Source: an optimization exercise on an open RTL-to-GDS flow (aim: small area). Production flows keep margins and buffers that such runs may drop.
The RTL was checked by simulation tests, not by an equivalence proof against the original design.
Power and IR drop assume default switching activity.

--- design/flow/design.v ---
module mux_2_1 (
  input logic [31:0] data_1_i    ,
  input logic [31:0] data_0_i    ,
  input logic        sel_i       ,
  output logic [31:0] data_out_o		
  );
  always_comb begin
    case (sel_i)
      1'b0 : data_out_o = data_0_i;
      1'b1 : data_out_o = data_1_i;
    endcase
  end
endmodule 
module mux_3_1 (
  input logic [31:0] data_0_i,
  input logic [31:0] data_1_i,
  input logic [31:0] data_2_i,
  input logic [1:0] sel_i,
  output logic [31:0] data_out_o		
  );
  always_comb begin
    case (sel_i)
      2'b00 : data_out_o = data_0_i;
      2'b01 : data_out_o = data_1_i;
      2'b10 : data_out_o = data_2_i;
      default : data_out_o = 32'b0;		
    endcase
  end
endmodule
module shift_l
(
 input logic [31:0] i_rs,
 input logic [4:0]  i_amount,
 output logic [31:0] result
);
logic [31:0] b_1, b_2, b_3, b_4;
  mux_2_1 shift_16bit(.data_1_i({i_rs[15:0], 16'b0}), .data_0_i(i_rs),  .sel_i(i_amount[4]), .data_out_o(b_1)    );
  mux_2_1 shift_8bit (.data_1_i({b_1 [23:0], 8'b0 }), .data_0_i(b_1 ),  .sel_i(i_amount[3]), .data_out_o(b_2)    );
  mux_2_1 shift_4bit (.data_1_i({b_2 [27:0], 4'b0 }), .data_0_i(b_2 ),  .sel_i(i_amount[2]), .data_out_o(b_3)    );
  mux_2_1 shift_2bit (.data_1_i({b_3 [29:0], 2'b0 }), .data_0_i(b_3 ),  .sel_i(i_amount[1]), .data_out_o(b_4)    );
  mux_2_1 shift_1bit (.data_1_i({b_4 [30:0], 1'b0 }), .data_0_i(b_4 ),  .sel_i(i_amount[0]), .data_out_o(result) );
endmodule
module shift_r(
 input logic [31:0] i_rs,
 input logic [4:0]  i_amount,
 output logic [31:0] result
 );
 logic [31:0] b_1, b_2, b_3, b_4;
  mux_2_1 shift_16bit(.data_1_i({16'b0, i_rs[31:16]}), .data_0_i(i_rs),  .sel_i(i_amount[4]), .data_out_o(b_1)    );
  mux_2_1 shift_8bit (.data_1_i({8'b0 , b_1 [31:8] }), .data_0_i(b_1 ),  .sel_i(i_amount[3]), .data_out_o(b_2)    );
  mux_2_1 shift_4bit (.data_1_i({4'b0 , b_2 [31:4] }), .data_0_i(b_2 ),  .sel_i(i_amount[2]), .data_out_o(b_3)    );
  mux_2_1 shift_2bit (.data_1_i({2'b0 , b_3 [31:2] }), .data_0_i(b_3 ),  .sel_i(i_amount[1]), .data_out_o(b_4)    );
  mux_2_1 shift_1bit (.data_1_i({1'b0 , b_4 [31:1] }), .data_0_i(b_4 ),  .sel_i(i_amount[0]), .data_out_o(result) );
 endmodule
 module shift_ra(
 input logic [31:0] i_rs,
 input logic [4:0]  i_amount,
 output logic [31:0] result
 );
 logic [31:0] b_1, b_2, b_3, b_4;
  mux_2_1 shift_16bit(.data_1_i({ {16{i_rs[31]}}  , i_rs[31:16]}), .data_0_i(i_rs),  .sel_i(i_amount[4]), .data_out_o(b_1)    );
  mux_2_1 shift_8bit (.data_1_i({ {8{b_1[31]}}    , b_1 [31:8] }), .data_0_i(b_1 ),  .sel_i(i_amount[3]), .data_out_o(b_2)    );
  mux_2_1 shift_4bit (.data_1_i({ {4{b_2[31]}}    , b_2 [31:4] }), .data_0_i(b_2 ),  .sel_i(i_amount[2]), .data_out_o(b_3)    );
  mux_2_1 shift_2bit (.data_1_i({ {2{b_3[31]}}    , b_3 [31:2] }), .data_0_i(b_3 ),  .sel_i(i_amount[1]), .data_out_o(b_4)    );
  mux_2_1 shift_1bit (.data_1_i({ b_4[31]         , b_4 [31:1] }), .data_0_i(b_4 ),  .sel_i(i_amount[0]), .data_out_o(result) );
 endmodule
module alu
(
	input  logic  [31:0]  i_operand_a,
	input  logic  [31:0]  i_operand_b,
    input  logic   [3:0]  i_alu_op,
	output  logic  [31:0]  o_alu_data
);
    localparam logic [3:0] A_ADD  = 4'b0000;
    localparam logic [3:0] A_SUB  = 4'b0001;
    localparam logic [3:0] A_SLT  = 4'b0010;
    localparam logic [3:0] A_SLTU = 4'b0011;
    localparam logic [3:0] A_XOR  = 4'b0100;
    localparam logic [3:0] A_OR   = 4'b0101;
    localparam logic [3:0] A_AND  = 4'b0110;
    localparam logic [3:0] A_SLL  = 4'b0111;
    localparam logic [3:0] A_SRL  = 4'b1000;
    localparam logic [3:0] A_SRA  = 4'b1001;
    localparam logic [3:0] A_LUI  = 4'b1010;
    logic  carryFlag, overFlag;
    logic  [32:0]  sub;
    logic [31:0] srl_tmp,srr_tmp,sra_tmp;
    assign sub = {1'b0, i_operand_a} + {1'b0, ~i_operand_b} + 1'b1;   
    assign carryFlag = sub[32];   
    assign  overFlag  =  ((i_operand_a[31]  !=  i_operand_b[31])  ?  ((i_operand_a[31] == 1'b1)?  1'b1  :  1'b0)  :  !carryFlag);
    shift_l shiftl_1(
        .i_rs(i_operand_a),
        .i_amount(i_operand_b[4:0]),
        .result(srl_tmp)
    );
    shift_r shiftr_1 (
        .i_rs(i_operand_a),
        .i_amount(i_operand_b[4:0]),
        .result(srr_tmp)
    );
    shift_ra shiftra_1 
    (
        .i_rs(i_operand_a),
        .i_amount(i_operand_b[4:0]),
        .result(sra_tmp)
    );
    always_comb begin 
        case  (i_alu_op)
        A_ADD:  o_alu_data  =  i_operand_a  +  i_operand_b;
        A_SUB:  o_alu_data  =  sub[31:0];
        A_SLT:  o_alu_data  =  {31'd0,  overFlag};
        A_SLTU:  o_alu_data  =  {31'd0,  !carryFlag};
        A_XOR:  o_alu_data  =  i_operand_a  ^  i_operand_b;
        A_OR:  o_alu_data  =  i_operand_a  |  i_operand_b;
        A_AND:  o_alu_data  =  i_operand_a  &  i_operand_b;
        A_SLL:  o_alu_data  =  srl_tmp;
        A_SRL:  o_alu_data  =  srr_tmp;
        A_SRA   :  o_alu_data  =  sra_tmp;
        A_LUI   :  o_alu_data  =  i_operand_b;
        default    o_alu_data  = 32'd0 ;
        endcase
    end
endmodule
module  brc (
	input  logic  [31:0]  i_rs1_data,
	input  logic  [31:0]  i_rs2_data,
	input  logic          i_br_un,
	output  logic  o_br_less,
	output  logic  o_br_equal
);
    logic  overFlag;
    logic  zeroFlag;
    logic  carryFlag;
    logic  [32:0]  sub;
    assign sub = {1'b0, i_rs1_data} + {1'b0, ~i_rs2_data} + 1'b1;   
    assign carryFlag = sub[32];   
    assign  overFlag  =  ((i_rs1_data[31]  !=  i_rs2_data[31])  ?  ((i_rs1_data[31] == 1'b1)? 1'b1  :  1'b0)  :  !carryFlag);
    assign  zeroFlag  =  (sub[31:0]  ==  0)? 1'b1: 1'b0;
    always_comb  begin
      o_br_equal = (zeroFlag == 1'b1) ? 1'b1: 1'b0;
      if (i_br_un) o_br_less = !carryFlag;
      else o_br_less = overFlag;
    end
endmodule 
module  immgen  (
	input   logic  [31:0]  i_inst,
	input   logic  [2 :0]  i_immsel,
	output  logic  [31:0]  o_imm
);
    always_comb  begin
      case  (i_immsel)
        3'b000  :    
            o_imm  =  0;
        3'b001  :   
          begin
            o_imm[31:11]  =  {21{i_inst[31]}};
            o_imm[10:5]  =  i_inst[30:25];
            o_imm[4:1]  =  i_inst[24:21];
            o_imm[0]  =  i_inst[20];
          end
        3'b010  :   
          begin
            o_imm[31:11]  =  {21{i_inst[31]}};
            o_imm[10:5]  =  i_inst[30:25];
            o_imm[4:1]  =  i_inst[11:8];
            o_imm[0]  =  i_inst[7];
          end
        3'b011  :   
          begin
            o_imm[31:12]  =  {20{i_inst[31]}};
            o_imm[11]  =  i_inst[7];
            o_imm[10:5]  =  i_inst[30:25];
            o_imm[4:1]  =  i_inst[11:8];
            o_imm[0]  =  1'b0;
          end
        3'b100:   
          begin
            o_imm[31:20]  =  {12{i_inst[31]}};
            o_imm[19:12]  =  i_inst[19:12];
            o_imm[11]     =  i_inst[20];
            o_imm[10:1]   =  i_inst[30:21];
            o_imm[0]      =  1'b0;
          end
        3'b101:  o_imm  =  {i_inst  [31:12],  12'd0};   
        default  :  o_imm  =  i_inst;
      endcase
    end
endmodule  :  immgen
module  ctrl_unit  (
	/*verilator lint_off UNUSED*/
	input  logic  [31:0]  i_instr      ,
	/*verilator lint_on UNUSED*/
	input  logic          i_br_less    ,
	input  logic          i_br_equal   ,
  output  logic         o_insn_vld  ,
  output  logic  [2:0]  o_slt_sl     ,
	output  logic         o_pc_sel     ,
	output  logic         o_br_unsigned,
	output  logic         o_rd_wren    ,
	output  logic         o_op_a_sel   ,
	output  logic         o_op_b_sel   ,
	output  logic  [3:0]  o_alu_op    ,
	output  logic         o_mem_wren   ,
	output  logic  [1:0]  o_wb_sel    ,
	output  logic  [2:0]  o_imm_sel,
  output  logic o_enb_branch,
  output logic o_enb_jump
);
    always_comb  begin
        o_insn_vld    =  1'b0;
        o_slt_sl         =  3'b000;
        o_pc_sel       =  1'b0;  
        o_br_unsigned  =  1'b0;  
        o_rd_wren      =  1'b0;  
        o_op_a_sel     =  1'b0;  
        o_op_b_sel     =  1'b0;  
        o_mem_wren     =  1'b0;  
        o_wb_sel      =  2'b00;  
        o_alu_op      =  4'd0;  
        o_imm_sel      =  3'b000;
        o_enb_branch = 1'b0;
        o_enb_jump = 1'b0;
      case  (i_instr  [6:0])
        7'b0110011:  begin
            case  (i_instr  [14:12])   
              3'b000  :  o_alu_op =  (i_instr[30]) ?  4'h1   : 4'h0;
              3'b010  :  o_alu_op =  4'd2;   
              3'b011  :  o_alu_op =  4'd3;   
              3'b100  :  o_alu_op =  4'd4;   
              3'b110  :  o_alu_op =  4'd5;   
              3'b111  :  o_alu_op =  4'd6;   
              3'b001  :  o_alu_op =  4'd7;   
              3'b101  :  o_alu_op =  (i_instr[30])  ?  4'd9  :  4'd8;   
              default :  o_alu_op =  4'd0;
            endcase
            o_insn_vld    =  1'b1;
            o_slt_sl         =  3'b000;
            o_pc_sel       =  1'b0;   
            o_br_unsigned  =  (o_alu_op ==  4'h3)? 1'b1 :1'b0;   
            o_rd_wren      =  1'b1;   
            o_op_a_sel     =  1'b0;   
            o_op_b_sel     =  1'b0;   
            o_mem_wren     =  1'b0;
            o_wb_sel      =  2'b00;   
            o_imm_sel      =  3'b000;
            o_enb_branch = 1'b0;
            o_enb_jump = 1'b0;
          end
        7'b0010011:  begin
            case  (i_instr  [14:12])   
              3'b000  :  o_alu_op =  4'd0;   
              3'b010  :  o_alu_op =  4'd2;   
              3'b011  :  o_alu_op =  4'd3;   
              3'b100  :  o_alu_op =  4'd4;   
              3'b110  :  o_alu_op =  4'd5;   
              3'b111  :  o_alu_op =  4'd6;   
              3'b001  :  o_alu_op =  4'd7;   
              3'b101  :  o_alu_op =  (i_instr[30]  ?  4'd9  :  4'd8);   
              default :  o_alu_op =  4'd0;
            endcase
            o_insn_vld    =  1'b1;
            o_slt_sl         =  3'b000;
            o_pc_sel       =  1'b0;   
            o_br_unsigned  =  (o_alu_op ==  4'h3)? 1'b1 :1'b0;   
            o_rd_wren      =  1'b1;   
            o_op_a_sel     =  1'b0;   
            o_op_b_sel     =  1'b1;   
            o_mem_wren     =  1'b0;   
            o_wb_sel      =  2'b00;   
            o_imm_sel      =  3'b001;
            o_enb_branch = 1'b0;
            o_enb_jump = 1'b0;
          end
      7'b0000011:  begin
            o_insn_vld    =  1'b1;
            o_pc_sel       =  1'b0;   
            o_br_unsigned  =  1'b0;   
            o_rd_wren      =  1'b1;   
            o_op_a_sel     =  1'b0;   
            o_op_b_sel     =  1'b1;   
            o_mem_wren     =  1'b0;   
            o_wb_sel      =  2'b01;   
            o_alu_op      =  4'd0;   
            o_imm_sel      =  3'b001;
            o_enb_branch = 1'b0;
            o_enb_jump = 1'b0;
            case(i_instr[14:12])
              3'b000: o_slt_sl = 3'b011;  
              3'b001: o_slt_sl = 3'b100;  
              3'b010: o_slt_sl = 3'b101;  
              3'b100: o_slt_sl = 3'b110;  
              3'b101: o_slt_sl = 3'b111;  
              default o_slt_sl = 3'b101;
            endcase
          end
      7'b0100011:  begin
            o_insn_vld    =  1'b1;
            o_pc_sel       =  1'b0;   
            o_br_unsigned  =  1'b0;   
            o_rd_wren      =  1'b0;   
            o_op_a_sel     =  1'b0;   
            o_op_b_sel     =  1'b1;   
            o_mem_wren     =  1'b1;   
            o_wb_sel      =  2'b01;   
            o_alu_op      =  4'd0;   
            o_imm_sel      =  3'b010;
            o_enb_branch = 1'b0;
            o_enb_jump = 1'b0;
          case(i_instr[14:12])
            3'b000: o_slt_sl = 3'b000;  
            3'b001: o_slt_sl = 3'b001;  
            3'b010: o_slt_sl = 3'b010;  
            default o_slt_sl = 3'b010;
          endcase
          end
       7'b0110111:  begin   
            o_insn_vld    =  1'b1;
            o_slt_sl         =  3'b000;
            o_pc_sel       =  1'b0;   
            o_br_unsigned  =  1'b0;  
            o_rd_wren      =  1'b1;   
            o_op_a_sel     =  1'b0;   
            o_op_b_sel     =  1'b1;   
            o_mem_wren     =  1'b0;   
            o_wb_sel      =  2'b00;   
            o_alu_op      =  4'd10;  
            o_imm_sel      =  3'b101;
            o_enb_branch = 1'b0;
            o_enb_jump = 1'b0;
             end     
      7'b0010111:    begin
            o_insn_vld    =  1'b1;
            o_slt_sl         =  3'b000;
            o_pc_sel       =  1'b0;   
            o_br_unsigned  =  1'b0;  
            o_rd_wren      =  1'b1;   
            o_op_a_sel     =  1'b1;   
            o_op_b_sel     =  1'b1;   
            o_mem_wren     =  1'b0;   
            o_wb_sel      =  2'b00;   
            o_alu_op      =  4'd0;   
            o_imm_sel      =  3'b101;
            o_enb_branch = 1'b0;
            o_enb_jump = 1'b0;
           end
      7'b1101111:  begin   
            o_insn_vld    =  1'b1;
            o_slt_sl         =  3'b000;
            o_pc_sel       =  1'b1;   
            o_br_unsigned  =  1'b0;  
            o_rd_wren      =  1'b1;   
            o_op_a_sel     =  1'b1;   
            o_op_b_sel     =  1'b1;   
            o_mem_wren     =  1'b0;   
            o_wb_sel      =  2'b10;   
            o_alu_op      =  4'd0;   
            o_imm_sel      =  3'b100;
            o_enb_branch = 1'b0;
            o_enb_jump = 1'b1;
           end
      7'b1100111:  begin   
            o_insn_vld    =  1'b1;
            o_slt_sl         =  3'b000;
            o_pc_sel       =  1'b1;   
            o_br_unsigned  =  1'b0;  
            o_rd_wren      =  1'b1;   
            o_op_a_sel     =  1'b0;   
            o_op_b_sel     =  1'b1;   
            o_mem_wren     =  1'b0;   
            o_wb_sel      =  2'b10;   
            o_alu_op      =  4'd0;   
            o_imm_sel      =  3'b001;
            o_enb_branch = 1'b0;
            o_enb_jump = 1'b1;
           end
      7'b1100011:  begin
            o_insn_vld    =  1'b1;
            o_slt_sl         =  3'b000;
            o_br_unsigned =  ((i_instr  [14:12]  ==   3'b111)  ?  1'b1  :  ((i_instr  [14:12]  ==   3'b110)  ?  1'b1  :   1'b0));
            o_pc_sel       =  ((i_instr  [14:12]  ==  3'b000)  ?  (i_br_equal  ?  1'b1  :  1'b0)  :  ((i_instr  [14:12]  ==  3'b100)  ?  
                              (i_br_less  ?  1'b1  :  1'b0)  :  ((i_instr  [14:12]  ==  3'b110)  ?  (i_br_less  ?  1'b1  :  1'b0)  : 
                              ((i_instr  [14:12]  ==  3'b001)  ?  (i_br_equal  ?  1'b0  :  1'b1)  :  (i_br_less  ?  1'b0  :  1'b1))))); 
            o_rd_wren      =  1'b0;
            o_op_a_sel     =  1'b1;
            o_op_b_sel     =  1'b1;  
            o_mem_wren     =  1'b0;  
            o_wb_sel      =  2'b01;   
            o_alu_op      =  4'd0; 
            o_imm_sel      =  3'b011;
            o_enb_branch = 1'b1;
            o_enb_jump = 1'b0;
           end
      default:  begin
          o_insn_vld    =  1'b0;
          o_slt_sl         =  3'b000;
          o_pc_sel       =  1'b0;   
          o_br_unsigned  =  1'b0;   
          o_rd_wren      =  1'b0;   
          o_op_a_sel     =  1'b0;   
          o_op_b_sel     =  1'b0;   
          o_mem_wren     =  1'b0;   
          o_wb_sel      =  2'b00;   
          o_alu_op      =  4'd0;   
          o_imm_sel      =  3'b000;
          o_enb_branch = 1'b0;
          o_enb_jump = 1'b0;
           end
        endcase
    end
endmodule    
module forward_br (
    input logic [4:0] i_rd_addr_E,
    input logic [4:0] i_rs1_addr_D,
    input logic [4:0] i_rs2_addr_D,
    input logic i_rd_wren_E,
    output logic o_sel_1,
    output logic o_sel_2
);
always_comb begin
    if ((i_rs1_addr_D != 5'h0)&&(i_rs1_addr_D == i_rd_addr_E) && i_rd_wren_E) begin
        o_sel_1 = 1'b1;
    end
    else begin
        o_sel_1 = 1'b0;
    end
    if ((i_rs2_addr_D != 5'h0)&&(i_rs2_addr_D == i_rd_addr_E) && i_rd_wren_E) begin
        o_sel_2 = 1'b1;
    end
    else begin
        o_sel_2 = 1'b0;
    end
end
endmodule
module regfile (
  input  logic        i_clk,
  input  logic i_stall,
  input  logic        i_rst,
  input  logic [4:0] i_rs1_addr, 
  input  logic [4:0] i_rs2_addr, 
  input  logic [4:0] i_rd_addr,
  input  logic [31:0] i_rd_data,
  input  logic 	      i_rd_wren,
  output logic [31:0] o_rs1_data, 
  output logic [31:0] o_rs2_data
  );
  logic [31:0] Reg [31:0];
  always_ff @(negedge i_clk, posedge i_rst) begin
    if (i_rst) begin
		for (int i = 0; i < 32; i++) begin
        Reg[i] <= 32'h0;
      end
	end
    else if(!i_stall) begin
	 if (i_rd_wren && (i_rd_addr != 5'h0)) begin
		Reg[i_rd_addr] <= i_rd_data;
    end
  end
 end
assign o_rs1_data = (i_rs1_addr == 5'h0)? 32'h0: Reg[i_rs1_addr];
assign o_rs2_data = (i_rs2_addr == 5'h0)? 32'h0: Reg[i_rs2_addr]; 
endmodule 
module decode_cycle (
    input logic i_clk,
    input logic i_enb_D,
    input logic i_rst,
    input logic i_rst_D,
    input logic [31:0] i_pc_D,
    input logic [31:0] i_pc_4_D,
    input logic [31:0] i_instr_D,
    input logic [31:0] i_result_W,
    input logic [4:0] i_rd_addr_W,
    input logic [31:0] i_alu_data_E,
    input logic [9:0] i_pattern_D,
    input logic i_rd_wren_W,
    output logic o_ins_n_vld_E,
    output logic [2:0] o_slt_sl_E,
    output logic o_rd_wren_E,
    output logic o_op_a_sel_E,
    output logic o_op_b_sel_E,
    output logic [3:0] o_alu_op_E,
    output logic o_mem_wren_E,
    output logic [1:0] o_wb_sel_E,
    output logic [31:0] o_imm_E,
    output logic o_taken_E,
    output logic o_enb_branch,
    output logic o_enb_jump,
    output logic [4:0] o_rs1_addr_E,
    output logic [4:0] o_rs2_addr_E,
    output logic [4:0] o_rd_addr_E,
    output logic [31:0] o_rs1_data_E,
    output logic [31:0] o_rs2_data_E,
    output logic [31:0] o_pc_E,
    output logic [31:0] o_pc_4_E,
    output logic [9:0] o_pattern_E
);
logic [31:0] rs1_data_D,rs2_data_D;
logic [31:0] imm_D;
logic [2:0] immsel_D;
logic br_un_D,br_less_D,br_euqal_D;
logic ins_n_vld_D;
logic  [2:0]  slt_sl_D    ;
logic         rd_wren_D    ;
logic         op_a_sel_D   ;
logic         op_b_sel_D   ;
logic  [3:0]  alu_op_D    ;
logic         mem_wren_D   ;
logic  [1:0]  wb_sel_D    ;
logic [4:0] rs1_addr_D, rs2_addr_D, rd_addr_D;
logic taken_D;
logic enb_branch;
logic enb_jump;
logic reg_ins_n_vld_D;
logic  [2:0]  reg_slt_sl_D    ;
logic         reg_rd_wren_D    ;
logic         reg_op_a_sel_D   ;
logic         reg_op_b_sel_D   ;
logic  [3:0]  reg_alu_op_D    ;
logic         reg_mem_wren_D   ;
logic  [1:0]  reg_wb_sel_D    ;
logic [4:0] reg_rs1_addr_D, reg_rs2_addr_D, reg_rd_addr_D;
logic [31:0] reg_pc_D;
logic [31:0] reg_pc_4_D;
logic [31:0] reg_rs1_data_D,reg_rs2_data_D;
logic [31:0] reg_imm_D;
logic reg_taken_D;
logic reg_enb_branch;
logic reg_enb_jump;
logic [9:0] reg_pattern_D;
assign rs1_addr_D = i_instr_D[19:15];
assign rs2_addr_D = i_instr_D[24:20];
assign rd_addr_D = i_instr_D[11:7];
regfile reg_decode (
  .i_clk(i_clk),
  .i_stall(i_enb_D),
  .i_rst(i_rst),
  .i_rs1_addr(i_instr_D[19:15]), 
  .i_rs2_addr(i_instr_D[24:20]), 
  .i_rd_addr(i_rd_addr_W),
  .i_rd_data(i_result_W),
  .i_rd_wren(i_rd_wren_W),
  .o_rs1_data(rs1_data_D), 
  .o_rs2_data (rs2_data_D)
);
immgen  imm_decode (
	.i_inst(i_instr_D),
	.i_immsel(immsel_D),
	.o_imm(imm_D)
);
ctrl_unit  ctrl_decode (
	.i_instr(i_instr_D)     ,
	.i_br_less(br_less_D)   ,
	.i_br_equal(br_euqal_D)  ,
    .o_insn_vld(ins_n_vld_D) ,
    .o_slt_sl(slt_sl_D)  ,
    .o_pc_sel(taken_D)   ,
    .o_br_unsigned(br_un_D),
    .o_rd_wren(rd_wren_D ),
    .o_op_a_sel(op_a_sel_D),
    .o_op_b_sel(op_b_sel_D),
	.o_alu_op(alu_op_D) ,
	.o_mem_wren(mem_wren_D)  ,
	.o_wb_sel(wb_sel_D)    ,
	.o_imm_sel(immsel_D),
    .o_enb_branch(enb_branch),
    .o_enb_jump(enb_jump)
);
brc brc_decode(
	.i_rs1_data(data_br_1),
	.i_rs2_data(data_br_2),
	.i_br_un(br_un_D),
	.o_br_less(br_less_D),
	.o_br_equal(br_euqal_D)
);
mux_2_1 mux_br_1 (
      .data_1_i      (i_alu_data_E), 
      .data_0_i      (rs1_data_D), 
      .sel_i         (sel_1), 
      .data_out_o    (data_br_1  )
      ); 	
mux_2_1 mux_b (
      .data_1_i      (i_alu_data_E), 
      .data_0_i      (rs2_data_D ), 
      .sel_i         (sel_2), 
      .data_out_o    (data_br_2  )
      );
logic sel_1,sel_2;
logic [31:0] data_br_1,data_br_2;
forward_br forward_decode (
    .i_rd_addr_E(o_rd_addr_E),
    .i_rs1_addr_D(rs1_addr_D),
    .i_rs2_addr_D(rs2_addr_D),
    .i_rd_wren_E(o_rd_wren_E),
    .o_sel_1(sel_1),
    .o_sel_2(sel_2)
);
always_ff @(posedge i_clk) begin
    if(i_rst_D) begin
        reg_ins_n_vld_D <= 1'b1;
        reg_slt_sl_D <= 3'b0;
        reg_rd_wren_D <= 1'b0;
        reg_op_a_sel_D <= 1'b0;
        reg_op_b_sel_D <= 1'b0;
        reg_alu_op_D <= 4'b0;
        reg_mem_wren_D <= 1'b0;
        reg_wb_sel_D <= 2'b0;
        reg_rs1_addr_D <= 5'b0;
        reg_rs2_addr_D <= 5'b0;
        reg_rd_addr_D <= 5'b0;
        reg_pc_D <= 32'h0;
        reg_pc_4_D <= 32'h0;
        reg_rs1_data_D <= 32'h0;
        reg_rs2_data_D <= 32'h0;
        reg_imm_D <= 32'h0;
        reg_taken_D <= 1'b0;
       reg_enb_branch <= 1'b0;
       reg_enb_jump <= 1'b0;
       reg_pattern_D <= '0;
    end
    else if (!i_enb_D)begin
        reg_ins_n_vld_D <= ins_n_vld_D;
        reg_slt_sl_D <= slt_sl_D;
        reg_rd_wren_D <= rd_wren_D;
        reg_op_a_sel_D <= op_a_sel_D;
        reg_op_b_sel_D <= op_b_sel_D;
        reg_alu_op_D <= alu_op_D;
        reg_mem_wren_D <= mem_wren_D;
        reg_wb_sel_D <= wb_sel_D; 
        reg_rs1_addr_D <= rs1_addr_D;
        reg_rs2_addr_D <= rs2_addr_D;
        reg_rd_addr_D <= rd_addr_D; 
        reg_pc_D <= i_pc_D;  
        reg_pc_4_D <= i_pc_4_D;
        reg_rs1_data_D <= rs1_data_D;
        reg_rs2_data_D <= rs2_data_D;
        reg_imm_D <= imm_D;
        reg_taken_D <= taken_D;
        reg_enb_branch <= enb_branch;
        reg_enb_jump <= enb_jump;
        reg_pattern_D <= i_pattern_D;
    end
end
assign o_ins_n_vld_E = reg_ins_n_vld_D;
assign o_slt_sl_E = reg_slt_sl_D;
assign o_rd_wren_E = reg_rd_wren_D;
assign o_op_a_sel_E = reg_op_a_sel_D;
assign o_op_b_sel_E = reg_op_b_sel_D;
assign o_alu_op_E = reg_alu_op_D;
assign o_mem_wren_E = reg_mem_wren_D;
assign o_wb_sel_E = reg_wb_sel_D;  
assign o_rs1_addr_E = reg_rs1_addr_D;
assign o_rs2_addr_E = reg_rs2_addr_D;
assign o_rd_addr_E = reg_rd_addr_D; 
assign o_pc_E = reg_pc_D;
assign o_pc_4_E = reg_pc_4_D;
assign o_rs1_data_E = reg_rs1_data_D;
assign o_rs2_data_E = reg_rs2_data_D;
assign o_imm_E = reg_imm_D;
assign o_taken_E = reg_taken_D;
assign o_enb_branch = reg_enb_branch;
assign o_enb_jump = reg_enb_jump;
assign o_pattern_E = reg_pattern_D;
endmodule
module pc(
  input  logic i_clk               , 
  input  logic i_rst              ,
  input  logic i_stall            ,
  input  logic [31:0] i_next_pc    ,
  output logic [31:0] o_pc_current
);
always_ff @(posedge i_clk or posedge i_rst) begin
    if (i_rst)
        o_pc_current <= 32'd0;
    else if (!i_stall)
         o_pc_current <= i_next_pc;
end
endmodule
module pc_plus4(
  input  logic [31:0] pc_current_i,
  input  logic i_rst,
  output logic [31:0] pc_plus4_o
);always_comb begin
  if (i_rst) pc_plus4_o = 32'h0;
  else pc_plus4_o = pc_current_i + 32'd4;
end
endmodule
    module gshare_v3
    # (
        parameter GBIT = 4
    )
    (   input logic i_clk,
        input logic i_rst,
        input logic i_taken,
        input logic [31:0] i_pc,
        input logic [31:0] i_pc_E,
        input logic [31:0] i_alu_data_E,
        input logic i_branche_en,
        input logic i_jump_enb,
        input logic [9:0] i_pattern_E,
        output logic o_pc_sel,
        output logic [31:0] o_pc_target_F,
        output logic o_pc_rp_sel,
        output logic [31:0] o_pc_rp,
        output logic o_rst_br_F,
        output logic [9:0] o_pattern_D 
    );
    logic [GBIT - 1:0] Pattern;
    logic predict_taken;
    logic hit;
    logic [31-GBIT:0] tag [2**GBIT - 1:0];
    logic [31:0] BTB [2**GBIT - 1:0];
    logic [1:0] PHT [2**GBIT - 1:0];
    logic [GBIT - 1:0] addr_pht;
    logic [GBIT - 1:0] Pattern_buffer;
    always_comb begin 
        addr_pht = i_pc[GBIT - 1:0] ^ Pattern;
            case (PHT[addr_pht]) 
                2'b00,2'b01: begin
                predict_taken = 1'b0;
                end
                2'b10,2'b11: begin
                predict_taken = 1'b1;
                end
            endcase
    end
    always_comb begin
        if (i_pc[31:GBIT] == tag[i_pc[GBIT-1:0]]) begin
            hit = 1'b1;
        end
        else begin
            hit = 1'b0;
        end
        o_pc_sel = hit & predict_taken;
        o_pc_target_F = BTB[i_pc[GBIT-1:0]];
        o_pattern_D = {{(10-GBIT){1'b0}}, Pattern};
    end
    always_ff @ (posedge i_clk, posedge i_rst) begin
        if (i_rst) Pattern <= {GBIT{1'b0}};
        else Pattern <= Pattern_buffer;
    end
    always_ff @(negedge i_clk, posedge i_rst) begin 
        if (i_rst) begin
            for (int i = 0; i < 2**GBIT; i++) begin
                PHT[i] <= 2'b01;
                BTB[i] <= 32'h0;
                tag[i] <= {31-GBIT+1{1'b1}};
            end
            Pattern_buffer <= {GBIT{1'b0}};
            o_pc_rp <= 32'h0;
            o_pc_rp_sel <= 1'b0;
            o_rst_br_F <= 1'b0;
        end
        else
        if (i_branche_en) begin
            tag[i_pc_E[GBIT-1:0]] <= i_pc_E[31:GBIT];
            Pattern_buffer <= {i_taken,Pattern[GBIT - 1:1]};
            BTB[i_pc_E[GBIT - 1:0]] <= i_alu_data_E;
            case (PHT[i_pc_E[GBIT - 1:0] ^ i_pattern_E[GBIT - 1:0]]) 
            2'b00: begin
                o_pc_rp <= i_alu_data_E;
                if(i_taken) begin
                    PHT[i_pc_E[GBIT - 1:0] ^ i_pattern_E[GBIT - 1:0]] <= 2'b01;
                    o_rst_br_F <= 1'b1;
                    o_pc_rp_sel <= 1'b1;
                end
                else begin
                    PHT[i_pc_E[GBIT - 1:0] ^ i_pattern_E[GBIT - 1:0]] <= 2'b00;
                    o_rst_br_F <= 1'b0;
                    o_pc_rp_sel <= 1'b0;
                end
            end
            2'b01: begin
                o_pc_rp <= i_alu_data_E;
                if(i_taken) begin
                    PHT[i_pc_E[GBIT - 1:0] ^ i_pattern_E[GBIT - 1:0]] <= 2'b11;
                    o_rst_br_F <= 1'b1;
                    o_pc_rp_sel <= 1'b1;
                end
                else begin
                    PHT[i_pc_E[GBIT - 1:0] ^ i_pattern_E[GBIT - 1:0]] <= 2'b00;
                    o_rst_br_F <= 1'b0;
                    o_pc_rp_sel <= 1'b0;
                end
            end
            2'b10: begin
                o_pc_rp <= i_pc_E + 32'd04;
                if(i_taken) begin
                    PHT[i_pc_E[GBIT - 1:0] ^ i_pattern_E[GBIT - 1:0]] <= 2'b11;
                    o_rst_br_F <= 1'b0;
                    o_pc_rp_sel <= 1'b0;
                end
                else begin
                    PHT[i_pc_E[GBIT - 1:0] ^ i_pattern_E[GBIT - 1:0]] <= 2'b00;
                    o_rst_br_F <= 1'b1;
                    o_pc_rp_sel <= 1'b1;
                end
            end
            2'b11: begin
                o_pc_rp <= i_pc_E + 32'd04;
                if(i_taken) begin
                    PHT[i_pc_E[GBIT - 1:0] ^ i_pattern_E[GBIT - 1:0]] <= 2'b11;
                    o_rst_br_F <= 1'b0;
                    o_pc_rp_sel <= 1'b0;
                end
                else begin
                    PHT[i_pc_E[GBIT - 1:0] ^ i_pattern_E[GBIT - 1:0]] <= 2'b10;
                    o_rst_br_F <= 1'b1;
                    o_pc_rp_sel <= 1'b1;
                end
            end
            endcase
        end
        else if (i_jump_enb) begin
            o_pc_rp <= i_alu_data_E;
            o_pc_rp_sel <= 1'b1;
            o_rst_br_F <= 1'b1;
        end
        else begin
            o_pc_rp <= 32'h0;
            o_pc_rp_sel <= 1'b0;
            o_rst_br_F <= 1'b0;
            end
    end
    endmodule
module fetch_cycle (
    input logic i_clk,
    input logic i_rst,
    input logic i_rst_F,
    input logic i_en_F,
    input logic i_branche_en_D,
    input logic i_jump_enb,
    input logic i_taken_E,
    input logic [31:0] i_pc_E,
    input logic [31:0] i_alu_data_E,
    input logic [9:0] i_pattern_E,
    output logic [11:0] o_imem_addr,
    input  logic [31:0] i_imem_rdata,
    output logic [31:0] o_instr_D,
    output logic [31:0] o_pc_4_D,
    output logic [31:0] o_pc_D,
    output logic o_rst_br_F,
    output logic [9:0] o_pattern_D
);
logic [31:0] pc_target_F;
logic [31:0] pc_four_F;
logic [31:0] pc_F,pc_Q1,pc_Q2,pc_rp;
logic pc_sel;
logic [31:0] instr_F;
logic pc_rp_sel;
logic [9:0] pattern_F;
logic [31:0] reg_instr_F;
logic [31:0] reg_pc_4_F;
logic [31:0] reg_pc_F;
logic [9:0] reg_pattern_F;
gshare_v3 gshare_fetch 
    (   .i_clk(i_clk),
        .i_rst(i_rst),
        .i_taken(i_taken_E),
        .i_pc(pc_F),
        .i_pc_E(i_pc_E),
        .i_alu_data_E(i_alu_data_E),
        .i_branche_en(i_branche_en_D),
        .i_jump_enb(i_jump_enb),
        .i_pattern_E(i_pattern_E),
        .o_pc_sel(pc_sel),
        .o_pc_target_F(pc_target_F),
        .o_pc_rp_sel(pc_rp_sel),
        .o_pc_rp(pc_rp),
        .o_rst_br_F(o_rst_br_F),
        .o_pattern_D(pattern_F)
    );
mux_2_1 block_mux_pc_1 (
      .data_1_i    (pc_target_F), 
      .data_0_i    (pc_four_F), 
      .sel_i       (pc_sel), 
      .data_out_o  (pc_Q1)
      );
mux_2_1 block_mux_pc_2 (
      .data_1_i    (pc_rp), 
      .data_0_i    (pc_Q1), 
      .sel_i       (pc_rp_sel), 
      .data_out_o  (pc_Q2)
      );
pc pc_fetch (
    .i_clk(i_clk)     , 
    .i_rst(i_rst)     ,
    .i_stall(i_en_F) ,
    .i_next_pc(pc_Q2)  ,
    .o_pc_current(pc_F)
);
pc_plus4 pc_plus_1 (
    .pc_current_i(pc_F),
    .i_rst(i_rst),
    .pc_plus4_o(pc_four_F)
);
assign o_imem_addr = pc_F[13:2];
assign instr_F = i_rst ? 32'h0 : i_imem_rdata;
always_ff @(posedge i_clk) begin
    if (i_rst_F) begin
        reg_instr_F <= '0;
        reg_pc_4_F <= '0;
        reg_pc_F <= '0;
        reg_pattern_F <= '0;
    end
    else if (!i_en_F) begin
        reg_instr_F <= instr_F;
        reg_pc_4_F <= pc_four_F;
        reg_pc_F <= pc_F;
        reg_pattern_F <= pattern_F;
    end
end
assign o_instr_D = reg_instr_F;
assign o_pc_4_D = reg_pc_4_F;
assign o_pc_D = reg_pc_F;
assign o_pattern_D = reg_pattern_F;
endmodule
module execute_cycle (
    input logic i_clk,
    input logic i_rst,
    input logic i_rst_E,
    input logic i_enb_E,
    input logic i_ins_n_vld_E,
    input logic [2:0] i_slt_sl_E,
    input logic i_rd_wren_E,
    input logic i_op_a_sel_E,
    input logic i_op_b_sel_E,
    input logic [3:0] i_alu_op_E,
    input logic i_mem_wren_E,
    input logic [1:0] i_wb_sel_E,
    input logic [31:0] i_pc_E,
    input logic [31:0] i_pc_4_E,
    input logic [31:0] i_imm_E,
    input logic [31:0] i_rs1_data_E,
    input logic [31:0] i_rs2_data_E,
    input logic [1:0] i_forwardA_E,
    input logic [1:0] i_forwardB_E,
    input logic [31:0] i_alu_data_M,
    input logic [31:0] i_rs_W,
    input logic [4:0] i_rd_addr_E,
    output logic o_ins_n_vld_M,
    output logic [31:0] o_pc_4_M,
    output logic [31:0] o_alu_data_E,
    output logic [31:0] o_alu_data_M,
    output logic [2:0] o_slt_sl_M,
    output logic o_rd_wren_M,
    output logic o_mem_wren_M,
    output logic [1:0] o_wb_sel_M,
    output logic [31:0] o_rs2_data_M,
    output logic [4:0] o_rd_addr_M
);
logic [31:0] operand_a_1,operand_b_1;
logic [31:0] operand_a_2,operand_b_2;
logic [31:0] alu_data_E;
logic reg_ins_n_vld_E;
logic [2:0] reg_slt_sl_E;
logic reg_rd_wren_E;
logic reg_mem_wren_E;
logic [1:0] reg_wb_sel_E;
logic [31:0] reg_rs2_data_E;
logic [31:0] reg_pc_4_E;
logic [31:0] reg_alu_data_E;
logic [4:0] reg_rd_addr_E;
mux_3_1 mux_FWA_E (
  .data_0_i(i_rs1_data_E),
  .data_1_i(i_alu_data_M),
  .data_2_i(i_rs_W),
  .sel_i(i_forwardA_E),
  .data_out_o(operand_a_1)		
  );
mux_3_1 mux_FWB_E (
  .data_0_i(i_rs2_data_E),
  .data_1_i(i_alu_data_M),
  .data_2_i(i_rs_W),
  .sel_i(i_forwardB_E),
  .data_out_o(operand_b_1)		
  );
mux_2_1 mux_a (
      .data_1_i      (i_pc_E      ), 
      .data_0_i      (operand_a_1), 
      .sel_i         (i_op_a_sel_E), 
      .data_out_o    (operand_a_2  )
      ); 	
mux_2_1 mux_b (
      .data_1_i      (i_imm_E     ), 
      .data_0_i      (operand_b_1   ), 
      .sel_i         (i_op_b_sel_E), 
      .data_out_o    (operand_b_2  )
      );
alu block_alu (
      .i_operand_a   (operand_a_2  ), 
      .i_operand_b   (operand_b_2  ), 
      .i_alu_op      (i_alu_op_E    ),  
      .o_alu_data    (alu_data_E    )
      );
always_ff @(posedge i_clk) begin
    if (i_rst_E) begin
    reg_slt_sl_E <= 3'b0;
    reg_rd_wren_E <= 1'b0;
    reg_mem_wren_E <= 1'b0;
    reg_wb_sel_E <= 2'b0;
    reg_rs2_data_E <= 32'h0;
    reg_ins_n_vld_E <= 1'b0;
    reg_pc_4_E <= 32'h0;
    reg_alu_data_E <= 32'h0;
    reg_rd_addr_E <= 5'h0;
    end
    else if (!i_enb_E)begin
    reg_slt_sl_E <= i_slt_sl_E;
    reg_rd_wren_E <= i_rd_wren_E;
    reg_mem_wren_E <= i_mem_wren_E;
    reg_wb_sel_E <= i_wb_sel_E;  
    reg_rs2_data_E <= operand_b_1; 
    reg_ins_n_vld_E <= i_ins_n_vld_E;
    reg_pc_4_E <= i_pc_4_E;
    reg_alu_data_E <= alu_data_E;
    reg_rd_addr_E <= i_rd_addr_E;
    end
end
assign o_slt_sl_M =  reg_slt_sl_E;
assign o_rd_wren_M =   reg_rd_wren_E;
assign o_mem_wren_M =  reg_mem_wren_E;
assign o_wb_sel_M =   reg_wb_sel_E;  
assign o_rs2_data_M =  reg_rs2_data_E; 
assign o_ins_n_vld_M =  reg_ins_n_vld_E; 
assign o_pc_4_M =  reg_pc_4_E;
assign o_alu_data_M =  reg_alu_data_E;
assign o_rd_addr_M =  reg_rd_addr_E;
assign o_alu_data_E =  alu_data_E;
endmodule
module sram_IS61WV25616_controller_32b_3lr (
  input  logic [17:0]   i_ADDR   ,
  input  logic [31:0]   i_WDATA  ,
  input  logic [ 3:0]   i_BMASK  ,
  input  logic          i_WREN   ,
  input  logic          i_RDEN   ,
  output logic [31:0]   o_RDATA  ,
  output logic          o_ACK    ,
  output logic [17:0]   SRAM_ADDR,
  output logic [15:0]   SRAM_DQ_O,
  output logic          SRAM_DQ_OE,
  input  logic [15:0]   SRAM_DQ_I,
  output logic          SRAM_CE_N,
  output logic          SRAM_WE_N,
  output logic          SRAM_OE_N,
  output logic          SRAM_LB_N,
  output logic          SRAM_UB_N,
  input logic i_clk,
  input logic i_reset
);
  typedef enum logic [2:0] {
      StIdle
    , StWrite
    , StWriteAck
    , StRead0
    , StRead1
    , StReadAck
  } sram_state_e;
  sram_state_e sram_state_d;
  sram_state_e sram_state_q;
  logic [17:0] addr_d;
  logic [17:0] addr_q;
  logic [31:0] wdata_d;
  logic [31:0] wdata_q;
  logic [31:0] rdata_d;
  logic [31:0] rdata_q;
  logic [ 3:0] bmask_d;
  logic [ 3:0] bmask_q;
  logic [15:0] DIN;
  logic [15:0] DOUT;
  always_comb begin : proc_detect_state
    case (sram_state_q)
      StIdle, StWriteAck, StReadAck: begin
        if (i_WREN ~^ i_RDEN) begin
          sram_state_d = StIdle;
          addr_d       = addr_q;
          wdata_d      = wdata_q;
          rdata_d      = rdata_q;
          bmask_d      = bmask_q;
        end
        else begin
          sram_state_d = i_WREN ? StWrite : StRead0;
          addr_d       = i_ADDR & 18'h3FFFE;
          wdata_d      = i_WREN ? i_WDATA : wdata_q;
          rdata_d      = rdata_q;
          bmask_d      = i_BMASK;
        end
      end
      StWrite: begin
        sram_state_d = StWriteAck;
        addr_d       = addr_q | 18'h1;
        wdata_d      = wdata_q >> 16;
        rdata_d      = rdata_q;
        bmask_d      = bmask_q;
      end
      StRead0: begin
        sram_state_d = StRead1;
        addr_d       = addr_q | 18'h1;
        wdata_d      = wdata_q;
        rdata_d      = {rdata_q[31:16], DIN};
        bmask_d      = bmask_q;
      end
      StRead1: begin
        sram_state_d = StReadAck;
        addr_d       = addr_q;
        wdata_d      = wdata_q;
        rdata_d      = {DIN, rdata_q[15:0]};
        bmask_d      = bmask_q;
      end
      default: begin
        sram_state_d = StIdle;
        addr_d       = '0;
        wdata_d      = '0;
        rdata_d      = '0;
        bmask_d      = '0;
      end
    endcase
  end
  always_ff @(posedge i_clk) begin
    if (!i_reset) begin
      sram_state_q <= StIdle;
    end
    else begin
      sram_state_q <= sram_state_d;
    end
  end
  always_ff @(posedge i_clk) begin
    if (!i_reset) begin
      addr_q  <= '0;
      wdata_q <= '0;
      rdata_q <= '0;
      bmask_q <= 4'b0000;
    end
    else begin
      addr_q  <= addr_d;
      wdata_q <= wdata_d;
      rdata_q <= rdata_d;
      bmask_q <= bmask_d;
    end
  end
  always_comb begin : proc_output_to_sram
    SRAM_ADDR = addr_q;
    case (sram_state_q)
      StWrite: begin
        DOUT      = wdata_q[15:0];
        SRAM_WE_N = 1'b0;
        SRAM_OE_N = 1'b1;
        SRAM_CE_N = 1'b0;
        {SRAM_UB_N, SRAM_LB_N} = ~bmask_q[1:0];
      end
      StWriteAck: begin
        DOUT      = wdata_q[15:0];
        SRAM_WE_N = 1'b0;
        SRAM_OE_N = 1'b1;
        SRAM_CE_N = 1'b0;
        {SRAM_UB_N, SRAM_LB_N} = ~bmask_q[3:2];
      end
      StRead0: begin
        DOUT      = wdata_q[15:0];
        SRAM_WE_N = 1'b1;
        SRAM_OE_N = 1'b0;
        SRAM_CE_N = 1'b0;
        {SRAM_UB_N, SRAM_LB_N} = ~bmask_q[1:0];
      end
      StRead1: begin
        DOUT      = wdata_q[15:0];
        SRAM_WE_N = 1'b1;
        SRAM_OE_N = 1'b0;
        SRAM_CE_N = 1'b0;
        {SRAM_UB_N, SRAM_LB_N} = ~bmask_q[3:2];
      end
      StReadAck: begin
        DOUT      = wdata_q[15:0];
        SRAM_WE_N = 1'b1;
        SRAM_OE_N = 1'b1;
        SRAM_CE_N = 1'b1;
        {SRAM_UB_N, SRAM_LB_N} = 2'b11;
      end
      default: begin
        DOUT      = wdata_q[15:0];
        SRAM_WE_N = 1'b1;
        SRAM_OE_N = 1'b1;
        SRAM_CE_N = 1'b1;
        {SRAM_UB_N, SRAM_LB_N} = 2'b11;
      end
    endcase
  end
  assign  SRAM_DQ_O  = DOUT;
  assign  SRAM_DQ_OE = (sram_state_q == StWrite) || (sram_state_q == StWriteAck);
  assign  DIN = SRAM_DQ_I;
  always_comb begin : proc_output_to_lsu
    o_RDATA = rdata_q;
    o_ACK  = (sram_state_q == StWriteAck) || (sram_state_q == StReadAck);
  end
endmodule : sram_IS61WV25616_controller_32b_3lr
module demux_sel_mem (
    input logic [15:0] i_lsu_addr,
    output logic en_datamem,
    output logic en_op_buf  
);
parameter start_datamem = 16'h2000;
parameter end_datamem = 16'h4000;
parameter start_op_bf = 16'h7000;
parameter end_op_bf = 16'h7040;
always_comb begin 
    if ((i_lsu_addr >= start_datamem) && (i_lsu_addr < end_datamem)) begin
        en_datamem = 1'b1;
        en_op_buf = 1'b0;
    end
    else if ((i_lsu_addr >= start_op_bf) && (i_lsu_addr < end_op_bf)) begin
            en_datamem = 1'b0;
            en_op_buf = 1'b1;
    end
    else begin
        en_datamem = 1'b0;
        en_op_buf = 1'b0;
    end
end
endmodule
module  data_trsf
(
    input logic [2:0] slt_sl,
    input logic [1:0] addr_sp,
    input logic wr_en,
    input logic [31:0] data_bf,
    input logic [31:0] data_bs,
    output logic [31:0] data_af
);
    localparam SW = 3'b010, SB = 3'b000, SH = 3'b001;
    localparam LW = 3'b101, LB = 3'b011, LH = 3'b100;
    localparam LBU = 3'b110, LHU = 3'b111;
logic [31:0] memb_tmp,memh_tmp;
always_comb begin 
  case (addr_sp) 
  2'b00: begin
  memb_tmp = (data_bs & 32'h000000ff);
  memh_tmp = (data_bs & 32'h0000ffff);
  end
  2'b01: begin
  memb_tmp = (data_bs & 32'h0000ff00);
  memh_tmp = (data_bs & 32'h00ffff00);
  end
  2'b10: begin
  memb_tmp = (data_bs & 32'h00ff0000);
  memh_tmp = (data_bs & 32'hffff0000);
  end
  2'b11: begin
  memb_tmp = (data_bs & 32'hff000000);
  memh_tmp = (data_bs & 32'hffff0000);
  end
  endcase
end
always_comb begin
 if(wr_en) begin
   case (slt_sl) 
    SW: data_af = data_bf;
    SB: begin
    case(addr_sp)
    2'b00: data_af = (data_bf & 32'h000000ff) | (data_bs & 32'hffffff00);
    2'b01: data_af = ((data_bf & 32'h000000ff) << 8) | (data_bs & 32'hffff00ff);
    2'b10: data_af = ((data_bf & 32'h000000ff) << 16)| (data_bs & 32'hff00ffff);
    2'b11: data_af = ((data_bf & 32'h000000ff) << 24)| (data_bs & 32'h00ffffff);
    endcase
    end
    SH: begin
    case (addr_sp)
    2'b00: data_af = (data_bf & 32'h0000ffff) | (data_bs & 32'hffff0000); 
    2'b01: data_af = ((data_bf & 32'h0000ffff) << 8) | (data_bs & 32'hff0000ff); 
    2'b10: data_af = ((data_bf & 32'h0000ffff) << 16) | (data_bs & 32'hffff0000);
    2'b11: data_af = ((data_bf & 32'h0000ffff) << 16) | (data_bs & 32'hffff0000); 
    endcase 
    end
	 default: data_af = data_bf;
	 endcase
 end
 else begin
  case (slt_sl) 
   LW: data_af = data_bs;
   LB: data_af = memb_tmp;
   LH: data_af = memh_tmp;
   LBU: data_af = (memb_tmp[7] == 1)? (memb_tmp | 32'hffffff00): memb_tmp;
   LHU: data_af = (memh_tmp[13] == 1)? (memh_tmp | 32'hffff0000): memh_tmp;
	default: data_af = 32'h00000000;
  endcase
 end
end
endmodule
module output_buffer(
     input logic [2:0] slt_sl,
     input logic [31:0] st_data_2_i  ,
	 input logic [15:0] addr_2_i ,
     input logic en_bf, 
	 input logic st_en_2_i           ,
	 input logic i_clk               ,
     input logic i_rst              ,
	 output logic [31:0] data_out_2_o,
	 output logic [31:0] io_lcd_o    ,
	 output logic [31:0] io_ledg_o   ,
	 output logic [31:0] io_ledr_o   ,
	 output logic [6:0] io_hex0_o   ,
	 output logic [6:0] io_hex1_o   ,
	 output logic [6:0] io_hex2_o   ,
	 output logic [6:0] io_hex3_o   ,
	 output logic [6:0] io_hex4_o   ,
	 output logic [6:0] io_hex5_o   ,
	 output logic [6:0] io_hex6_o   ,
	 output logic [6:0] io_hex7_o
	 );
     logic [31:0] data_bs,data_tmp;
     logic [31:0] MEMBF [0:4];
     always_comb begin
        case(addr_2_i[15:4])
        12'h700: data_bs = MEMBF[0];  
        12'h701: data_bs = MEMBF[1];  
        12'h702: begin
            if (addr_2_i[2] == 1'b0) data_bs = MEMBF[2]; 
            else data_bs = MEMBF[3];  
        end
        12'h703: data_bs = MEMBF[4];  
        default data_bs = 32'h0;
        endcase
     end
    data_trsf trsf_st (
        .slt_sl(slt_sl),
        .addr_sp(addr_2_i[1:0]),
        .wr_en(st_en_2_i),
        .data_bf(st_data_2_i),
        .data_bs(data_bs),
        .data_af(data_tmp)
    );
	 always_ff @(posedge i_clk, posedge i_rst) begin
        if (i_rst) begin
             MEMBF[0] <= 32'h0;
             MEMBF[1] <= 32'h0;
             MEMBF[2] <= 32'h0;
             MEMBF[3] <= 32'h0;
             MEMBF[4] <= 32'h0;
        end
        else if (en_bf) begin
           if (st_en_2_i) begin
        case(addr_2_i[15:4])
        12'h700: MEMBF[0] <= data_tmp;  
        12'h701: MEMBF[1] <= data_tmp;  
        12'h702: begin
            if (addr_2_i[2] == 1'b0) MEMBF[2] <= data_tmp; 
            else MEMBF[3] <= data_tmp;  
        end
        12'h703: MEMBF[4]<= data_tmp;
        default begin
             MEMBF[0] <= MEMBF[0];
             MEMBF[1] <= MEMBF[1];
             MEMBF[2] <= MEMBF[2];
             MEMBF[3] <= MEMBF[3];
             MEMBF[4] <= MEMBF[4];
            end
        endcase
           end          
        end
     end
	always_comb begin
	    if(!st_en_2_i & en_bf)begin
               data_out_2_o = data_tmp;          
	      end
	else begin
			data_out_2_o = 32'h0;
	  end
	 end
    assign  io_ledr_o = i_rst ? 32'h0: MEMBF[0];
    assign  io_ledg_o = i_rst ? 32'h0: MEMBF[1];
    assign  io_hex0_o = i_rst ? 7'h0: MEMBF[2][6:0];  
    assign  io_hex1_o = i_rst ? 7'h0: MEMBF[2][14:8];
    assign  io_hex2_o = i_rst ? 7'h0: MEMBF[2][22:16]; 
    assign  io_hex3_o = i_rst ? 7'h0: MEMBF[2][30:24];
    assign  io_hex4_o = i_rst ? 7'h0: MEMBF[3][6:0];
    assign  io_hex5_o = i_rst ? 7'h0: MEMBF[3][14:8]; 
    assign  io_hex6_o = i_rst ? 7'h0: MEMBF[3][22:16];
    assign  io_hex7_o = i_rst ? 7'h0: MEMBF[3][30:24];    
    assign	io_lcd_o  = i_rst ? 32'h0 : MEMBF[4];               
  endmodule
/*verilator lint_off UNUSED*/
module mux_3_1_lsu(
  input logic [31:0] in_data_1_i,
  input logic [31:0] in_data_2_i,
  input logic [31:0] in_data_3_i,
  input logic [15:0] i_lsu_addr,
  output logic [31:0] o_ld_data
);
  logic [1:0] addr_sel ;
always_comb begin
  case (i_lsu_addr[15:4])
     12'h780:  addr_sel  =  2'b00;  
     12'h703:  addr_sel  =  2'b01;  
     12'h702:  addr_sel  =  2'b01;  
     12'h701:  addr_sel  =  2'b01;  
     12'h700:  addr_sel  =  2'b01;  
     default addr_sel = 2'b10;  
  endcase
end
always_comb begin
  case(addr_sel)
  2'b00:o_ld_data = in_data_1_i;  
  2'b01:o_ld_data = in_data_2_i;  
  2'b10:o_ld_data = in_data_3_i;  
  default: o_ld_data = 32'd0;    
  endcase
  end
endmodule
module lsu(
  input logic         i_clk,
  input logic         i_rst,
  input logic  [31:0] i_st_data,
  input logic  [31:0] i_lsu_addr,
  input logic         i_lsu_wren,
  input logic  [31:0] i_io_sw,
  input logic [3:0] i_io_btn,
  input logic [2:0] slt_sl,
  output logic o_stall,
  output logic [17:0]   o_SRAM_ADDR,
  output logic [15:0]  o_SRAM_DQ  ,
  output logic         o_SRAM_DQ_OE,
  input  logic [15:0]  i_SRAM_DQ  ,
  output logic          o_SRAM_CE_N,
  output logic          o_SRAM_WE_N,
  output logic          o_SRAM_LB_N,
  output logic          o_SRAM_UB_N,
  output  logic          o_SRAM_OE_N, 
  output logic [31:0] o_ld_data ,
  output logic [31:0] o_io_ledr, 
  output logic [31:0] o_io_ledg ,
  output logic [6:0] o_io_hex0, 
  output logic [6:0] o_io_hex1, 
  output logic [6:0] o_io_hex2,   
  output logic [6:0] o_io_hex3, 
  output logic [6:0] o_io_hex4, 
  output logic [6:0] o_io_hex5, 
  output logic [6:0] o_io_hex6,   
  output logic [6:0] o_io_hex7, 
  output logic [31:0] o_io_lcd
  );
  logic en_datamem;
  logic en_op_buf;
  logic [31:0] data_out_1,data_out_2,io_sw;
  logic [31:0] INPUT;
  logic ACK;
    always_ff @(posedge i_clk) begin
        INPUT <= i_io_sw; 
     end
assign io_sw = i_rst ? 32'd0: INPUT;
  demux_sel_mem demux_1 (
    .i_lsu_addr(i_lsu_addr[15:0]),
    .en_datamem(en_datamem),
    .en_op_buf(en_op_buf)  
  );
  logic read_signal;
  logic write_signal;
  assign write_signal = (en_datamem & (slt_sl == 3'b010) & (~ACK)) ? 1'b1: 1'b0;
  assign read_signal = (en_datamem & (slt_sl == 3'b101) & (~ACK)) ? 1'b1: 1'b0; 
assign o_stall = (en_datamem & ((slt_sl == 3'b101)|(slt_sl == 3'b010)) & (~ACK)) ? 1'b1: 1'b0;
  sram_IS61WV25616_controller_32b_3lr sram_mem (
    .i_ADDR (i_lsu_addr[17:0]),
    .i_WDATA (i_st_data),
    .i_BMASK (4'b1111),
    .i_WREN  (write_signal),
    .i_RDEN  (read_signal) ,
    .o_RDATA (data_out_1) ,
    .o_ACK   (ACK) ,
    .SRAM_ADDR(o_SRAM_ADDR),
    .SRAM_DQ_O (o_SRAM_DQ),
    .SRAM_DQ_OE(o_SRAM_DQ_OE),
    .SRAM_DQ_I (i_SRAM_DQ),
    .SRAM_CE_N (o_SRAM_CE_N),
    .SRAM_WE_N (o_SRAM_WE_N),
    .SRAM_LB_N (o_SRAM_LB_N),
    .SRAM_UB_N (o_SRAM_UB_N),
    .SRAM_OE_N (o_SRAM_OE_N),
    .i_clk (i_clk),
    .i_reset (~i_rst)
);
  output_buffer  outputperiph (
    .slt_sl (slt_sl),
    .st_data_2_i   (i_st_data), 
    .addr_2_i      (i_lsu_addr[15:0]),
    .en_bf         (en_op_buf), 
    .st_en_2_i     (i_lsu_wren),
    .i_clk         (i_clk), 
    .i_rst         (i_rst),
    .data_out_2_o  (data_out_2), 
    .io_lcd_o      (o_io_lcd), 
    .io_ledg_o     (o_io_ledg), 
    .io_ledr_o     (o_io_ledr), 
    .io_hex0_o     (o_io_hex0), 
    .io_hex1_o     (o_io_hex1), 
    .io_hex2_o     (o_io_hex2), 
    .io_hex3_o     (o_io_hex3), 
    .io_hex4_o     (o_io_hex4), 
    .io_hex5_o     (o_io_hex5), 
    .io_hex6_o     (o_io_hex6), 
    .io_hex7_o     (o_io_hex7)
	  );
  mux_3_1_lsu mux31  (
    .in_data_3_i	(data_out_1), 
    .in_data_2_i	(data_out_2), 
    .in_data_1_i	(io_sw), 
    .i_lsu_addr     (i_lsu_addr[15:0]),
    .o_ld_data      (o_ld_data)
    );					
endmodule
module mem_cycle (
    input logic i_clk,
    input logic i_rst,
    input logic i_rst_M,
    input logic i_enb_M,
    input logic i_ins_n_vld_M,
    input logic [31:0] i_pc_4_M,
    input logic [31:0] i_alu_data_M,
    input logic [2:0] i_slt_sl_M,
    input logic i_rd_wren_M,
    input logic i_mem_wren_M,
    input logic [1:0] i_wb_sel_M,
    input logic [31:0] i_rs2_data_M,
    input logic [4:0] i_rd_addr_M,
    input logic  [31:0] i_io_sw,
    input logic [3:0] i_io_btn,
    output logic o_stall_M,
    output logic [17:0]   o_SRAM_ADDR,
    output logic [15:0]  o_SRAM_DQ  ,
    output logic         o_SRAM_DQ_OE,
    input  logic [15:0]  i_SRAM_DQ  ,
    output logic          o_SRAM_CE_N,
    output logic          o_SRAM_WE_N,
    output logic          o_SRAM_LB_N,
    output logic          o_SRAM_UB_N,
    output logic          o_SRAM_OE_N, 
    output logic [31:0] o_ld_data_W ,
    output logic [31:0] o_io_ledr, 
    output logic [31:0] o_io_ledg ,
    output logic [6:0] o_io_hex0, 
    output logic [6:0] o_io_hex1, 
    output logic [6:0] o_io_hex2,   
    output logic [6:0] o_io_hex3, 
    output logic [6:0] o_io_hex4, 
    output logic [6:0] o_io_hex5, 
    output logic [6:0] o_io_hex6,   
    output logic [6:0] o_io_hex7, 
    output logic [31:0] o_io_lcd,
    output logic o_ins_n_vld_W,
    output logic [31:0] o_pc_4_W,
    output logic [31:0] o_alu_data_W,
    output logic o_rd_wren_W,
    output logic [1:0] o_wb_sel_W,
    output logic [4:0] o_rd_addr_W
);
logic [31:0] ld_data_M;
logic stall_M;
logic [17:0]   SRAM_ADDR;
logic          SRAM_CE_N;
logic          SRAM_WE_N;
logic          SRAM_LB_N;
logic          SRAM_UB_N;
logic [31:0] io_ledr; 
logic [31:0] io_ledg ;
logic [6:0] io_hex0; 
logic [6:0] io_hex1; 
logic [6:0] io_hex2;   
logic [6:0] io_hex3; 
logic [6:0] io_hex4; 
logic [6:0] io_hex5; 
logic [6:0] io_hex6;   
logic [6:0] io_hex7; 
logic [31:0] io_lcd;
logic [31:0] reg_ld_data_M;
logic [17:0]   reg_SRAM_ADDR;
logic [15:0]   reg_SRAM_DQ  ;
logic          reg_SRAM_CE_N;
logic          reg_SRAM_WE_N;
logic          reg_SRAM_LB_N;
logic          reg_SRAM_UB_N;
logic reg_ins_n_vld_M;
logic [31:0] reg_pc_4_M;
logic [31:0] reg_alu_data_M;
logic reg_rd_wren_M;
logic [1:0] reg_wb_sel_M;
logic [31:0] reg_io_ledr; 
logic [31:0] reg_io_ledg ;
logic [6:0] reg_io_hex0; 
logic [6:0] reg_io_hex1; 
logic [6:0] reg_io_hex2;   
logic [6:0] reg_io_hex3; 
logic [6:0] reg_io_hex4; 
logic [6:0] reg_io_hex5; 
logic [6:0] reg_io_hex6;   
logic [6:0] reg_io_hex7; 
logic [31:0] reg_io_lcd;
logic [4:0] reg_rd_addr_M;
lsu lsu_mem (
  .i_clk(i_clk),
  .i_rst(i_rst),
  .i_st_data(i_rs2_data_M),
  .i_lsu_addr(i_alu_data_M),
  .i_lsu_wren(i_mem_wren_M),
  .i_io_sw(i_io_sw),
  .i_io_btn(i_io_btn),
  .slt_sl(i_slt_sl_M),
  .o_stall(stall_M),
  .o_SRAM_ADDR(o_SRAM_ADDR),
  .o_SRAM_DQ  (o_SRAM_DQ),
  .o_SRAM_DQ_OE(o_SRAM_DQ_OE),
  .i_SRAM_DQ  (i_SRAM_DQ),
  .o_SRAM_CE_N(o_SRAM_CE_N),
  .o_SRAM_WE_N(o_SRAM_WE_N),
  .o_SRAM_LB_N(o_SRAM_LB_N),
  .o_SRAM_UB_N(o_SRAM_UB_N),
  .o_SRAM_OE_N(o_SRAM_OE_N), 
  .o_ld_data (ld_data_M),
  .o_io_ledr(io_ledr), 
  .o_io_ledg (io_ledg),
  .o_io_hex0(io_hex0), 
  .o_io_hex1(io_hex1), 
  .o_io_hex2(io_hex2),   
  .o_io_hex3(io_hex3), 
  .o_io_hex4(io_hex4), 
  .o_io_hex5(io_hex5), 
  .o_io_hex6(io_hex6),   
  .o_io_hex7(io_hex7), 
  .o_io_lcd(io_lcd)
  );
always_ff @ (posedge i_clk, posedge i_rst_M) begin
    if (i_rst_M) begin
        reg_ld_data_M <= 32'h0;
        reg_SRAM_ADDR <= 18'h0;
        reg_SRAM_DQ   <= 16'h0;
        reg_SRAM_CE_N <= 1'b1;
        reg_SRAM_WE_N <= 1'b1;
        reg_SRAM_LB_N <= 1'b1;
        reg_SRAM_UB_N <= 1'b1;
        reg_io_ledr <=  32'h0;
        reg_io_ledg  <= 32'h0;
        reg_io_hex0 <=  7'h0;
        reg_io_hex1 <=  7'h0;
        reg_io_hex2 <=  7'h0;  
        reg_io_hex3 <=  7'h0;
        reg_io_hex4 <=  7'h0;
        reg_io_hex5 <=  7'h0;
        reg_io_hex6 <=  7'h0; 
        reg_io_hex7 <=  7'h0;
        reg_io_lcd <= 32'h0;
        reg_ins_n_vld_M <= 1'b0;;
        reg_pc_4_M <= 32'h0;
        reg_alu_data_M <= 32'h0;
        reg_rd_wren_M <= 1'b0;
        reg_wb_sel_M <= 2'h0;
        reg_rd_addr_M <= 5'h0;
    end
    else if (!i_enb_M)begin
        reg_ld_data_M <= ld_data_M;
        reg_io_ledr <=  io_ledr;
        reg_io_ledg  <= io_ledg;
        reg_io_hex0 <=  io_hex0;
        reg_io_hex1 <=  io_hex1;
        reg_io_hex2 <=  io_hex2;  
        reg_io_hex3 <=  io_hex3;
        reg_io_hex4 <=  io_hex4;
        reg_io_hex5 <=  io_hex5;
        reg_io_hex6 <=  io_hex6; 
        reg_io_hex7 <=  io_hex7;
        reg_io_lcd <= io_lcd;
        reg_ins_n_vld_M <= i_ins_n_vld_M;
        reg_pc_4_M <= i_pc_4_M;
        reg_alu_data_M <= i_alu_data_M;
        reg_rd_wren_M <= i_rd_wren_M;
        reg_wb_sel_M <= i_wb_sel_M;  
        reg_rd_addr_M <= i_rd_addr_M;      
    end
end
assign o_ld_data_W = reg_ld_data_M;
assign o_stall_M = stall_M;
assign o_io_ledr =  reg_io_ledr;
assign o_io_ledg  = reg_io_ledg;
assign o_io_hex0 =  reg_io_hex0;
assign o_io_hex1 =  reg_io_hex1;
assign o_io_hex2 =  reg_io_hex2;  
assign o_io_hex3 =  reg_io_hex3;
assign o_io_hex4 =  reg_io_hex4;
assign o_io_hex5 =  reg_io_hex5;
assign o_io_hex6 =  reg_io_hex6; 
assign o_io_hex7 =  reg_io_hex7;
assign o_io_lcd = reg_io_lcd;  
assign o_ins_n_vld_W = reg_ins_n_vld_M;
assign o_pc_4_W = reg_pc_4_M;
assign o_alu_data_W = reg_alu_data_M;
assign o_rd_wren_W = reg_rd_wren_M;
assign o_wb_sel_W = reg_wb_sel_M;
assign o_rd_addr_W =reg_rd_addr_M;
endmodule
module wb_cycle (
    input logic [31:0] i_ld_data_M,
    input logic [31:0] i_pc_4_W,
    input logic [31:0] i_alu_data_W,
    input logic [1:0] i_wb_sel_W,
    output logic [31:0] o_result_W
);
 mux_3_1 block_mux_wb (
    .data_0_i      (i_alu_data_W), 
    .data_1_i      (i_ld_data_M), 
    .data_2_i      (i_pc_4_W), 
    .sel_i         (i_wb_sel_W  ), 
    .data_out_o    (o_result_W )
);
endmodule
module forward_unit (
    input logic [4:0] i_rs1_addr_E,
    input logic [4:0] i_rs2_addr_E,
    input logic [4:0] i_rd_addr_M,
    input logic [4:0] i_rd_addr_W,
    input logic i_rd_wren_M,
    input logic i_rd_wren_W,
    output logic [1:0] o_forwardA_E,
    output logic [1:0] o_forwardB_E
);
always_comb begin
    if ((i_rs1_addr_E != 5'h0)&&(i_rs1_addr_E == i_rd_addr_M) && i_rd_wren_M) begin
        o_forwardA_E = 2'b01;
    end
    else if ((i_rs1_addr_E != 5'h0)&&(i_rs1_addr_E == i_rd_addr_W) && i_rd_wren_W) begin
        o_forwardA_E = 2'b10;
    end
    else begin
        o_forwardA_E = 2'b00;
    end
    if ((i_rs2_addr_E != 5'h0)&&(i_rs2_addr_E == i_rd_addr_M) && i_rd_wren_M) begin
        o_forwardB_E = 2'b01;
    end
    else if ((i_rs2_addr_E != 5'h0)&&(i_rs2_addr_E == i_rd_addr_W) && i_rd_wren_W) begin
        o_forwardB_E = 2'b10;
    end
    else begin
        o_forwardB_E = 2'b00;
    end
end
endmodule
module harzard_detection (
    input logic i_all_rst,
    input logic [2:0] i_slt_sl_M,
    input logic [4:0] i_rd_addr_M,
    input logic [4:0] i_rs1_addr_E,
    input logic [4:0] i_rs2_addr_E,
    input logic i_rst_br_F,
    input logic i_stall_M,
    output logic o_rst_F,
    output logic o_rst_D,
    output logic o_rst_E,
    output logic o_rst_M,
    output logic o_enb_F,
    output logic o_enb_D,
    output logic o_enb_E,
    output logic o_enb_M,
    output logic o_enb_W
);
always_comb begin
    o_rst_F = 1'b0;
    o_rst_D = 1'b0;
    o_rst_E = 1'b0;
    o_rst_M = 1'b0;
    o_enb_F = 1'b0;
    o_enb_D = 1'b0;
    o_enb_E = 1'b0;
    o_enb_M = 1'b0;
    o_enb_W = 1'b0;
    if (i_all_rst) begin
        o_rst_F = 1'b1;
        o_rst_D = 1'b1;
        o_rst_E = 1'b1;
        o_rst_M = 1'b1;
    end
    else if (i_rst_br_F) begin
        o_rst_F = 1'b1;
        o_rst_D = 1'b1;
    end
    else if (((i_slt_sl_M == 3'b101)|(i_slt_sl_M == 3'b011)|((i_slt_sl_M == 3'b011))) && ((i_rd_addr_M == i_rs1_addr_E) | (i_rd_addr_M == i_rs2_addr_E))) begin
       o_rst_E = 1'b1;
        o_enb_F = 1'b1;
        o_enb_D = 1'b1;
        o_enb_E = 1'b1;
    end
    else if (i_stall_M) begin
        o_enb_F = 1'b1;
        o_enb_D = 1'b1;
        o_enb_E = 1'b1;
        o_enb_E = 1'b1;
        o_enb_M = 1'b1;
        o_enb_W = 1'b1;
    end
    else begin
        o_enb_F = 1'b0;
        o_enb_D = 1'b0;
        o_enb_E = 1'b0;
        o_enb_E = 1'b0;
        o_enb_M = 1'b0;
        o_enb_W = 1'b0;
    end
end
endmodule
module pipeline (
    input logic i_clk,
    input logic i_rst,
    input logic  [31:0] i_io_sw,
    input logic [3:0] i_io_btn,
    output logic [11:0]   o_imem_addr,
    input  logic [31:0]   i_imem_rdata,
    output logic [17:0]   o_SRAM_ADDR,
    output logic [15:0]   o_SRAM_DQ  ,
    output logic          o_SRAM_DQ_OE,
    input  logic [15:0]   i_SRAM_DQ  ,
    output logic          o_SRAM_CE_N,
    output logic          o_SRAM_WE_N,
    output logic          o_SRAM_LB_N,
    output logic          o_SRAM_UB_N,
    output logic          o_SRAM_OE_N, 
    output logic [31:0] o_io_ledr, 
    output logic [31:0] o_io_ledg ,
    output logic [6:0] o_io_hex0, 
    output logic [6:0] o_io_hex1, 
    output logic [6:0] o_io_hex2,   
    output logic [6:0] o_io_hex3, 
    output logic [6:0] o_io_hex4, 
    output logic [6:0] o_io_hex5, 
    output logic [6:0] o_io_hex6,   
    output logic [6:0] o_io_hex7, 
    output logic [31:0] o_io_lcd,
    output  logic o_ins_n_vld,
    output  logic [31:0] o_pc_debug   
);
logic enb_F,enb_branch,enb_jump,br_taken,rst_br_F,enb_D,rst_F,rst_D,rst_M;
logic enb_E,enb_M,enb_W,rst_E;
logic [31:0] pc_E,alu_data_E;
logic [31:0] instr_D,pc_4_D,pc_D,result_W,ld_data_W;
logic ins_n_vld_E;
logic [2:0] slt_sl_E;
logic rd_wren_E;
logic op_a_sel_E;
logic op_b_sel_E;
logic [3:0] alu_op_E;
logic mem_wren_E;
logic [1:0] wb_sel_E;
logic [31:0] imm_E;
logic [4:0] rs1_addr_E;
logic [4:0] rs2_addr_E;
logic [4:0] rd_addr_E;
logic [4:0] rd_addr_M, rd_addr_W;
logic [31:0] rs1_data_E;
logic [31:0] rs2_data_E;
logic [31:0] pc_4_E;
logic ins_n_vld_M;
logic [31:0] pc_4_M;
logic [31:0] alu_data_M;
logic [2:0] slt_sl_M;
logic rd_wren_M, stall_M;
logic mem_wren_M;
logic [1:0] wb_sel_M;
logic [31:0] rs2_data_M;
logic o_ins_n_vld_W;
logic [31:0] pc_4_W;
logic [31:0] alu_data_W;
logic rd_wren_W;
logic [1:0] wb_sel_W;
logic [1:0] forwardA_E,forwardB_E;
logic [9:0] pattern_E,pattern_D;
logic rst_lw;
always_ff @ (posedge i_clk) begin
    o_pc_debug <= (i_rst == 1'b0) ? 32'h0: pc_D;
end
forward_unit forward_pipeline(
    .i_rs1_addr_E(rs1_addr_E),
    .i_rs2_addr_E(rs2_addr_E),
    .i_rd_addr_M(rd_addr_M),
    .i_rd_addr_W(rd_addr_W),
    .i_rd_wren_M(rd_wren_M),
    .i_rd_wren_W(rd_wren_W),
    .o_forwardA_E(forwardA_E),
    .o_forwardB_E(forwardB_E)
);
harzard_detection detect_pipline(
    .i_all_rst(!i_rst),
    .i_slt_sl_M(slt_sl_M),
    .i_rd_addr_M(rd_addr_M),
    .i_rs1_addr_E(rs1_addr_E),
    .i_rs2_addr_E(rs2_addr_E),
    .i_rst_br_F(rst_br_F),
    .i_stall_M(stall_M),
    .o_rst_F(rst_F),
    .o_rst_D(rst_D),
    .o_rst_E(rst_E),
    .o_rst_M(rst_M),
    .o_enb_F(enb_F),
    .o_enb_D(enb_D),
    .o_enb_E(enb_E),
    .o_enb_M(enb_M),
    .o_enb_W(enb_W)
);
fetch_cycle fetch_pipeline (
    .i_clk(i_clk),
    .i_rst(!i_rst),
    .i_rst_F(rst_F),
    .i_en_F(enb_F),
    .i_branche_en_D(enb_branch),
    .i_jump_enb(enb_jump),
    .i_taken_E(br_taken),
    .i_pc_E(pc_E),
    .i_alu_data_E(alu_data_E),
    .i_pattern_E(pattern_E),
    .o_imem_addr(o_imem_addr),
    .i_imem_rdata(i_imem_rdata),
    .o_instr_D(instr_D),
    .o_pc_4_D(pc_4_D),
    .o_pc_D(pc_D),
    .o_rst_br_F(rst_br_F),
    .o_pattern_D(pattern_D)
);
decode_cycle decode_pipeline(
    .i_clk(i_clk),
    .i_enb_D(enb_D),
    .i_rst(!i_rst),
    .i_rst_D(rst_D),
    .i_pc_D(pc_D),
    .i_pc_4_D(pc_4_D),
    .i_instr_D(instr_D),
    .i_result_W(result_W),
    .i_rd_addr_W(rd_addr_W),
    .i_alu_data_E(alu_data_E),
    .i_rd_wren_W(rd_wren_W),
    .i_pattern_D(pattern_D),
    .o_ins_n_vld_E(ins_n_vld_E),
    .o_slt_sl_E(slt_sl_E),
    .o_rd_wren_E(rd_wren_E),
    .o_op_a_sel_E(op_a_sel_E),
    .o_op_b_sel_E(op_b_sel_E),
    .o_alu_op_E(alu_op_E),
    .o_mem_wren_E(mem_wren_E),
    .o_wb_sel_E(wb_sel_E),
    .o_imm_E(imm_E),
    .o_taken_E(br_taken),
    .o_enb_branch(enb_branch),
    .o_enb_jump(enb_jump),
    .o_rs1_addr_E(rs1_addr_E),
    .o_rs2_addr_E(rs2_addr_E),
    .o_rd_addr_E(rd_addr_E),
    .o_rs1_data_E(rs1_data_E),
    .o_rs2_data_E(rs2_data_E),
    .o_pc_E(pc_E),
    .o_pc_4_E(pc_4_E),
    .o_pattern_E(pattern_E)
);
 execute_cycle execute_pipeline(
    .i_clk(i_clk),
    .i_rst(!i_rst),
    .i_rst_E(rst_E),
    .i_enb_E(enb_E),
    .i_ins_n_vld_E(ins_n_vld_E),
    .i_slt_sl_E(slt_sl_E),
    .i_rd_wren_E(rd_wren_E),
    .i_op_a_sel_E(op_a_sel_E),
    .i_op_b_sel_E(op_b_sel_E),
    .i_alu_op_E(alu_op_E),
    .i_mem_wren_E(mem_wren_E),
    .i_wb_sel_E(wb_sel_E),
    .i_pc_E(pc_E),
    .i_pc_4_E(pc_4_E),
    .i_imm_E(imm_E),
    .i_rs1_data_E(rs1_data_E),
    .i_rs2_data_E(rs2_data_E),
    .i_forwardA_E(forwardA_E),
    .i_forwardB_E(forwardB_E),
    .i_alu_data_M(alu_data_M),
    .i_rs_W(result_W),
    .i_rd_addr_E(rd_addr_E),
    .o_ins_n_vld_M(ins_n_vld_M),
    .o_pc_4_M(pc_4_M),
    .o_alu_data_E(alu_data_E),
    .o_alu_data_M(alu_data_M),
    .o_slt_sl_M(slt_sl_M),
    .o_rd_wren_M(rd_wren_M),
    .o_mem_wren_M(mem_wren_M),
    .o_wb_sel_M(wb_sel_M),
    .o_rs2_data_M(rs2_data_M),
    .o_rd_addr_M(rd_addr_M)
);
mem_cycle mem_pipeline(
    .i_clk(i_clk),
    .i_rst(!i_rst),
    .i_rst_M(rst_M),
    .i_enb_M(enb_M),
    .i_ins_n_vld_M(ins_n_vld_M),
    .i_pc_4_M(pc_4_M),
    .i_alu_data_M(alu_data_M),
    .i_slt_sl_M(slt_sl_M),
    .i_rd_wren_M(rd_wren_M),
    .i_mem_wren_M(mem_wren_M),
    .i_wb_sel_M(wb_sel_M),
    .i_rs2_data_M(rs2_data_M),
    .i_rd_addr_M(rd_addr_M),
    .i_io_sw(i_io_sw),
    .i_io_btn(i_io_btn),
    .o_stall_M(stall_M), 
    .o_SRAM_ADDR(o_SRAM_ADDR),
    .o_SRAM_DQ  (o_SRAM_DQ),
    .o_SRAM_DQ_OE(o_SRAM_DQ_OE),
    .i_SRAM_DQ  (i_SRAM_DQ),
    .o_SRAM_CE_N(o_SRAM_CE_N),
    .o_SRAM_WE_N(o_SRAM_WE_N),
    .o_SRAM_LB_N(o_SRAM_LB_N),
    .o_SRAM_UB_N(o_SRAM_UB_N),
    .o_SRAM_OE_N(o_SRAM_OE_N), 
    .o_ld_data_W (ld_data_W),
    .o_io_ledr(o_io_ledr), 
    .o_io_ledg (o_io_ledg),
    .o_io_hex0(o_io_hex0), 
    .o_io_hex1(o_io_hex1), 
    .o_io_hex2(o_io_hex2),   
    .o_io_hex3(o_io_hex3), 
    .o_io_hex4(o_io_hex4), 
    .o_io_hex5(o_io_hex5), 
    .o_io_hex6(o_io_hex6),   
    .o_io_hex7(o_io_hex7), 
    .o_io_lcd(o_io_lcd),
    .o_ins_n_vld_W(o_ins_n_vld),
    .o_pc_4_W(pc_4_W),
    .o_alu_data_W(alu_data_W),
    .o_rd_wren_W(rd_wren_W),
    .o_wb_sel_W(wb_sel_W),
    .o_rd_addr_W(rd_addr_W)
);
wb_cycle wb_pipeline(
    .i_ld_data_M(ld_data_W),
    .i_pc_4_W(pc_4_W),
    .i_alu_data_W(alu_data_W),
    .i_wb_sel_W(wb_sel_W),
    .o_result_W(result_W)
);
endmodule
--- design/flow/run.sh ---
#!/bin/bash
# synth_recipe.tcl (not shown) runs the flow's synth.tcl, then flattens the netlist and writes it again
# the make line also repeats each setting of config.mk as NAME=value (left out here)
make -C /OpenROAD-flow-scripts/flow DESIGN_CONFIG=/design/flow/config.mk WORK_HOME=/design/flow/orfs CLKGATE_MAP_FILE= SYNTH_SCRIPT=/design/flow/synth_recipe.tcl finish
--- design/flow/config.mk ---
export PLATFORM = sky130hd
export DESIGN_NAME = pipeline
export DESIGN_NICKNAME = pipeline
export VERILOG_FILES = /design/flow/design.v
export SDC_FILE = /design/flow/constraint.sdc
export NUM_CORES = 4
export LEC_CHECK = 0
export CAP_MARGIN = 20
export CORE_MARGIN = 2
export CORE_UTILIZATION = 40
export SLEW_MARGIN = 20
--- design/flow/constraint.sdc ---
create_clock -name core_clock -period 24.0 [get_ports {i_clk}]
set_input_delay 4.8000 -clock core_clock [delete_from_list [all_inputs] [get_ports {i_clk}]]
set_output_delay 4.8000 -clock core_clock [all_outputs]
set_load 0.01 [all_outputs]
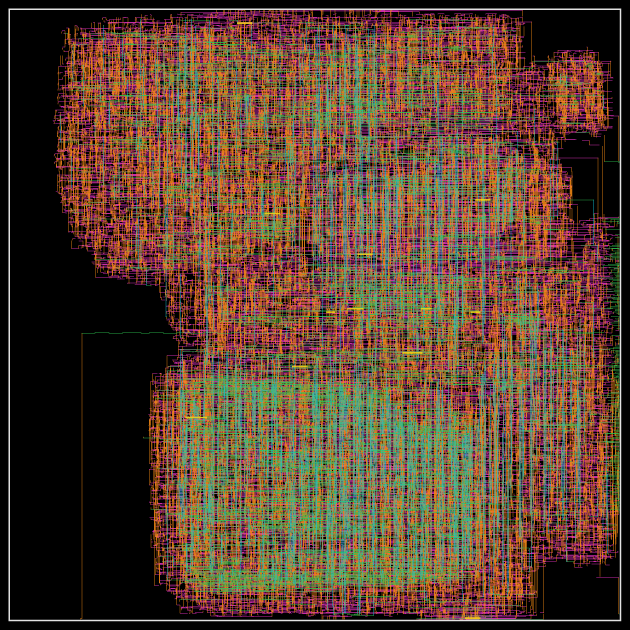
Figure 1: wiring by layer.
Drawn at 1 px/um.
- metal 2: orange (wire length 276 mm)
- metal 3: green (wire length 85.4 mm)
- metal 1: magenta (wire length 269 mm)
- metal 4: cyan (wire length 50.5 mm)
- metal 5: yellow (wire length 161 um)
All-Layer GR Usage: 0.356
WL final: 681000 um
routed len/inst: 31.8 um

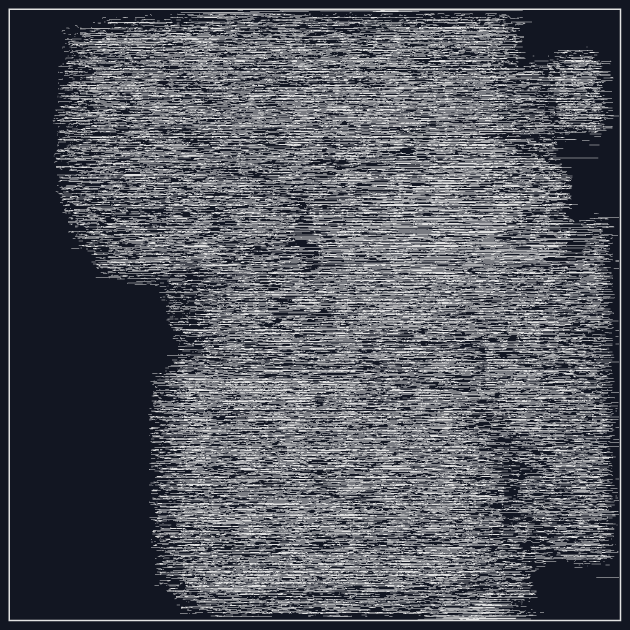
Figure 2: M1 wires.
Drawn at 1 px/um.
- main direction: horizontal
- wire length on this layer: 269 mm
- longest straight run: 142 um
- share of all routed wire: 39%
met1 Use GR: 0.477
vias: 137k

==> impl_metrics.py <==
metrics = {
    "run_status": {
        "status": "finished clean",
    },
    "worst_setup_path": {
        "slowest_delay_ps": 1030,
        "worstPathRequired_ps": 12770,
        "crit_chain": "xnor2_1 -> nand4_1 -> nor3_1 -> nand2_1 -> buf_4 -> o221ai_1 -> mux2_2 -> ha_1 -> a211oi_1 -> nor3_1 -> a211oi_1 -> a2111oi_0 -> a211oi_1 -> xnor2_1 -> nand2_1 -> o211a_1 -> inv_1 -> a21o_1",
        "arrival_ps": 9490,
    },
    "routing": {
        "drt-pass1-iter-count": 14,
        "ant_nets": 0,
        "vias_per_cell": 6.39,
    },
    "synth": {
        "synth-seq-cells": 3029,
        "yosys.area.top_type": "dfrtn_1",
        "yosys-top-cells-area": "dfrtn_1 27%, nand2_1 8.4%, dfstp_2 8.3%",
        "netlist_instances": 16300,
        "synthFlopType": "dfrtn_1",
        "ys_seq_area_frac": 0.501,
        "avgSynthCellArea_um2": 9.03,
        "synth_top_area_share": 0.265,
        "netlist_area_um2": 147000,
    },
    "timing": {
        "relSlewSlack": 0.0824,
        "setup_viol_count_final": 0,
        "maxSlewViolCount": 0,
        "clock_skew_ps": 132,
        "max_slew.worst_pin.slew_ps": 1370,
        "rsz0062_at_grt": "false",
    },
    "cells_and_area": {
        "multi_input_comb_area_um2": 67900,
        "mostFrequentLayoutCells": "3238 x nand2_1, 2032 x o21ai_0, 1557 x dfrtn_1, 850 x a21oi_1, 719 x nor2_1",
        "final_common_cell": "nand2_1",
    },
    "flow_run": {
        "cap_violations": 0,
    },
    "clock_network": {
        "cts.sinks": 3029,
        "path_clk_slew_ps": 60,
        "cts_resized": 0,
        "cts_hold_buffers": 0,
    },
    "placement": {
        "io_buffer_count": 318,
        "gp_congestion": 0.995,
    },
    "power_and_ir_drop": {
        "max-vdd-ir-drop_uv": 61.9,
        "p_leak_nw": 70.8,
    },
    "floorplan": {
        "io_pins": 323,
        "die_area_um2": 372000,
        "initial_utilization": 0.402,
        "die_w_um": 610,
    },
    "global_route": {
        "grt_pass1_wl_um": 963000,
        "antenna_found_initial": 35,
        "first_global_vias": 127000,
    },
    "worst_hold_path": {
        "min_path_type": "flop to flop",
    },
}
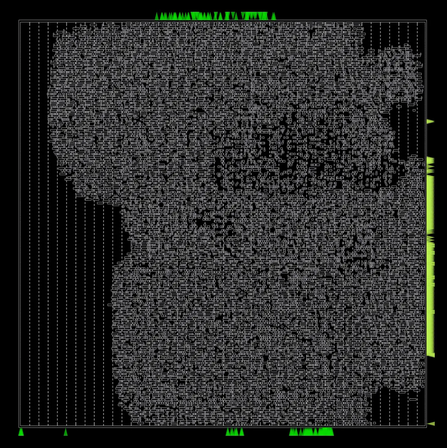
Figure 3: placement view.
final std cells w/o fill: 21.4k
Taps Inserted: 4816
cell row count: 222
# fillers: 35.4k

-- where the power goes --
group | switching [W] | internal, W
combinational | 0.000739 | 0.000238
clock | 0.00253 | 0.00321
sequential | 0.0000433 | 0.00515
total | 0.00331 | 0.00859
-- cells by family after synthesis --
family | after synthesis | share of synthesized area
simple gates | 5263 | 0.151
xor+xnor | 162 | 0.00967
buf+inv | 1742 | 0.0466
fa+ha+maj | 149 | 0.0128
compound gates | 5275 | 0.230
mux | 637 | 0.0482
flops | 3029 | 0.501
-- worst max-delay path: cells and delay by family (launching register included) --
kind	cells	cell delay, ps
AO/OA/AOI/OAI	7	4310
XOR/XNOR	2	280
adder cells (fa/ha/maj)	1	390
buffers and inverters	2	770
flip-flops	1	710
multiplexers	1	380
AND/OR/NAND/NOR	5	1620
-- per-layer routing --
metal,vias up,GRT usage,share of wire
met1,67000,0.477,0.39
met2,9179,0.497,0.41
met5,-,0.000646,0.00024
met4,24,0.220,0.074
li1,58100,-,-
met3,2252,0.111,0.13
-- registers in the layout, summed over array words and instances (netlist names), 160 cells and up --
name / count
decode_pipeline.reg_decode.Reg: 992
mem_pipeline.lsu_mem.outputperiph.MEMBF: 160
fetch_pipeline.gshare_fetch.tag: 448
fetch_pipeline.gshare_fetch.BTB: 512
-- synth_stat cells (all sizes together) (99+ instances only) --
library cell  number
dfrtp            453
ha               146
nand4            211
xnor2             99
a211oi           117
dfxtp            555
a21oi            886
nor3             221
o21ai           2081
a22oi            680
clkbuf          1295
buf              239
dfrtn           1557
inv              205
dfstp            464
nand2           3268
nand3            378
a221oi           394
mux2i            284
nor2             792
mux2             331
a22o             373
-- path summary, 6_finish.rpt --
check | from | to | slack [ps] | depth (start not counted)
worst max-delay path | mem_pipeline.reg_rd_addr_M[0] | fetch_pipeline.gshare_fetch.o_pc_rp[27] | 3280 | 18
worst min-delay path | decode_pipeline.reg_pc_4_D[20] | execute_pipeline.reg_pc_4_E[20] | 420 | 2
worst max register to register | mem_pipeline.reg_rd_addr_M[0] | fetch_pipeline.gshare_fetch.o_pc_rp[27] | 3280 | 18
worst min register to register | decode_pipeline.reg_pc_4_D[20] | execute_pipeline.reg_pc_4_E[20] | 420 | 2
max in group asynchronous | i_rst | fetch_pipeline.gshare_fetch.BTB[12][3] | 4300 | 5
min in group asynchronous | i_rst | mem_pipeline.reg_wb_sel_M[0] | 4230 | 2
-- through the flow --
stage	hold WS [ps]	area, um^2	setup WS [ps]	std cells	power (W)
6_report	418	168000	3280	21400	0.0119
5_1_grt	438	168000	3230	21400	0.0122
4_1_cts	416	168000	3610	21400	0.0119
3_5_place_dp	428	155000	3360	20300	0.00632
3_3_place_gp	422	155000	3200	20300	0.00632
2_1_floorplan	409	147000	5550	16300	0.00584
-- final cells by class --
type	count	share of cell area
Clock buffer	447	0.0559
Tap cell	4816	0.0358
Clock inverter	637	0.0224
Multi-Input combinational cell	11500	0.404
Inverter	207	0.00464
Timing Repair Buffer	750	0.0396
Antenna cell	21	0.000313
Sequential cell	3029	0.438
